From an optimization exercise on the open Yosys and OpenROAD flow, aimed at small area; shortcuts taken in it are not production practice. Where RTL was checked, it was by simulation tests only, not by an equivalence proof against the original. Some runs may be left out. An edit can pass the tests and still lose a function that they never use. No functional check of the RTL was part of run 5. Power is estimated from default activity; no workload was simulated.

Figure 1. Local utilization (run 1).
Drawn at 1.5 px/um. The die is cut into 28 by 28 equal tiles; dark blue is low, red is high, 0 to 100% covered.
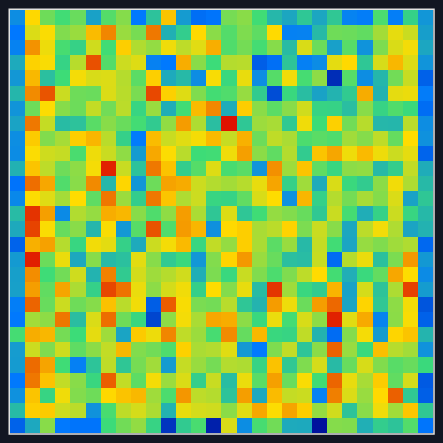
Figure 2. Sequential cells grouped by signal name (run 1).
Drawn at 1.5 px/um.
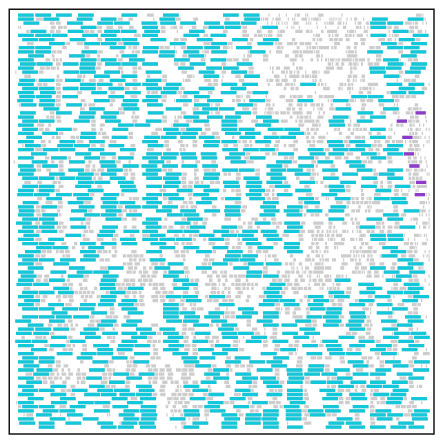
Figure 3. Cells coloured by class (run 1).
Drawn at 1.5 px/um. Fill, decap, tap and diode cells in grey.
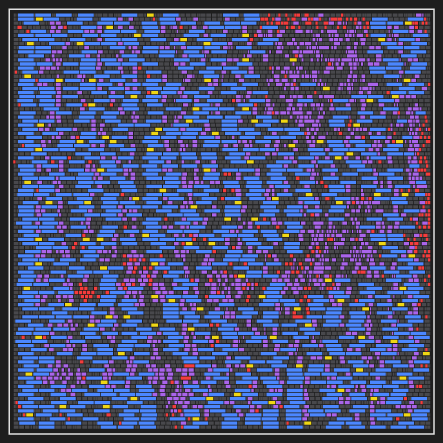
==> design.v <==
module rf_aoi222(
        input a1, a2, b1, b2, c1, c2,
        output y
    );
    assign y = ~((a1 & a2) | (b1 & b2) | (c1 & c2));
endmodule
module rf_read(
        input [4:0] addr,
        input [32*31-1:0] q,      
        output [31:0] data
    );
    wire [31:0] sel;
    genvar r, b, k;
    generate
        for (r = 0; r < 32; r = r + 1) begin : dec
            assign sel[r] = (addr == r);
        end
        for (b = 0; b < 32; b = b + 1) begin : bits
            wire [10:0] g;
            for (k = 0; k < 10; k = k + 1) begin : grp
                rf_aoi222 u(.a1(sel[3*k+1]), .a2(q[(3*k)*32+b]),
                            .b1(sel[3*k+2]), .b2(q[(3*k+1)*32+b]),
                            .c1(sel[3*k+3]), .c2(q[(3*k+2)*32+b]),
                            .y(g[k]));
            end
            assign g[10] = ~(sel[31] & q[30*32+b]);
            assign data[b] = ~&g;
        end
    endgenerate
endmodule
module riscV_top(
        input sysclk,
        input reset,
        input boot_sel,
        output [7:0] imem_addr,
        input [31:0] imem_data,
        output [31:0] dmem_addr,
        output [31:0] dmem_wdata,
        output dmem_we,
        output dmem_re,
        input [31:0] dmem_rdata,
        output wb_en,
        output [4:0] wb_rd,
        output [31:0] wb_data
    );
    wire [31:0] ins = imem_data;
    wire [6:0] op = ins[6:0];
    wire [3:0] fn = {ins[30], ins[14:12]};
    wire is_r  = (op == 7'h33);
    wire is_i  = (op == 7'h13);
    wire is_ld = (op == 7'h03);
    wire is_st = (op == 7'h23);
    wire is_br = (op == 7'h63);
    wire reg_write = is_r | is_i | is_ld;
    wire [31:0] imm_i = {{20{ins[31]}}, ins[31:20]};
    wire [31:0] imm_s = {{20{ins[31]}}, ins[31:25], ins[11:7]};
    wire [7:0]  imm_b = {ins[27:25], ins[11:8], 1'b0};
    wire [31:0] r1, r2;
    wire [31:0] wdata;
    reg [31:0] regs [1:31];
    integer i;
    always @(posedge sysclk) begin
        for (i = 1; i < 32; i = i + 1)
            if (reg_write && ins[11:7] == i)
                regs[i] <= wdata;
    end
    wire [32*31-1:0] q;
    genvar gi;
    generate
        for (gi = 1; gi < 32; gi = gi + 1) begin : rq
            assign q[(gi-1)*32 +: 32] = regs[gi];
        end
    endgenerate
    rf_read read_one(.addr(ins[19:15]), .q(q), .data(r1));
    rf_read read_two(.addr(ins[24:20]), .q(q), .data(r2));
    wire use_r2 = is_r | is_br;
    wire [31:0] b = use_r2 ? r2 : (is_st ? imm_s : imm_i);
    wire alu_arith = ((is_r | is_i) & (fn[2:0] == 3'b000)) |
                     ((is_ld | is_st) & (fn == 4'b0010)) |
                     (is_br & (fn == 4'b0000));
    wire alu_sub   = is_br | fn[3];
    wire alu_or    = (is_r | is_i) & (fn == 4'b0110);
    wire alu_and   = (is_r | is_i) & (fn == 4'b0111);
    wire [31:0] bb = b ^ {32{alu_sub}};
    wire [31:0] p0 = r1 ^ bb;
    wire [31:0] g0 = r1 & bb;
    reg [31:0] p, g;
    integer j, k;
    always @* begin
        p = p0;
        g = g0;
        g[0] = g0[0] | (p0[0] & alu_sub);
        for (j = 1; j <= 5; j = j + 1)
            for (k = 2**j - 1; k < 32; k = k + 2**j) begin
                g[k] = g[k] | (p[k] & g[k - 2**(j-1)]);
                p[k] = p[k] & p[k - 2**(j-1)];
            end
        for (j = 4; j >= 1; j = j - 1)
            for (k = 3 * 2**(j-1) - 1; k < 32; k = k + 2**j) begin
                g[k] = g[k] | (p[k] & g[k - 2**(j-1)]);
                p[k] = p[k] & p[k - 2**(j-1)];
            end
    end
    wire [31:0] sum = p0 ^ {g[30:0], alu_sub};
    wire [31:0] result = ({32{alu_arith}} & sum) |
                         ({32{alu_or}} & p0) |
                         ({32{alu_or | alu_and}} & g0);
    wire taken = is_br & ((fn != 4'b0000) | (&p0));
    reg [7:0] pc;
    always @(posedge sysclk) begin
        if (reset)
            pc <= boot_sel ? 8'h40 : 8'h00;
        else
            pc <= pc + (taken ? imm_b : 8'd4);
    end
    assign wdata = is_ld ? dmem_rdata : result;
    assign imem_addr = pc;
    assign dmem_addr = result;
    assign dmem_wdata = r2;
    assign dmem_we = is_st;
    assign dmem_re = is_ld;
    assign wb_en = reg_write;
    assign wb_rd = ins[11:7];
    assign wb_data = wdata;
endmodule
==> flow/run.sh <==
#!/bin/bash
# Standard ORFS layout with two changes:
#  - port buffers are buf_1 cells rather than the slow clkdlybuf4s50_1 that
#    buffer_ports picks by default;
#  - clock tree built from smaller clock buffers, without dummy loads.
set -euo pipefail
bash standard.sh synth > synth.log 2>&1
bash standard.sh \
  BUFFER_PORTS_ARGS="-buffer_cell sky130_fd_sc_hd__buf_1" \
  CTS_ARGS="-sink_clustering_enable -repair_clock_nets -dont_use_dummy_load -buf_list {sky130_fd_sc_hd__clkbuf_4 sky130_fd_sc_hd__clkbuf_8} -sink_clustering_size 16 -sink_clustering_max_diameter 45" \
  finish > layout.log 2>&1
==> standard.sh <==
#!/bin/bash
# synth_recipe.tcl (not shown) runs the flow's synth.tcl, then flattens the netlist and writes it again
# the make line also repeats each setting of config.mk as NAME=value (left out here)
make -C /OpenROAD-flow-scripts/flow DESIGN_CONFIG=/design/flow/config.mk WORK_HOME=/design/flow/orfs CLKGATE_MAP_FILE= SYNTH_SCRIPT=/design/flow/synth_recipe.tcl "${@:-finish}"
==> config.mk <==
export PLATFORM = sky130hd
export DESIGN_NAME = riscV_top
export DESIGN_NICKNAME = riscV_top
export VERILOG_FILES = /design/flow/design.v
export SDC_FILE = /design/flow/constraint.sdc
export NUM_CORES = 4
export LEC_CHECK = 0
export CAP_MARGIN = 20
export CORE_MARGIN = 2
export CORE_UTILIZATION = 55
export SLEW_MARGIN = 20
export SYNTH_HIERARCHICAL = 1
export SYNTH_MINIMUM_KEEP_SIZE = 0
==> constraint.sdc <==
create_clock -name core_clock -period 11.0 [get_ports {sysclk}]
set_input_delay 2.2000 -clock core_clock [delete_from_list [all_inputs] [get_ports {sysclk}]]
set_output_delay 2.2000 -clock core_clock [all_outputs]
set_load 0.01 [all_outputs]
==> implementation parameters, run 1 <==
Parameter                              Value

Outcome
  Result of the run  timing/DRC/antenna clean

STA
  Highest Clock Rate    92.8 MHz
  Count of final max-slew check failures    0
  Setup violation total in the final timing report    0
  Total count of hold-check failures in the final report    0
  Slew HR    17.8%
  Slew of the pin with the lowest slew margin    1.23 ns
  Final Cycle Share    97.9%
  Fin Clk Skew    0.0998 ns
  Final hold slack    0.645 ns
  Final critical path time including I/O delays and setup    10.77 ns
  Post-route setup TNS    0 ns
  Unrepaired setup endpoints after global routing    no

Clocking
  Clock transition time at the flip-flop clock pins of the worst setup and hold paths    0.06 ns
  Worst-skew pair later-pin latency    0.78 ns
  Total clock buffers created by CTS    118
  Clk Tree Root Cell    clkbuf_8
  Maximum clock path buffer count    3
  Number of levels in the clock H-tree    3
  Clock tree from TritonCTS    yes
  Buffers inserted during post-CTS setup optimization    0

Synth
  Post-synth EDFFs    992
  Sequential area share after synthesis    70.3%
  Unique cell type count in the Yosys netlist    73
  Post-Synthesis Mean Instance Area    16.9 um2
  Async set or reset register ratio after synthesis    0%
  Number of warnings printed during yosys synthesis    8
  Most frequently used flop master after synthesis    edfxtp_1
  Mapped cell area    42600 um2
  Post-synthesis instance total    2525
  Number of storage elements in the synthesis netlist    999

Power and ir drop
  PD cells    142 nW/um2
  Relative contribution of the clock network to total power    32.0%
  Sequential power share    60.9%
  Worst voltage drop across the vdd grid    0.103 mV
  Switching component of the power    0.00157 W
  LEAKAGE    16.5 nW
  Pint    0.00521 W
  Combinational share of power    7.0%
  Proportion of total power due to net switching    23.1%

Route
  Total via count in the routed design    33394
  Routed wirelength normalized by instance count    44.2 um
  Post-detailed-route DRC marker count    0
  1st-pass router iterations    13
  Final routed wirelength across all metal layers    176 mm
  Average vias per placed instance    8.40
  DRT antenna net count    0
  DR iter-0 viols    9677

Placement
  Hpwl dp    114 mm
  IO Port Bufs    177
  Weighted congestion reported at the end of routability-driven placement    1.01

Setup path
  Critical path startpoint category    primary input
  Highest-delay cell along the critical path    or4_1
  Required time at the worst-slack endpoint    8.80 ns
  Maximum fanout along the worst path    21
  Register-to-register path setup slack    4.93 ns
  Delay of the slowest cell on the worst path    0.53 ns
  Crit path buf inv count    4
  Cell family with most CP delay    simple AND/OR/NAND/NOR gates
  Worst endpoint data arrival time    8.57 ns
  Sort of element at the end of the critical path    output port
  Crit path cell chain    buf_1, or3b_1, nor2_4, buf_4, a222oi_1, nand4_1, a2111o_1, xor2_1, nor2_1, ha_1, nand4_1, a211oi_1, buf_4, o21bai_1, a21oi_1, nand2b_1, fa_1, or4_1, o211ai_1, a221o_1, mux2_4, buf_1
  Critical Setup Path Class    in -> out

Die
  # rows    102
  Die W    282 um
  Die boundary height    282 um
  Area inside the core boundary    77100 um2
  Effective utilization at floorplan    55.2%
  Die area    79600 um2
  Top Ports    179

Global route
  Number of global-route vias before repair    31533
  Global-route usage over all layers    43.4%
  First-pass GRT wire length    239 mm
  Residual overflow from global routing    0
  Pin count of the biggest net entering global routing    33
  Antenna violations before repair    18

Cells and area
  Signed area change from the synthesized netlist to the final layout    12.3%
  Commonest non-fill, non-tap cell in the layout    edfxtp_1
  Post-layout nets    3052
  Leading cell types in the layout, fill and taps excluded    992 x edfxtp_1, 642 x a222oi_1, 177 x buf_1
  Fraction of layout instances using a drive strength above 1    14.3%

Job
  Number of max-cap violations    0

Min path
  Worst hold path class    reg -> reg
-- Figure 1 (at the start) --
tiles over 75% full: 18%
mean over tiles: 58%
fullest tile: 98%

-- Figure 2 (at the start) --
[`regs`] cyan | sequential cells: 992 | where: widely spread
[`pc`] purple | sequential cells: 7

-- Figure 3 (at the start) --
[sequential cells] blue | cells: 999 | share of their area: 64%
[clock drivers] yellow | cells: 118 | share of their area: 3.5%
[combinational and other logic] purple | cells: 1476 | share of their area: 28%
[remaining buffers and delay cells] red | cells: 335 | share of their area: 4.1%

## run 1: metal layers
layer	wire length [um]	vias up	share of wire, %	GRT usage [%]
li1	-	12794	-	-
met1	58700	16426	33	56.7
met2	75400	3524	43	64.1
met4	10100	24	5.7	20.3
met5	152	-	0.086	0
met3	31500	626	18	16.9
## run 1: cells in the mapped netlist, drive strengths merged (3+ instances only)
library cell	n	area share, %
a21oi	64	0.79
o21a	4	0.071
mux2i	11	0.26
nor2	123	1.1
o21ai	8	0.094
a211o	3	0.062
xor2	28	0.58
a21o	7	0.12
edfxtp	992	70
or3	5	0.074
mux2	30	0.81
o21bai	5	0.088
nand2	83	0.74
and2	19	0.28
xnor2	12	0.25
nor2b	10	0.15
inv	27	0.24
dfxtp	7	0.33
a222oi	642	15
nand4	143	2.1
ha	38	1.1
nand3	10	0.15
nand3b	11	0.19
a221o	10	0.24
nand2b	8	0.12
or3b	6	0.12
a211oi	4	0.071
a2111o	64	1.7
nor3	5	0.085
o22ai	5	0.074
o211ai	15	0.28
o2111ai	4	0.082
buf	30	0.53
fa	17	0.80
or4	10	0.18
o2bb2ai	11	0.23
a31oi	6	0.088
clkbuf	20	0.18
## run 1: sequential cells by signal (all words and copies together) (netlist names)
name / cells
regs: 992
pc: 7
## run 1: cell type report
class                      count  area, um2
multi-input combinational   1448      12900
fill                        5793      29300
clock buffer                 118       1620
timing repair buffer         335       1890
antenna                        8       20.0
sequential                   999      29900
inverter                      28        105
tap                         1040       1300
## run 1: kinds of logic after synthesis
logic type,synth area share [%]
xor+xnor,0.823
mux,1.07
other cells,0.00881
buf+inv,0.950
fa+ha+maj,1.92
flops,70.3
simple gates,5.65
compound gates,19.3
## run 1: worst reg2reg max path: stages, from the launching register on
cell,delay [ns]
edfxtp_1,0.39
a222oi_1,0.43
nand4_1,0.54
a2111o_1,0.51
mux2i_1,0.17
xor2_1,0.17
ha_1,0.29
a21oi_1,0.13
o21ai_0,0.27
a21oi_1,0.29
inv_1,0.11
a21oi_1,0.16
o21bai_1,0.11
fa_1,0.43
or4_1,0.53
o211ai_1,0.11
a221o_1,0.22
mux2_1,0.49
buf_4,0.43
## run 1: power groups by stage
stage	registers, W	logic [W]	clock network, W
final	0.00413	0.000475	0.00217
after detailed placement	0.00421	0.000449	0
after global placement	0.00421	0.000444	0
after global routing	0.00413	0.000490	0.00233
after floorplan	0.00421	0.000243	0
after CTS	0.00413	0.000451	0.00218
## run 1: repair_timing
| item | 4_1_cts | 5_1_grt |
|---|---|---|
| resized for setup | 0 | 2 |
| hold buffers | 0 | 0 |
| hold endpoints to repair | 0 | 0 |
| endpoints found under the setup margin | 0 | 6 |
## run 1: per-module statistics from Yosys (local to each module, per instance)
| module | cells inside | flip-flops and latches | copies in the design | cell area [um2] |
|---|---|---|---|---|
| rf_aoi222 | 1 | 0 | 640 | 10.0 |
| rf_read | 178 | 0 | 2 | 1140 |
| riscV_top | 1529 | 999 | 1 | 33900 |
## run 1: final timing paths
check	endpoint	cells past startpoint	startpoint
max	wb_data[19]	22	imem_data[21]
min	pc[1]$_SDFF_PP0_	2	pc[1]$_SDFF_PP0_
max reg2reg	regs[21][11]$_DFFE_PP_	18	regs[10][5]$_DFFE_PP_
min reg2reg	pc[1]$_SDFF_PP0_	2	pc[1]$_SDFF_PP0_
## run 1: through the flow
stage	cell area, um2	setup slack, ns	instances	power, W	util [%]
floorplan	42600	1.21	2525	0.00446	-
detailed placement	46100	0.280	3850	0.00466	59.8
CTS	47700	0.262	3968	0.00676	61.9
global route	47800	0.0344	3971	0.00694	62.0
finish	47800	0.226	3976	0.00678	62.0
global placement	46100	0.437	3848	0.00466	59.8
==> inputs of run 2 (changes only) <==
==> flow/run.sh (replaced) <==
#!/bin/bash
# Standard ORFS layout with two changes:
#  - port buffers are buf_1 cells rather than the slow clkdlybuf4s50_1 that
#    buffer_ports picks by default;
#  - clock tree built from clkbuf_4 cells in small clusters, without dummy loads.
set -euo pipefail
bash standard.sh synth > synth.log 2>&1
bash standard.sh \
  BUFFER_PORTS_ARGS="-buffer_cell sky130_fd_sc_hd__buf_1" \
  CTS_ARGS="-sink_clustering_enable -repair_clock_nets -dont_use_dummy_load -buf_list {sky130_fd_sc_hd__clkbuf_4} -sink_clustering_size 10 -sink_clustering_max_diameter 30" \
  finish > layout.log 2>&1
--- a/config.mk
+++ b/config.mk
@@ -9,4 +9,5 @@
 export CORE_MARGIN = 2
 export CORE_UTILIZATION = 55
+export SETUP_SLACK_MARGIN = 0.1
 export SLEW_MARGIN = 20
 export SYNTH_HIERARCHICAL = 1
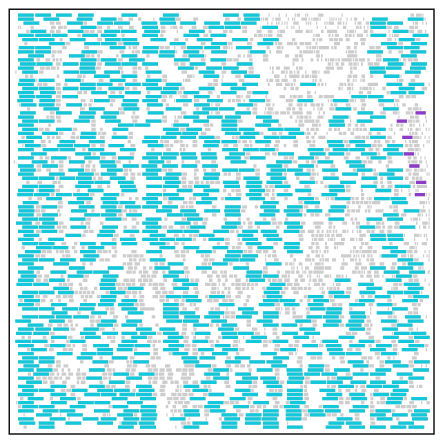
Figure 4: run 2, sequential cells grouped by signal name.
Drawn at 1.5 px/um.
[`regs`] cyan | sequential cells: 992 | where: widely spread
[`pc`] purple | sequential cells: 7
FF+latch area: 29900 um2
Seq/total area: 62.8%

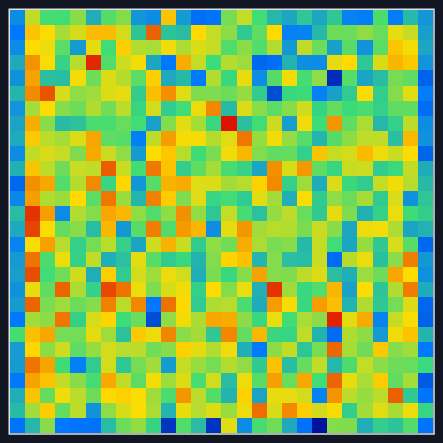
Figure 5: run 2, local utilization.
Drawn at 1.5 px/um. The die is cut into 28 by 28 equal tiles; dark blue is low, red is high, 0 to 100% covered.
mean over tiles: 58%
tiles over 75% full: 16%
fullest tile: 98%
core utilization of the finished layout: 61.8%
area inside the core boundary: 77100 um2
effective utilization at floorplan: 55.2%

==> run 2 against run 1 <==
  * Sequential share of layout area up 0.17 points
  * Wire length is 0.18% higher
  * Total power fell by 1.9%
  * First-iteration DRC count fell by 2.8%
  * Sequential power is essentially flat
  * Global-route usage is 0.17 points higher
  * Clock-buffer cell count grew 77
  * Worst hold slack worse by 0.0097 ns
  * Core utilization down 0.17 points
  * Largest cell class unchanged
==> implementation parameters, run 2 <==
Parameter                              Value

STA
  Highest Clock Rate    92.9 MHz (was 92.8 MHz)
  Total count of hold-check failures in the final report    0 (unchanged)
  Fin Clk Skew    0.195 ns (was 0.0998 ns)
  Post-route setup TNS    0 ns (unchanged)
  Setup violation total in the final timing report    0 (unchanged)
  Slew of the pin with the lowest slew margin    1.27 ns (was 1.23 ns)
  Count of final max-slew check failures    0 (unchanged)

Setup path
  Critical Setup Path Class    in -> out (unchanged)
  Sort of element at the end of the critical path    output port (unchanged)
  Required time at the worst-slack endpoint    8.80 ns (about the same)
  Register-to-register path setup slack    4.78 ns (was 4.93 ns)
  Critical path startpoint category    primary input (unchanged)

Outcome
  Result of the run  timing/DRC/antenna clean (unchanged)

Synth
  Fraction of synthesized cell area in xor and xnor cells    0.823% (unchanged)
  Post-synth EDFFs    992 (unchanged)
  Post-synth top area cell    edfxtp_1 (unchanged)
  Async set or reset register ratio after synthesis    0% (unchanged)
  Synth Area in Compound Gates    19.3% (unchanged)
  Basic-gate share of the synthesized area counting and, or, nand and nor cells    5.65% (unchanged)
  Number of storage elements in the synthesis netlist    999 (unchanged)
  Largest family of logic cells by synthesized area    compound AO/OA/AOI/OAI gates (unchanged)
  Unique cell type count in the Yosys netlist    73 (unchanged)

Route
  Total via count in the routed design    34079 (was 33394)
  Post-detailed-route DRC marker count    0 (unchanged)
  DR iter-0 viols    9403 (was 9677)
  Routed wirelength normalized by instance count    43.5 um (was 44.2 um)

Placement
  IO Port Bufs    177 (unchanged)
  Hpwl dp    114 mm (unchanged)
  Total placed cells including tap cells    3850 (unchanged)

Clocking
  Clock tree from TritonCTS    yes (unchanged)
  # hold bufs at CTS    0 (unchanged)
  Maximum clock path buffer count    3 (unchanged)
  Number of levels in the clock H-tree    4 (was 3)
  # resized after CTS    0 (unchanged)

Min path
  Worst hold path class    reg -> reg (unchanged)

Global route
  Global-route usage over all layers    43.6% (was 43.4%)
  Antenna violations before repair    19 (was 18)
  Busiest metal layer after global routing    met2 (unchanged)
  Number of global-route vias before repair    32132 (was 31533)
  Met3 GRT Util    17.5% (was 16.9%)

Power and ir drop
  Worst voltage drop across the vdd grid    0.0919 mV (was 0.103 mV)

Die
  # rows    102 (unchanged)
  Die boundary height    282 um (unchanged)
  Top Ports    179 (unchanged)

Cells and area
  Commonest non-fill, non-tap cell in the layout    edfxtp_1 (unchanged)
  Final standard cell count with taps included and fillers excluded    4053 (was 3976)
  Fraction of layout instances using a drive strength above 1    16.6% (was 14.3%)
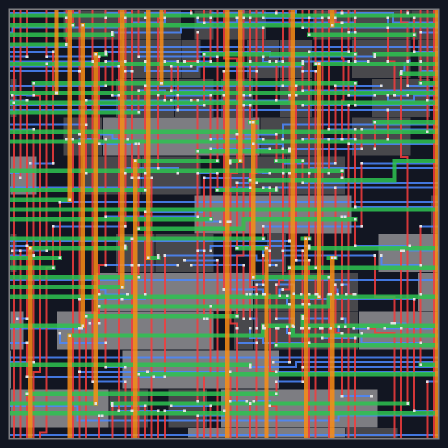
Figure 6: run 2, zoomed window.
Region (126, 70) to (156, 100) um. Cells in grey, sequential cells in the stronger grey; small squares are vias.
[metal 3] green
[metal 1] blue
[metal 2] red
[metal 4] orange
netlist names of flops here include: `regs` (8)
sequential cells in the window: 8
most frequent: nor2_4 (12), edfxtp_1 (8), buf_4 (5)
cells with their middle in the window: 43

run 2: metrics by stage:
stage / hold WS (ns) / instance area, um2 / setup WS, ns / utilization [%]
4_1_cts: 0.648 / 47600 / 0.263 / 61.7
3_3_place_gp: 0.577 / 46100 / 0.437 / 59.8
2_1_floorplan: 0.629 / 42600 / 1.21 / -
3_5_place_dp: 0.648 / 46100 / 0.280 / 59.8
6_report: 0.636 / 47700 / 0.237 / 61.8
5_1_grt: 0.718 / 47600 / 0.157 / 61.8
run 2: kinds of logic after synthesis:
family / after synthesis
flops: 999
compound gates: 861
simple gates: 450
buf+inv: 78
fa+ha+maj: 55
mux: 41
xor+xnor: 40
other cells: 1
run 2: layout make-up:
cell class	count	area [um2]	share of cell area, %
multi-input cells	1448	12900	27.1
well taps	1040	1300	2.73
diodes	7	17.5	0.0368
repair buffers	336	1920	4.02
flip-flops and latches	999	29900	62.8
inverters	28	105	0.221
clock buffers	195	1460	3.07
run 2: final timing paths:
kind,from,depth (start not counted),endpoint
worst max register to register,regs[7][7]$_DFFE_PP_,18,regs[13][11]$_DFFE_PP_
worst min-delay path,pc[1]$_SDFF_PP0_,2,pc[1]$_SDFF_PP0_
worst min register to register,pc[1]$_SDFF_PP0_,2,pc[1]$_SDFF_PP0_
worst max-delay path,imem_data[23],21,wb_data[11]
run 2: routing by layer:
metal | part of all wire (%) | vias up
li1 | - | 13045
met3 | 18 | 653
met4 | 5.7 | 24
met5 | 0.089 | -
met1 | 33 | 16737
met2 | 43 | 3620
run 2: modules after synthesis (local to each module, per instance):
| module | times used | cells | flops+latches | area [um2] |
|---|---|---|---|---|
| rf_read | 2 | 178 | 0 | 1140 |
| riscV_top | 1 | 1529 | 999 | 33900 |
| rf_aoi222 | 640 | 1 | 0 | 10.0 |
run 2: worst max-delay path, stage by stage:
cell and delay, ns:
buf_1 0.35, nand3b_1 0.49, nor2_4 0.23, a222oi_1 0.45, nand4_1 0.51, a2111o_1 0.53
mux2i_1 0.18, xor2_1 0.18, ha_1 0.31, a21oi_1 0.15, o21ai_0 0.30, a21oi_1 0.29
inv_1 0.11, a21oi_1 0.16, o21bai_1 0.11, fa_1 0.43, or4_1 0.53, o211ai_1 0.11
a221o_1 0.22, mux2_1 0.50, buf_1 0.22
run 2: power breakdown:
part           switching, W  total (W)  internal [W]
sequential       0.00000143    0.00413       0.00413
combinational      0.000336   0.000475      0.000139
clock               0.00124    0.00204      0.000800
total               0.00158    0.00665       0.00507
Figure 7. Top view of the die (run 2).
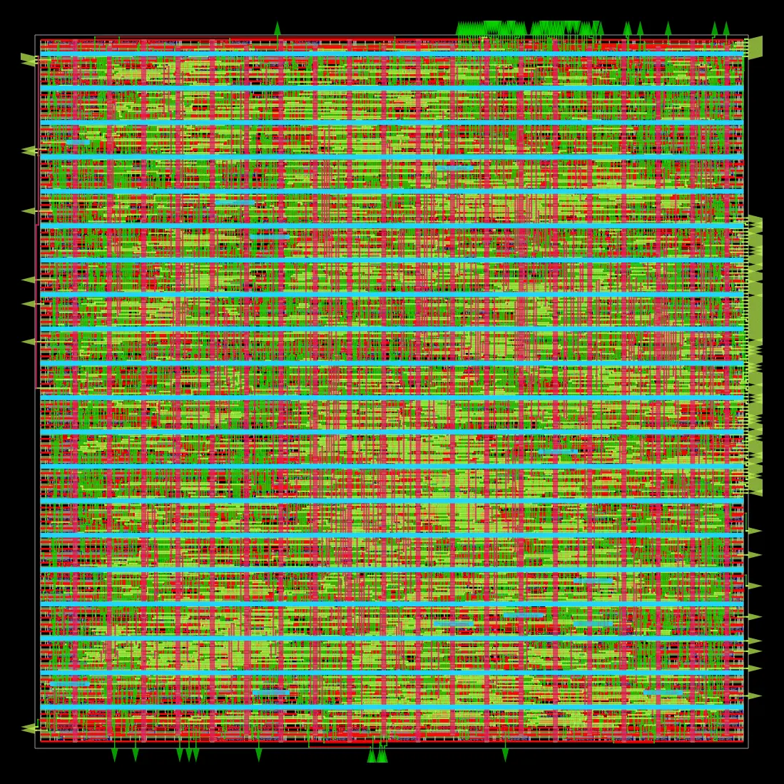

==> inputs of run 3 (changes only) <==
--- a/design.v
+++ b/design.v
@@ -4,4 +4,31 @@
     );
     assign y = ~((a1 & a2) | (b1 & b2) | (c1 & c2));
+endmodule
+module rf_and2(
+        input a, b,
+        output y
+    );
+    assign y = a & b;
+endmodule
+module rf_dec(
+        input [4:0] addr,
+        input en,
+        output [31:0] sel
+    );
+    wire [3:0] lo;
+    wire [7:0] hi;
+    genvar i;
+    generate
+        for (i = 0; i < 4; i = i + 1) begin : plo
+            assign lo[i] = en & (addr[1:0] == i);
+        end
+        for (i = 0; i < 8; i = i + 1) begin : phi
+            assign hi[i] = (addr[4:2] == i);
+        end
+        assign sel[0] = 1'b0;
+        for (i = 1; i < 32; i = i + 1) begin : d
+            rf_and2 u(.a(lo[i % 4]), .b(hi[i / 4]), .y(sel[i]));
+        end
+    endgenerate
 endmodule
 module rf_read(
@@ -11,9 +38,7 @@
     );
     wire [31:0] sel;
-    genvar r, b, k;
+    rf_dec dec(.addr(addr), .en(1'b1), .sel(sel));
+    genvar b, k;
     generate
-        for (r = 0; r < 32; r = r + 1) begin : dec
-            assign sel[r] = (addr == r);
-        end
         for (b = 0; b < 32; b = b + 1) begin : bits
             wire [10:0] g;
@@ -59,8 +84,10 @@
     wire [31:0] wdata;
     reg [31:0] regs [1:31];
+    wire [31:0] we;
+    rf_dec wdec(.addr(ins[11:7]), .en(reg_write), .sel(we));
     integer i;
     always @(posedge sysclk) begin
         for (i = 1; i < 32; i = i + 1)
-            if (reg_write && ins[11:7] == i)
+            if (we[i])
                 regs[i] <= wdata;
     end
--- a/config.mk
+++ b/config.mk
@@ -9,5 +9,5 @@
 export CORE_MARGIN = 2
 export CORE_UTILIZATION = 55
-export SETUP_SLACK_MARGIN = 0.1
+export SETUP_SLACK_MARGIN = 0.2
 export SLEW_MARGIN = 20
 export SYNTH_HIERARCHICAL = 1
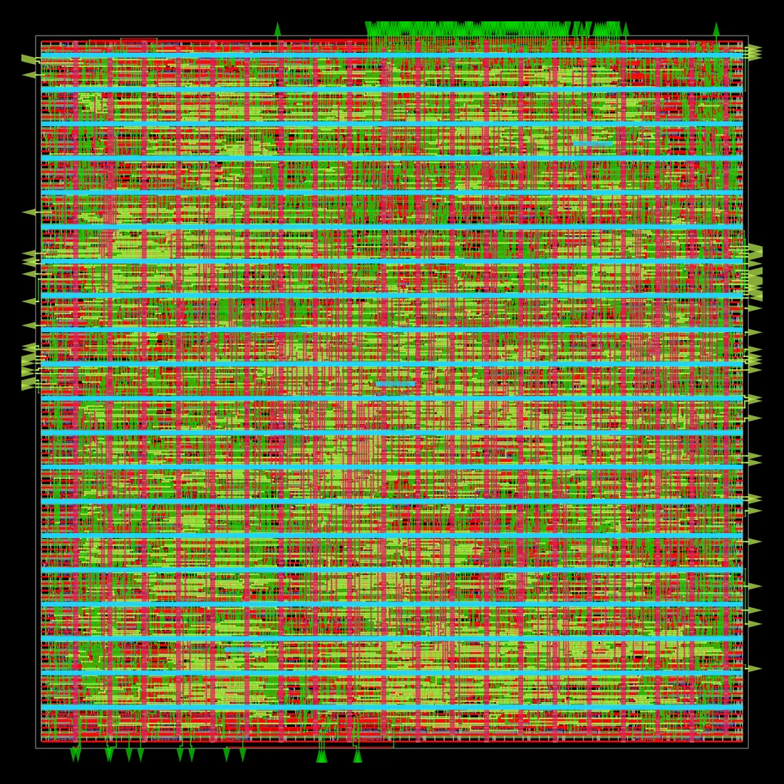
Figure 8: run 3, top view of the die.
Top Ports: 179
die area: 79800 um2
Die W: 282 um
die boundary height: 282 um
# rows: 102

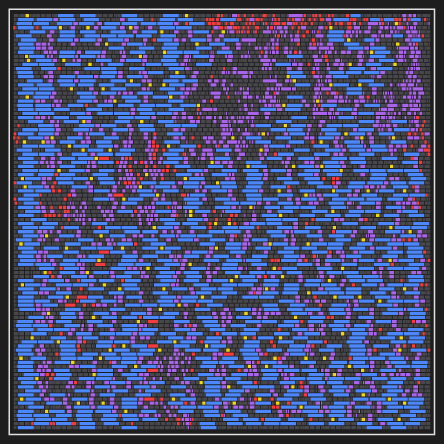
Figure 9: run 3, cells coloured by class.
Drawn at 1.5 px/um. Fill, decap, tap and diode cells in grey.
[combinational and other logic] purple | cells: 1485 | share of their area: 28%
[sequential cells] blue | cells: 999 | share of their area: 65%
[clock drivers] yellow | cells: 177 | share of their area: 2.9%
[remaining buffers and delay cells] red | cells: 355 | share of their area: 4.6%
core utilization of the finished layout: 61.5%
Seq/total area: 63.1%
fin area: 47400 um2

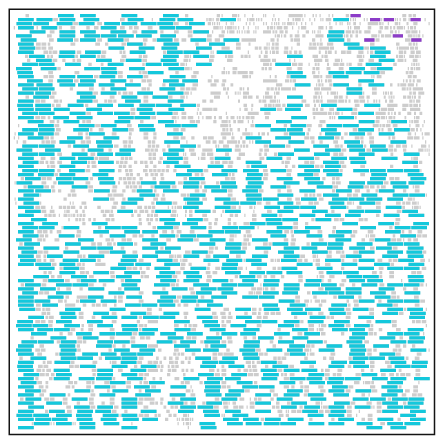
Figure 10: run 3, sequential cells grouped by signal name.
Drawn at 1.5 px/um.
[`regs`] cyan | sequential cells: 992 | where: widely spread
[`pc`] purple | sequential cells: 7 | where: north-east
sequential cell power: 0.00413 W

==> run 3 against run 2 <==
  * Maximum frequency shrank 0.24%
  * Combinational power decreased by 19%
  * Critical path type unchanged
  * Sequential share of layout area increased by 0.28 points
  * Via count grew 0.14%
  * Highest routed layer unchanged
  * Die area grew 0.22%
  * Clock skew shrank 0.053 ns
  * Sequential power is essentially flat
  * Wire length increased by 2.4%
  * Worst setup slack lost 0.026 ns
  * Register-to-register slack lost 0.30 ns
  * Largest power group unchanged
  * Global-route usage grew 1.0 points
  * Flip-flop and latch count unchanged
==> implementation parameters, run 3 <==
Parameter                              Value

Route
  Final routed wirelength across all metal layers    180 mm (was 176 mm)
  1st-pass router iterations    14 (unchanged)
  DRT antenna net count    0 (unchanged)
  Routed wirelength normalized by instance count    44.4 um (was 43.5 um)
  Total via count in the routed design    34127 (was 34079)
  Average vias per placed instance    8.39 (was 8.41)
  DR iter-0 viols    9124 (was 9403)
  Post-detailed-route DRC marker count    0 (unchanged)

Min path
  Worst hold path class    reg -> reg (unchanged)
  Depth of the worst hold-timing path    2 (unchanged)

Placement
  IO Port Bufs    177 (unchanged)
  Hpwl dp    114 mm (about the same)
  Weighted congestion reported at the end of routability-driven placement    1.00 (was 1.01)
  Total placed cells including tap cells    3876 (was 3850)
  Worst slack at placement    0.486 ns (was 0.280 ns)

Cells and area
  Top register by number of flip-flops    regs (unchanged)
  Final standard cell count with taps included and fillers excluded    4068 (was 4053)
  Leading cell types in the layout, fill and taps excluded    992 x edfxtp_1, 640 x a222oi_1, 177 x clkbuf_4, 177 x buf_1, 166 x buf_4 (was 992 x edfxtp_1, 642 x a222oi_1, 195 x clkbuf_4)
  Largest register FFs    992 (unchanged)
  Fraction of layout instances using a drive strength above 1    15.4% (was 16.6%)
  Commonest non-fill, non-tap cell in the layout    edfxtp_1 (unchanged)
  Post-layout nets    3140 (was 3130)
  FILL cells    5870 (was 5874)
  Largest registers    regs x992, pc x7 (unchanged)
  Signed area change from the synthesized netlist to the final layout    11.2% (was 12.0%)

Clocking
  Clock tree from TritonCTS    yes (unchanged)
  Clk Tree Root Cell    clkbuf_4 (unchanged)
  Number of levels in the clock H-tree    4 (unchanged)
  # hold bufs at CTS    0 (unchanged)
  Number of clock sinks    999 (unchanged)
  Total clock buffers created by CTS    177 (was 195)
  Maximum clock path buffer count    3 (unchanged)
  Clock transition time at the flip-flop clock pins of the worst setup and hold paths    0.05 ns (was 0.06 ns)
  Worst-skew pair later-pin latency    1.10 ns (was 1.13 ns)

Setup path
  Reg-to-reg critical path endpoint    pc[7]$_SDFF_PP0_ (was regs[13][11]$_DFFE_PP_)
  Register-to-register path setup slack    4.48 ns (was 4.78 ns)
  Critical R2R Launch    regs[1][18]$_DFFE_PP_ (was regs[7][7]$_DFFE_PP_)
  Launching element of the worst setup path    imem_data[23] (unchanged)
  Critical path destination    wb_data[21] (was wb_data[11])
  Critical Setup Path Class    in -> out (unchanged)
  Worst endpoint data arrival time    8.59 ns (was 8.56 ns)
  Sort of element at the end of the critical path    output port (unchanged)
  Critical path startpoint category    primary input (unchanged)
  Register-to-Register Path Depth    19 (was 18)
  Required time at the worst-slack endpoint    8.80 ns (about the same)
  Maximum fanout along the worst path    15 (was 13)

Global route
  Residual overflow from global routing    0 (unchanged)
  First-pass GRT wire length    244 mm (was 239 mm)
  Antenna violations before repair    14 (was 19)
  Global-route usage over all layers    44.6% (was 43.6%)
  Number of global-route vias before repair    31946 (was 32132)
  Pin count of the biggest net entering global routing    33 (unchanged)

Outcome
  Result of the run  timing/DRC/antenna clean (unchanged)

Power and ir drop
  Proportion of total power due to net switching    23.1% (was 23.8%)
  Worst voltage drop across the vdd grid    0.107 mV (was 0.0919 mV)
  Sequential power share    63.9% (was 62.1%)
  PD cells    136 nW/um2 (was 140 nW/um2)
  Combinational share of power    6.0% (was 7.2%)
  Switching component of the power    0.00149 W (was 0.00158 W)
  LEAKAGE    16.7 nW (was 16.5 nW)
  Relative contribution of the clock network to total power    30.2% (was 30.7%)
  Pint    0.00498 W (was 0.00507 W)

Die
  Effective utilization at floorplan    55.3% (was 55.2%)
  Area inside the core boundary    77100 um2 (unchanged)

STA
  Final Cycle Share    98.1% (was 97.8%)
  Slew of the pin with the lowest slew margin    1.27 ns (about the same)
  Final hold slack    0.623 ns (was 0.636 ns)
  Total count of hold-check failures in the final report    0 (unchanged)
  Post-route setup TNS    0 ns (unchanged)
  Setup violation total in the final timing report    0 (unchanged)
  Unrepaired setup endpoints after global routing    yes (was no)
  Count of final max-slew check failures    0 (unchanged)
  Fin Clk Skew    0.142 ns (was 0.195 ns)
  Least setup slack across all paths after layout    0.211 ns (was 0.237 ns)
  Final critical path time including I/O delays and setup    10.79 ns (was 10.76 ns)
  Highest Clock Rate    92.7 MHz (was 92.9 MHz)
  Slew HR    15.2% (was 15.4%)

Synth
  Post-synthesis instance total    2520 (was 2525)
  Post-Synthesis Mean Instance Area    16.9 um2 (about the same)
  Number of warnings printed during yosys synthesis    8 (unchanged)
  Mapped cell area    42700 um2 (was 42600 um2)

Job
  Number of max-cap violations    0 (unchanged)
run 3: final cells by class:
class                      instances  area, um2  area share, %
timing repair buffer             355       2140           4.52
multi-input combinational       1472      12700           26.7
clock buffer                     177       1330           2.80
sequential                       999      29900           63.1
antenna                           12       30.0         0.0633
inverter                          13       48.8          0.103
tap                             1040       1300           2.74
run 3: what timing repair did:
| action | in CTS | in global routing |
|---|---|---|
| endpoints found under the setup margin | 0 | 11 |
| resized for setup | 0 | 4 |
| hold endpoints to repair | 0 | 0 |
| buffers inserted | 0 | 0 |
run 3: worst min-delay path by stage:
stage                     start               end  slack [ns]
2_1_floorplan  pc[1]$_SDFF_PP0_  pc[1]$_SDFF_PP0_        0.63
3_3_place_gp   pc[1]$_SDFF_PP0_  pc[1]$_SDFF_PP0_        0.58
5_1_grt        pc[1]$_SDFF_PP0_  pc[1]$_SDFF_PP0_        0.64
3_5_place_dp   pc[1]$_SDFF_PP0_  pc[1]$_SDFF_PP0_        0.60
4_1_cts        pc[1]$_SDFF_PP0_  pc[1]$_SDFF_PP0_        0.62
6_report       pc[1]$_SDFF_PP0_  pc[1]$_SDFF_PP0_        0.62
run 3: power by group through the flow:
stage / registers, W / logic, W / clock network (W)
detailed placement: 0.00422 / 0.000365 / 0
floorplan: 0.00422 / 0.000198 / 0
CTS: 0.00413 / 0.000366 / 0.00196
global route: 0.00413 / 0.000401 / 0.00213
global placement: 0.00422 / 0.000361 / 0
finish: 0.00413 / 0.000386 / 0.00195
run 3: metal layers:
| layer | part of all wire, % | wire [um] | GRT usage [%] |
|---|---|---|---|
| met1 | 33 | 60400 | 57.8 |
| met5 | 0.023 | 41 | 0 |
| met2 | 42 | 75600 | 63.0 |
| met4 | 6.8 | 12300 | 26.5 |
| met3 | 18 | 32100 | 18.4 |
run 3: stage by stage:
stage | utilization [%] | area (um2) | power [W]
2_1_floorplan | - | 42700 | 0.00441
3_3_place_gp | 59.7 | 46000 | 0.00458
3_5_place_dp | 59.7 | 46000 | 0.00458
4_1_cts | 61.4 | 47300 | 0.00646
5_1_grt | 61.5 | 47400 | 0.00666
6_report | 61.5 | 47400 | 0.00647
run 3: critical path: stages:
cell and delay, ns:
buf_1 0.28, and3b_2 0.28, and2_1 0.54, a222oi_1 0.52, nand4_1 0.55, a2111o_1 0.57
nor2_1 0.11, a21oi_1 0.08, xnor2_1 0.27, ha_1 0.33, nand4_1 0.15, a211oi_1 0.07
o21ai_0 0.46, a21oi_1 0.13, or2_2 0.30, fa_1 0.41, nor4_1 0.27, o21ai_0 0.20
a41oi_4 0.61, buf_1 0.22
==> inputs of run 4 (changes only) <==
--- a/flow/run.sh
+++ b/flow/run.sh
@@ -8,4 +8,4 @@
 bash standard.sh \
   BUFFER_PORTS_ARGS="-buffer_cell sky130_fd_sc_hd__buf_1" \
-  CTS_ARGS="-sink_clustering_enable -repair_clock_nets -dont_use_dummy_load -buf_list {sky130_fd_sc_hd__clkbuf_4} -sink_clustering_size 10 -sink_clustering_max_diameter 30" \
+  CTS_ARGS="-sink_clustering_enable -repair_clock_nets -dont_use_dummy_load -buf_list {sky130_fd_sc_hd__clkbuf_4} -sink_clustering_size 12 -sink_clustering_max_diameter 32" \
   finish > layout.log 2>&1
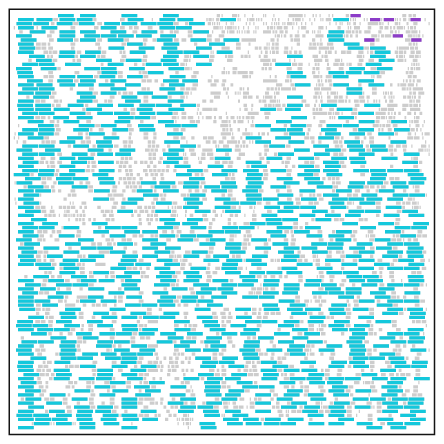
Figure 11: run 4, sequential cells grouped by signal name.
Drawn at 1.5 px/um.
[`pc`] purple | sequential cells: 7 | where: north-east
[`regs`] cyan | sequential cells: 992 | where: widely spread

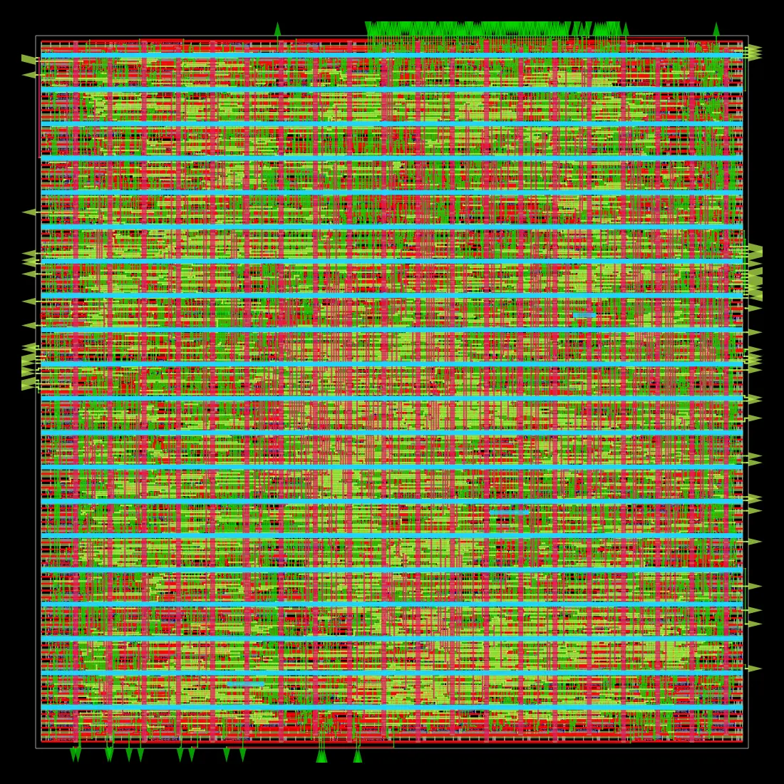
Figure 12: run 4, top view of the die.
core utilization of the finished layout: 61.4%
final routed wirelength across all metal layers: 180 mm

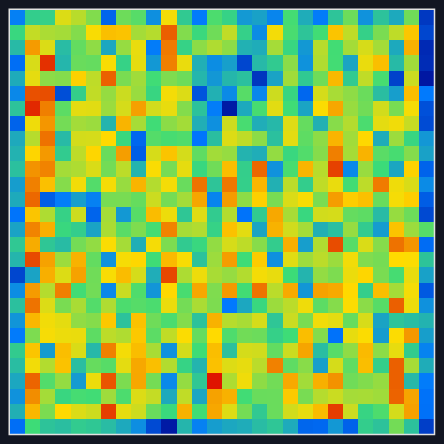
Figure 13: run 4, local utilization.
Drawn at 1.5 px/um. The die is cut into 28 by 28 equal tiles; dark blue is low, red is high, 0 to 100% covered.
tiles over 75% full: 18%
fullest tile: 98%
mean over tiles: 58%
effective utilization at floorplan: 55.3%

==> run 4 against run 3 <==
  * Die area unchanged
  * Largest cell class unchanged
  * Worst setup slack improved by 0.011 ns
  * Core utilization decreased by 0.16 points
  * Clock power decreased by 3%
  * Still clean
  * Via count decreased by 0.28%
  * First-iteration DRC count decreased by 1.6%
  * Critical path depth unchanged
  * Sequential power about the same
  * Register-to-register slack got worse by 0.02 ns
  * Synthesized cell count unchanged
  * Clock-buffer cell count decreased by 12
  * Sequential share of layout area increased by 0.17 points
==> implementation parameters, run 4 <==
Parameter                              Value

Outcome
  Result of the run  timing/DRC/antenna clean (unchanged)

STA
  Highest Clock Rate    92.8 MHz (was 92.7 MHz)
  Final critical path time including I/O delays and setup    10.78 ns (was 10.79 ns)
  Fin Clk Skew    0.164 ns (was 0.142 ns)
  Post-route setup TNS    0 ns (unchanged)
  Slew HR    13.3% (was 15.2%)
  Slew of the pin with the lowest slew margin    1.30 ns (was 1.27 ns)
  Unrepaired setup endpoints after global routing    yes (unchanged)
  Setup violation total in the final timing report    0 (unchanged)
  Final Cycle Share    98.0% (was 98.1%)
  Count of final max-slew check failures    0 (unchanged)
  Total count of hold-check failures in the final report    0 (unchanged)

Die
  Die boundary height    282 um (unchanged)
  Area inside the core boundary    77100 um2 (unchanged)
  # rows    102 (unchanged)
  Die area    79800 um2 (unchanged)
  Die W    282 um (unchanged)
  Top Ports    179 (unchanged)

Min path
  Worst hold path class    reg -> reg (unchanged)

Synth
  Mapped cell area    42700 um2 (unchanged)
  Post-Synthesis Mean Instance Area    16.9 um2 (unchanged)
  Number of warnings printed during yosys synthesis    8 (unchanged)
  Post-synthesis instance total    2520 (unchanged)

Clocking
  Clock transition time at the flip-flop clock pins of the worst setup and hold paths    0.08 ns (was 0.05 ns)
  Total clock buffers created by CTS    165 (was 177)
  Number of levels in the clock H-tree    4 (unchanged)
  Clk Tree Root Cell    clkbuf_4 (unchanged)
  Number of clock sinks    999 (unchanged)
  Maximum clock path buffer count    3 (unchanged)
  Worst-skew pair later-pin latency    1.08 ns (was 1.10 ns)
  Clock tree from TritonCTS    yes (unchanged)

Setup path
  Sort of element at the end of the critical path    output port (unchanged)
  Critical path startpoint category    primary input (unchanged)
  Critical Setup Path Class    in -> out (unchanged)
  Cell family with most CP delay    compound AO/OA/AOI/OAI gates (unchanged)
  Worst endpoint data arrival time    8.58 ns (was 8.59 ns)
  Maximum fanout along the worst path    15 (unchanged)
  Crit path cell chain    buf_1, and3b_2, and2_1, a222oi_1, nand4_1, a2111o_1, nor2_1, a21oi_1, xnor2_1, ha_1, nand4_1, a211oi_1, o21ai_0, a21oi_1, or2_2, fa_1, nor4_1, o21ai_0, a41oi_4, buf_1 (unchanged)
  Delay of the slowest cell on the worst path    0.60 ns (was 0.61 ns)
  Required time at the worst-slack endpoint    8.80 ns (about the same)
  Crit path buf inv count    2 (unchanged)
  Highest-delay cell along the critical path    a41oi_4 (unchanged)

Global route
  Pin count of the biggest net entering global routing    33 (unchanged)
  First-pass GRT wire length    243 mm (was 244 mm)
  Residual overflow from global routing    0 (unchanged)
  Global-route usage over all layers    44.6% (about the same)
  Number of global-route vias before repair    31822 (was 31946)
  Antenna violations before repair    11 (was 14)

Power and ir drop
  Worst voltage drop across the vdd grid    0.0981 mV (was 0.107 mV)
  PD cells    136 nW/um2 (about the same)
  LEAKAGE    16.6 nW (was 16.7 nW)

Placement
  Total placed cells including tap cells    3876 (unchanged)
  Hpwl dp    114 mm (unchanged)
  Weighted congestion reported at the end of routability-driven placement    1.00 (unchanged)
  IO Port Bufs    177 (unchanged)

Cells and area
  Signed area change from the synthesized netlist to the final layout    10.9% (was 11.2%)
  Post-layout nets    3126 (was 3140)
  Top register by number of flip-flops    regs (unchanged)
  Final standard cell count with taps included and fillers excluded    4055 (was 4068)
  Largest register FFs    992 (unchanged)
  Leading cell types in the layout, fill and taps excluded    992 x edfxtp_1, 640 x a222oi_1, 177 x buf_1 (was 992 x edfxtp_1, 640 x a222oi_1, 177 x clkbuf_4, 177 x buf_1, 166 x buf_4)
  Commonest non-fill, non-tap cell in the layout    edfxtp_1 (unchanged)
  FILL cells    5878 (was 5870)
  Largest registers    regs x992, pc x7 (unchanged)
  Fraction of layout instances using a drive strength above 1    15.0% (was 15.4%)

Route
  1st-pass router iterations    14 (unchanged)
  DRT antenna net count    0 (unchanged)
  Post-detailed-route DRC marker count    0 (unchanged)
  Average vias per placed instance    8.39 (about the same)
  Total via count in the routed design    34033 (was 34127)
  Routed wirelength normalized by instance count    44.4 um (about the same)
  DR iter-0 viols    8980 (was 9124)

Job
  Number of max-cap violations    0 (unchanged)
run 4: metrics by stage:
step / cell area, um2 / worst slack, ns / hold WS, ns / total power (W)
final: 47300 / 0.222 / 0.630 / 0.00641
after global routing: 47300 / 0.169 / 0.646 / 0.00659
after CTS: 47300 / 0.468 / 0.626 / 0.00640
after detailed placement: 46000 / 0.486 / 0.603 / 0.00458
after global placement: 46000 / 0.476 / 0.579 / 0.00458
after floorplan: 42700 / 1.47 / 0.629 / 0.00441
run 4: worst min-delay path: cells and delay by family (launching register included):
family | cells | cell delay, ns
flip-flops | 1 | 0.35
AND/OR/NAND/NOR | 1 | 0.12
adder cells (fa/ha/maj) | 1 | 0.13
run 4: final cells by class:
cell class	instances	area [um2]	area share, %
Tap cell	1040	1300	2.75
Inverter	13	48.8	0.103
Clock buffer	165	1240	2.62
Multi-Input combinational cell	1472	12700	26.8
Sequential cell	999	29900	63.3
Antenna cell	13	32.5	0.0688
Timing Repair Buffer	353	2100	4.44
run 4: final timing paths:
check                              from                to  slack (ns)  cells past startpoint
setup / recovery          imem_data[23]       wb_data[21]        0.22                     20
hold / removal         pc[1]$_SDFF_PP0_  pc[1]$_SDFF_PP0_        0.63                      2
setup reg to reg  regs[1][18]$_DFFE_PP_  pc[7]$_SDFF_PP0_        4.46                     19
hold reg to reg        pc[1]$_SDFF_PP0_  pc[1]$_SDFF_PP0_        0.63                      2
run 4: per-layer routing:
layer / GRT usage, % / up-vias / share of wire [%]
met5: 0 / - / 0.019
met4: 27.1 / 6 / 7.1
met3: 18.4 / 670 / 18
met2: 62.8 / 3602 / 42
met1: 57.6 / 16711 / 33
li1: - / 13044 / -
run 4: timing repair:
item                                    4_1_cts  5_1_grt
endpoints found under the setup margin        0       11
gates resized for setup                       0        4
hold endpoints to repair                      0        0
hold buffers                                  0        0
buffers inserted                              0        0
run 4: report_power, final:
| part | switching [W] | total, W | internal (W) |
|---|---|---|---|
| registers | 0.00000187 | 0.00413 | 0.00413 |
| clock network | 0.00121 | 0.00190 | 0.000683 |
| logic | 0.000269 | 0.000386 | 0.000117 |
| total | 0.00148 | 0.00641 | 0.00493 |
## Run 5: files that changed since run 4, shown whole
removed: flow/run.sh
removed: standard.sh
==> design.v <==
`timescale 1ns / 1ns
module control(
        input [6:0] opcode,
        output reg branch,
        output reg mem_read,
        output reg mem_to_reg,
        output reg [1:0] alu_op,
        output reg mem_write,
        output reg alu_src,
        output reg reg_write
    );
    always @(*) begin
        case (opcode) 
            7'b0110011: {alu_src, mem_to_reg, reg_write, mem_read, mem_write, branch, alu_op} = 8'b00100010;  
            7'b0000011: {alu_src, mem_to_reg, reg_write, mem_read, mem_write, branch, alu_op} = 8'b11110000;  
            7'b0100011: {alu_src, mem_to_reg, reg_write, mem_read, mem_write, branch, alu_op} = 8'b10001000;  
            7'b1100011: {alu_src, mem_to_reg, reg_write, mem_read, mem_write, branch, alu_op} = 8'b00000101;  
            7'b0010011: {alu_src, mem_to_reg, reg_write, mem_read, mem_write, branch, alu_op} = 8'b10100010;  
            default: {alu_src, mem_to_reg, reg_write, mem_read, mem_write, branch, alu_op} = 8'b0;
        endcase
    end
endmodule
`timescale 1ns / 1ns
module immediate(
        input sysclk,
        input [31:0] instruction,
        output reg [31:0] immediate
    );
    wire [6:0] opcode = instruction[6:0];
    always @(*) begin    
        case (opcode)
            7'h03: immediate = {{20{instruction[31]}}, instruction[31:20]};  
            7'h13: immediate = {{20{instruction[31]}}, instruction[31:20]};  
            7'h23: immediate = {{20{instruction[31]}}, instruction[31:25], instruction[11:7]};  
            7'h63: immediate = {{19{instruction[31]}}, instruction[31], instruction[7], instruction[30:25], instruction[11:8], 1'b0};  
            default: immediate = 31'b0;  
        endcase
    end    
endmodule
`timescale 1ns / 1ns
module aluVcntrl(
    input [1:0] ALUOp,
    input [3:0] func,  
    output reg [3:0] ALUCtrl
    );
    localparam AND = 4'b0000;
    localparam OR  = 4'b0001;
    localparam ADD = 4'b0010;
    localparam SUB = 4'b0110;
    localparam NIL = 4'b1111;  
    always @(*) begin
        case ({ALUOp, func})
            12'b100000: ALUCtrl = ADD;
            12'b101000: ALUCtrl = SUB;
            12'b100110: ALUCtrl = OR;
            12'b100111: ALUCtrl = AND;
            12'b000010: ALUCtrl = ADD;  
            12'b010000: ALUCtrl = SUB;  
            default: ALUCtrl = NIL;
        endcase
    end
endmodule
`timescale 1ns / 1ns
module aluV_32(
        input [31:0] reg_one,
        input [31:0] reg_two,
        input [31:0] imm,
        input alu_src,
        input [3:0] ALUCtl,
        output reg zero,
        output reg [31:0] result
    );
    wire [31:0] A = reg_one;
    wire [31:0] B = alu_src ? imm : reg_two;
    wire [32:0] add = A + B;
    wire [32:0] sub = {1'b0, A} + {1'b0, ~B} + 1'b1;
    always @(*) begin
        zero = 0;
        case (ALUCtl) 
            4'b0000: result = A & B;  
            4'b0001: result = A | B;  
            4'b0010: begin  
                result = add;
           end
            4'b0110: begin  
                result = sub[31:0];
            end
            default: result = 32'b0;
        endcase
        zero = (result == 0);
   end 
endmodule
`timescale 1ns / 1ns
module reg_file(
        input sysclk,
        input [4:0] reg_one,
        input [4:0] reg_two, 
        input [4:0] write_reg,
        input [31:0] write_data,
        input reg_write,
        output reg [31:0] read_data_one,
        output reg [31:0] read_data_two
    );
    reg [31:0] regs [31:0];
    always @(posedge sysclk) begin
        if (reg_write) begin
            regs[write_reg] <= write_data;
        end
    end
    always @(*) begin
        read_data_one = (reg_one == 5'd0) ? 32'h0 : regs[reg_one];
        read_data_two = (reg_two == 5'd0) ? 32'h0 : regs[reg_two];
    end
endmodule
`timescale 1ns / 1ns
module pc_compute(
        input sysclk,
        input [31:0] immediate,
        input reset,
        input s0,
        input ctrl_branch,
        input alu_zero,
        output reg [7:0] pc
    );
    reg [7:0] standard_new_pc;
    reg [7:0] branch_new_pc;
    always @(posedge sysclk) begin
        standard_new_pc = pc + 4;
        branch_new_pc = pc + immediate;
        if (reset) begin
            pc <= s0 ? 32'h40 : 32'h00;
        end else begin            
            pc <= (ctrl_branch && alu_zero) ? branch_new_pc : standard_new_pc;
        end
    end
endmodule
`timescale 1ns / 1ns
module riscV_top(
        input sysclk,
        input reset,
        input boot_sel,
        output [7:0] imem_addr,
        input [31:0] imem_data,
        output [31:0] dmem_addr,
        output [31:0] dmem_wdata,
        output dmem_we,
        output dmem_re,
        input [31:0] dmem_rdata,
        output wb_en,
        output [4:0] wb_rd,
        output [31:0] wb_data
    );
    wire [7:0] pc;
    wire ctrl_branch;
    wire ctrl_mem_read;
    wire ctrl_mem_to_reg;
    wire [1:0] ctrl_alu_op;
    wire ctrl_mem_write;
    wire ctrl_alu_src;
    wire ctrl_reg_write;
    wire [31:0] instruction = imem_data;
    wire [4:0] rs1 = instruction[19:15];
    wire [4:0] rs2 = instruction[24:20];
    wire [4:0] rd = instruction[11:7];
    wire [31:0] reg_read_one;
    wire [31:0] reg_read_two;
    wire [3:0] alu_ctrl_out;
    wire alu_zero;
    wire [31:0] alu_result;
    wire [31:0] write_data;
    wire [31:0] imm;
    pc_compute program_counter_update(sysclk, imm, reset, boot_sel, ctrl_branch, alu_zero, pc);
    assign imem_addr = pc;
    control control_block(instruction[6:0], ctrl_branch, ctrl_mem_read, ctrl_mem_to_reg, ctrl_alu_op, ctrl_mem_write, ctrl_alu_src, ctrl_reg_write);
    reg_file register_file(sysclk, rs1, rs2, rd, write_data, ctrl_reg_write, reg_read_one, reg_read_two);
    immediate imm_gen(sysclk, instruction, imm);
    aluVcntrl alu_control(.ALUOp(ctrl_alu_op), .func({instruction[30], instruction[14:12]}), .ALUCtrl(alu_ctrl_out));
    aluV_32 ALU(reg_read_one, reg_read_two, imm, ctrl_alu_src, alu_ctrl_out, alu_zero, alu_result);
    assign dmem_addr = alu_result;
    assign dmem_wdata = reg_read_two;
    assign dmem_we = ctrl_mem_write;
    assign dmem_re = ctrl_mem_read;
    assign write_data = ctrl_mem_to_reg ? dmem_rdata : alu_result;
    assign wb_en = ctrl_reg_write;
    assign wb_rd = rd;
    assign wb_data = write_data;
endmodule
==> run.sh <==
#!/bin/bash
# synth_recipe.tcl (not shown) runs the flow's synth.tcl, then flattens the netlist and writes it again
# the make line also repeats each setting of config.mk as NAME=value (left out here)
make -C /OpenROAD-flow-scripts/flow DESIGN_CONFIG=/design/flow/config.mk WORK_HOME=/design/flow/orfs CLKGATE_MAP_FILE= SYNTH_SCRIPT=/design/flow/synth_recipe.tcl finish
==> config.mk <==
export PLATFORM = sky130hd
export DESIGN_NAME = riscV_top
export DESIGN_NICKNAME = riscV_top
export VERILOG_FILES = /design/flow/design.v
export SDC_FILE = /design/flow/constraint.sdc
export NUM_CORES = 4
export LEC_CHECK = 0
export CAP_MARGIN = 20
export CORE_MARGIN = 2
export CORE_UTILIZATION = 40
export SLEW_MARGIN = 20
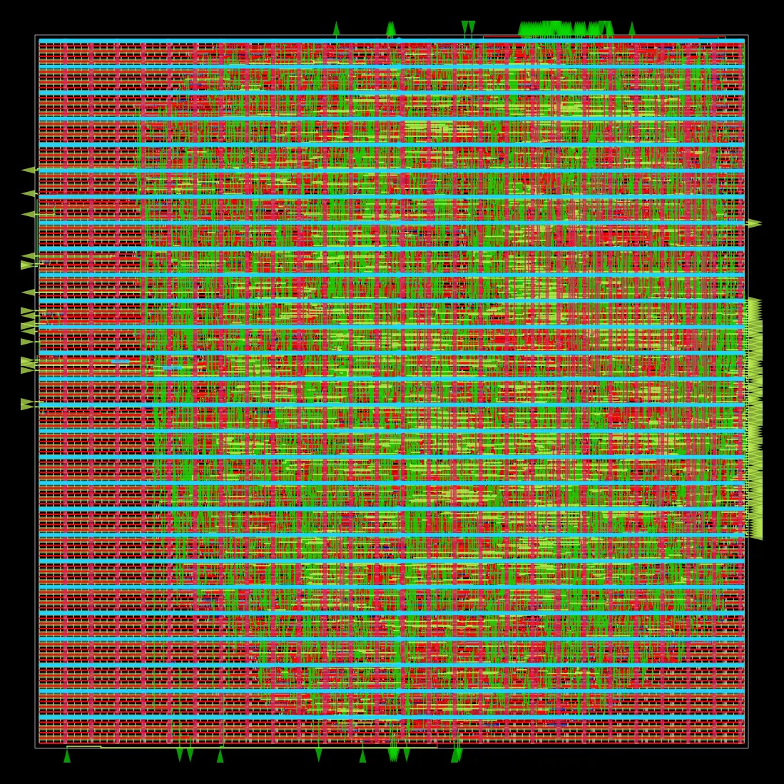
Figure 14: run 5, top view of the die.
final routed wirelength across all metal layers: 194 mm
core utilization of the finished layout: 47.1%
die boundary height: 373 um
die area: 139000 um2
final standard cell count with taps included and fillers excluded: 5462

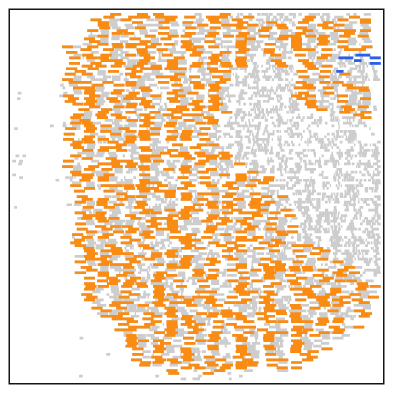
Figure 15: run 5, sequential cells grouped by signal name.
Drawn at 1 px/um.
[`register_file.regs`] orange | sequential cells: 1024
[`program_counter_update.pc`] blue | sequential cells: 8 | where: north-east
sequential cell power: 0.00454 W
FF+latch area: 30900 um2
Seq/total area: 48.5%

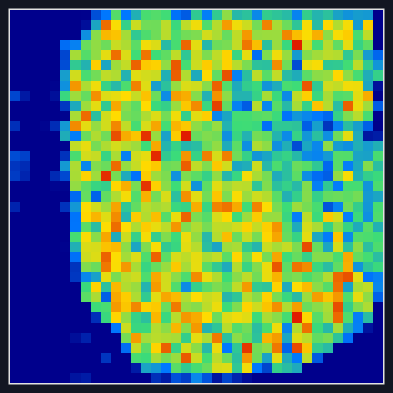
Figure 16: run 5, local utilization.
Drawn at 1 px/um. The die is cut into 37 by 37 equal tiles; dark blue is low, red is high, 0 to 100% covered.
fullest tile: 97%
tiles over 75% full: 13%
mean over tiles: 44%
emptiest ninth of the die: south-west
nearly empty tiles: 21%
area inside the core boundary: 135000 um2
effective utilization at floorplan: 40.2%

==> run 5 against run 4 <==
  * Die area increased by 74%
  * Flip-flop and latch count increased by 33
  * Maximum frequency about the same
  * Global-route usage decreased by 17 points
  * Critical path type unchanged
==> implementation parameters, run 5 <==
Parameter                              Value

Outcome
  Result of the run  timing/DRC/antenna clean (unchanged)

Synth
  Unique cell type count in the Yosys netlist    95
  Post-synth top area cell    edfxtp_1
  Top cells by area, synth    edfxtp_1 57%, mux4_2 23%, ha_1 2.4%
  Cell types with the highest counts after synthesis    1026 x edfxtp_1, 564 x mux4_2, 175 x nor2_1
  Top cell type's share of synthesized area    56.6%
  Number of storage elements in the synthesis netlist    1032
  Mapped cell area    54400 um2 (was 42700 um2)
  Most frequently used flop master after synthesis    edfxtp_1
  Post-synthesis instance total    3306 (was 2520)
  Number of warnings printed during yosys synthesis    6 (was 8)
  Async set or reset register ratio after synthesis    0%
  Post-synth EDFFs    1026
  Sequential area share after synthesis    56.8%

Cells and area
  Fin area    63800 um2 (was 47300 um2)
  Largest register FFs    1024 (was 992)
  Area used by multi-input combinational logic    22400 um2 (was 12700 um2)
  Post-layout nets    3760 (was 3126)
  FILL cells    11461 (was 5878)
  Commonest non-fill, non-tap cell in the layout    edfxtp_1 (unchanged)
  Largest registers    register_file.regs x1024, program_counter_update.pc x8 (was regs x992, pc x7)
  Fraction of layout instances using a drive strength above 1    30.8% (was 15.0%)
  Top register by number of flip-flops    register_file.regs (was regs)

Global route
  Antenna violations before repair    6 (was 11)
  Pin count of the biggest net entering global routing    76 (was 33)
  Residual overflow from global routing    0 (unchanged)
  Global-route usage over all layers    27.7% (was 44.6%)

Clocking
  Clock tree from TritonCTS    yes (unchanged)
  Total clock buffers created by CTS    107 (was 165)
  Worst-skew pair later-pin latency    0.74 ns (was 1.08 ns)
  Number of clock sinks    1032 (was 999)
  Maximum clock path buffer count    3 (unchanged)

Min path
  Hold path start    program_counter_update.pc[7]$_SDFF_PP0_ (was pc[1]$_SDFF_PP0_)
  Worst hold path class    reg -> reg (unchanged)

Route
  Average vias per placed instance    6.59 (was 8.39)
  DR iter-0 viols    5284 (was 8980)
  Total via count in the routed design    35987 (was 34033)
  1st-pass router iterations    7 (was 14)
  DRT antenna net count    0 (unchanged)
  Routed wirelength normalized by instance count    35.6 um (was 44.4 um)

STA
  Count of final max-slew check failures    0 (unchanged)
  Unrepaired setup endpoints after global routing    no (was yes)
  Highest Clock Rate    92.8 MHz (about the same)
  Setup violation total in the final timing report    0 (unchanged)
  Final Cycle Share    98.0% (about the same)
  Slew HR    29.1% (was 13.3%)
  Fin Clk Skew    0.0376 ns (was 0.164 ns)
  Slew of the pin with the lowest slew margin    1.05 ns (was 1.30 ns)
  Total count of hold-check failures in the final report    0 (unchanged)

Power and ir drop
  Worst voltage drop across the vdd grid    0.154 mV (was 0.0981 mV)
  LEAKAGE    21.7 nW (was 16.6 nW)

Setup path
  Critical path startpoint category    primary input (unchanged)
  Crit path cell chain    buf_8, buf_12, mux4_2, mux4_2, mux2i_1, nor2_1, a21oi_1, ha_1, inv_1, a21oi_1, nand4_1, nor4_2, buf_4, nor4_2, o21bai_1, a211oi_1, a211o_1, o22ai_1, nand2_1, mux2_2, clkdlybuf4s50_1 (was buf_1, and3b_2, and2_1, a222oi_1, nand4_1, a2111o_1, nor2_1, a21oi_1, xnor2_1, ha_1, nand4_1, a211oi_1, o21ai_0, a21oi_1, or2_2, fa_1, nor4_1, o21ai_0, a41oi_4, buf_1)
  Highest-delay cell along the critical path    mux4_2 (was a41oi_4)
  Launching element of the worst setup path    imem_data[20] (was imem_data[23])
  Delay of the slowest cell on the worst path    0.59 ns (was 0.60 ns)
  Crit path buf inv count    5 (was 2)
  Worst endpoint data arrival time    8.58 ns (about the same)
  Sort of element at the end of the critical path    output port (unchanged)
  Critical R2R Launch    register_file.regs[7][8]$_DFFE_PP_ (was regs[1][18]$_DFFE_PP_)
  Required time at the worst-slack endpoint    8.80 ns (about the same)
  Cell family with most CP delay    multiplexers (was compound AO/OA/AOI/OAI gates)
  Critical Setup Path Class    in -> out (unchanged)

Placement
  Placed Instance Area    60100 um2 (was 46000 um2)
  IO Port Bufs    178 (was 177)

Job
  Number of max-cap violations    0 (unchanged)

Die
  Die W    373 um (was 282 um)
  Top Ports    179 (unchanged)
  # rows    135 (was 102)
-- run 5: cell count changes in the layout (fill, tap and decap cells not counted), sizes merged, moves of 57 or more --
cell,before,now
clkdlybuf4s50,0,167
nor2,35,175
a21oi,61,145
mux2i,11,87
nand4,135,11
o21ai,23,80
buf,353,256
a2111o,64,1
inv,13,136
a222oi,640,0
and2,101,10
mux4,0,564
ha,38,103
-- run 5: repair_timing --
item                                    CTS  global route
buffers inserted                          0             0
hold endpoints to repair                  0             0
resized for setup                         0             3
endpoints found under the setup margin    0             1
-- run 5: area by class of cell --
| class | count | share of cell area, % |
|---|---|---|
| diodes | 3 | 0.0118 |
| clock buffers | 121 | 4.31 |
| clock inverters | 79 | 1.46 |
| inverters | 131 | 0.771 |
| multi-input cells | 1892 | 35.1 |
| flip-flops and latches | 1032 | 48.5 |
| well taps | 1781 | 3.49 |
| repair buffers | 423 | 6.35 |
-- run 5: path summary, 6_finish.rpt --
check                                                          endpoint  slack, ns  cells after the start
worst max-delay path                                        wb_data[31]       0.22                     21
worst min-delay path            program_counter_update.pc[7]$_SDFF_PP0_       0.68                      3
worst max register to register     program_counter_update.pc[6]$_DFF_P_       4.28                     22
worst min register to register  program_counter_update.pc[7]$_SDFF_PP0_       0.68                      3
-- run 5: worst min-delay path: cells and delay by family (launching register included) --
| family | cells | cell delay (ns) |
|---|---|---|
| flip-flops | 1 | 0.37 |
| AND/OR/NAND/NOR | 2 | 0.15 |
| AO/OA/AOI/OAI | 1 | 0.12 |
-- run 5: logic make-up after synthesis --
kind of cell	after synthesis	synth area share [%]
compound gates	556	7.11
xor+xnor	13	0.209
fa+ha+maj	106	2.48
buf+inv	382	2.74
flops	1032	56.8
mux	703	26.0
simple gates	514	4.64
-- run 5: per-stage QoR --
stage          power (W)  instances  hold WS (ns)  worst slack (ns)
2_1_floorplan    0.00572       3306         0.557             0.726
3_3_place_gp     0.00659       5259         0.657             0.378
3_5_place_dp     0.00660       5259         0.676             0.407
4_1_cts           0.0104       5459         0.686             0.393
5_1_grt           0.0107       5459         0.699            0.0451
6_report          0.0104       5462         0.680             0.221
-- run 5: layer usage --
layer | vias up | wire (um) | share of wire, % | GRT usage (%)
met1 | 19031 | 76300 | 39 | 38.3
met4 | 4 | 9510 | 4.9 | 12.3
li1 | 14295 | - | - | -
met2 | 2276 | 88600 | 46 | 42.4
met5 | - | 15 | 0.0077 | 0
met3 | 381 | 19800 | 10 | 5.57
-- run 5: report_power, final --
part           internal, W  switching (W)
clock              0.00223        0.00159
combinational     0.000765        0.00126
sequential         0.00453     0.00000428

==> layout pictures side by side <==
Zoomed window.
Plate I
Region (126, 70) to (156, 100) um. Cells in grey, sequential cells in the stronger grey; small squares are vias.
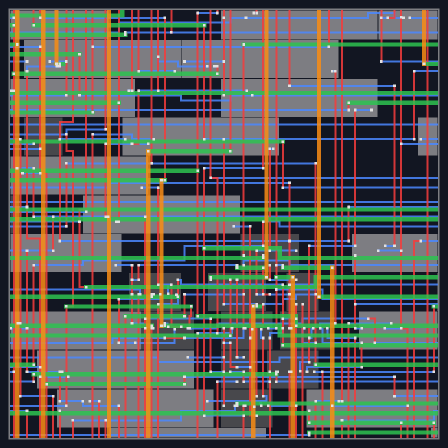
Plate II
Region (171, 97) to (201, 127) um. Cells in grey, sequential cells in the stronger grey; small squares are vias.
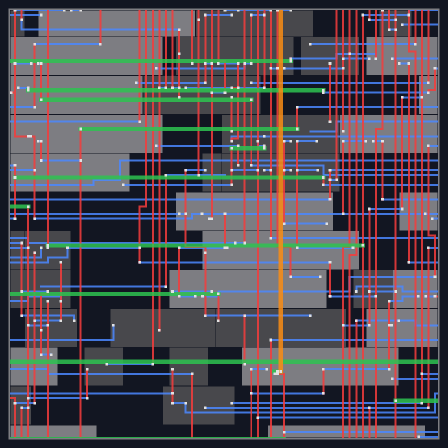
Plate III
Region (126, 70) to (156, 100) um. Cells in grey, sequential cells in the stronger grey; small squares are vias.
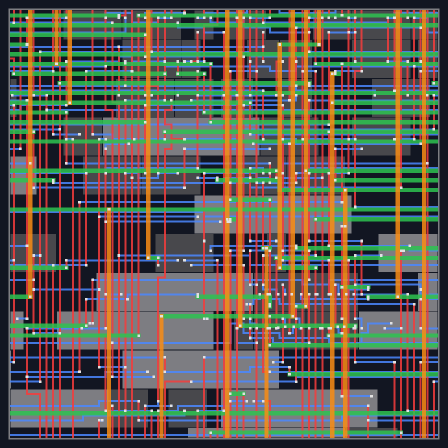
| from | picture |
|---|---|
| run 5 | Plate II |
| run 3 | Plate I |
| run 1 | Plate III |

Key to Plate I:
[metal 2] red
[metal 4] orange
[metal 3] green
[metal 1] blue
most frequent: edfxtp_1 (16), a222oi_1 (6)
sequential cells in the window: 16
cells with their middle in the window: 27
netlist names of flops here include: `regs` (16)


==> layout pictures side by side <==
Cells coloured by class.
shot_01.png
Drawn at 1.5 px/um. Fill, decap, tap and diode cells in grey.
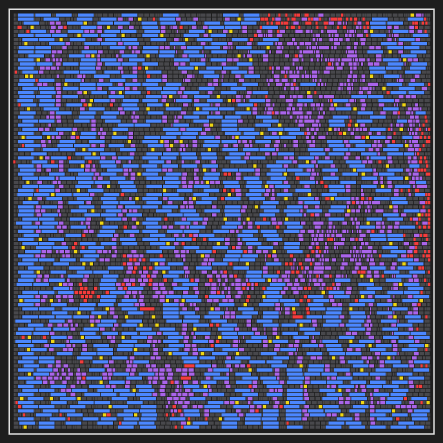
shot_02.png
Drawn at 1 px/um. Fill, decap, tap and diode cells in grey.
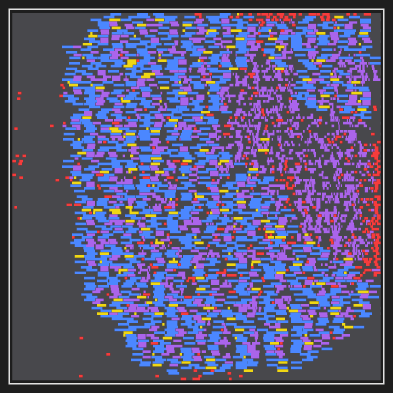
shot_03.png
Drawn at 1.5 px/um. Fill, decap, tap and diode cells in grey.
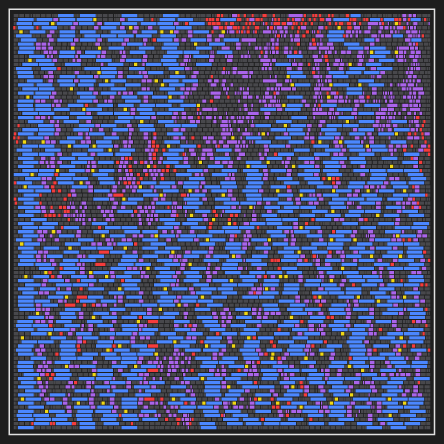
The one with the largest die is shot_02.png.
The one with the lowest utilization is shot_02.png.
Run 5 is shot_02.png.
Run 2 is shot_01.png.
Run 4 is shot_03.png.

Key to shot_03.png:
[sequential cells] blue | cells: 999 | share of their area: 65%
[clock drivers] yellow | cells: 165 | share of their area: 2.7%
[remaining buffers and delay cells] red | cells: 353 | share of their area: 4.6%
[combinational and other logic] purple | cells: 1485 | share of their area: 28%

==> re-timing with driven ports <==
No port has a modelled driver above. Below, the same layouts with a new extraction and two added sets of constraints.
Step 1 sets driving cells, clkbuf_16 on the clock port and buf_2 on the other inputs (assumed; they add their load-dependent delay and slew).
Step 2 also shifts input and output timing later by t, the mid clock arrival at the registers, as if the neighbouring blocks saw the same clock.
Slacks: ideal / step 1 / step 2; pairs: ideal / step 1.
run | shift t [ns] | setup WS [ns] | cell pins on the clock port's net
run 1 | 0.801 | 0.226 / 0.153 / 0.153 | 1
run 2 | 1.098 | 0.237 / 0.119 / 0.119 | 1
run 3 | 1.097 | 0.211 / 0.162 / 0.162 | 1
run 4 | 1.060 | 0.222 / 0.167 / 0.167 | 1
run 5 | 0.795 | 0.221 / 0.142 / 0.142 | 1
After both steps every run listed still meets setup and hold. For run 2, which loses most, drivers alone change the setup slack by -0.118 ns; drivers and shift together by -0.118 ns.
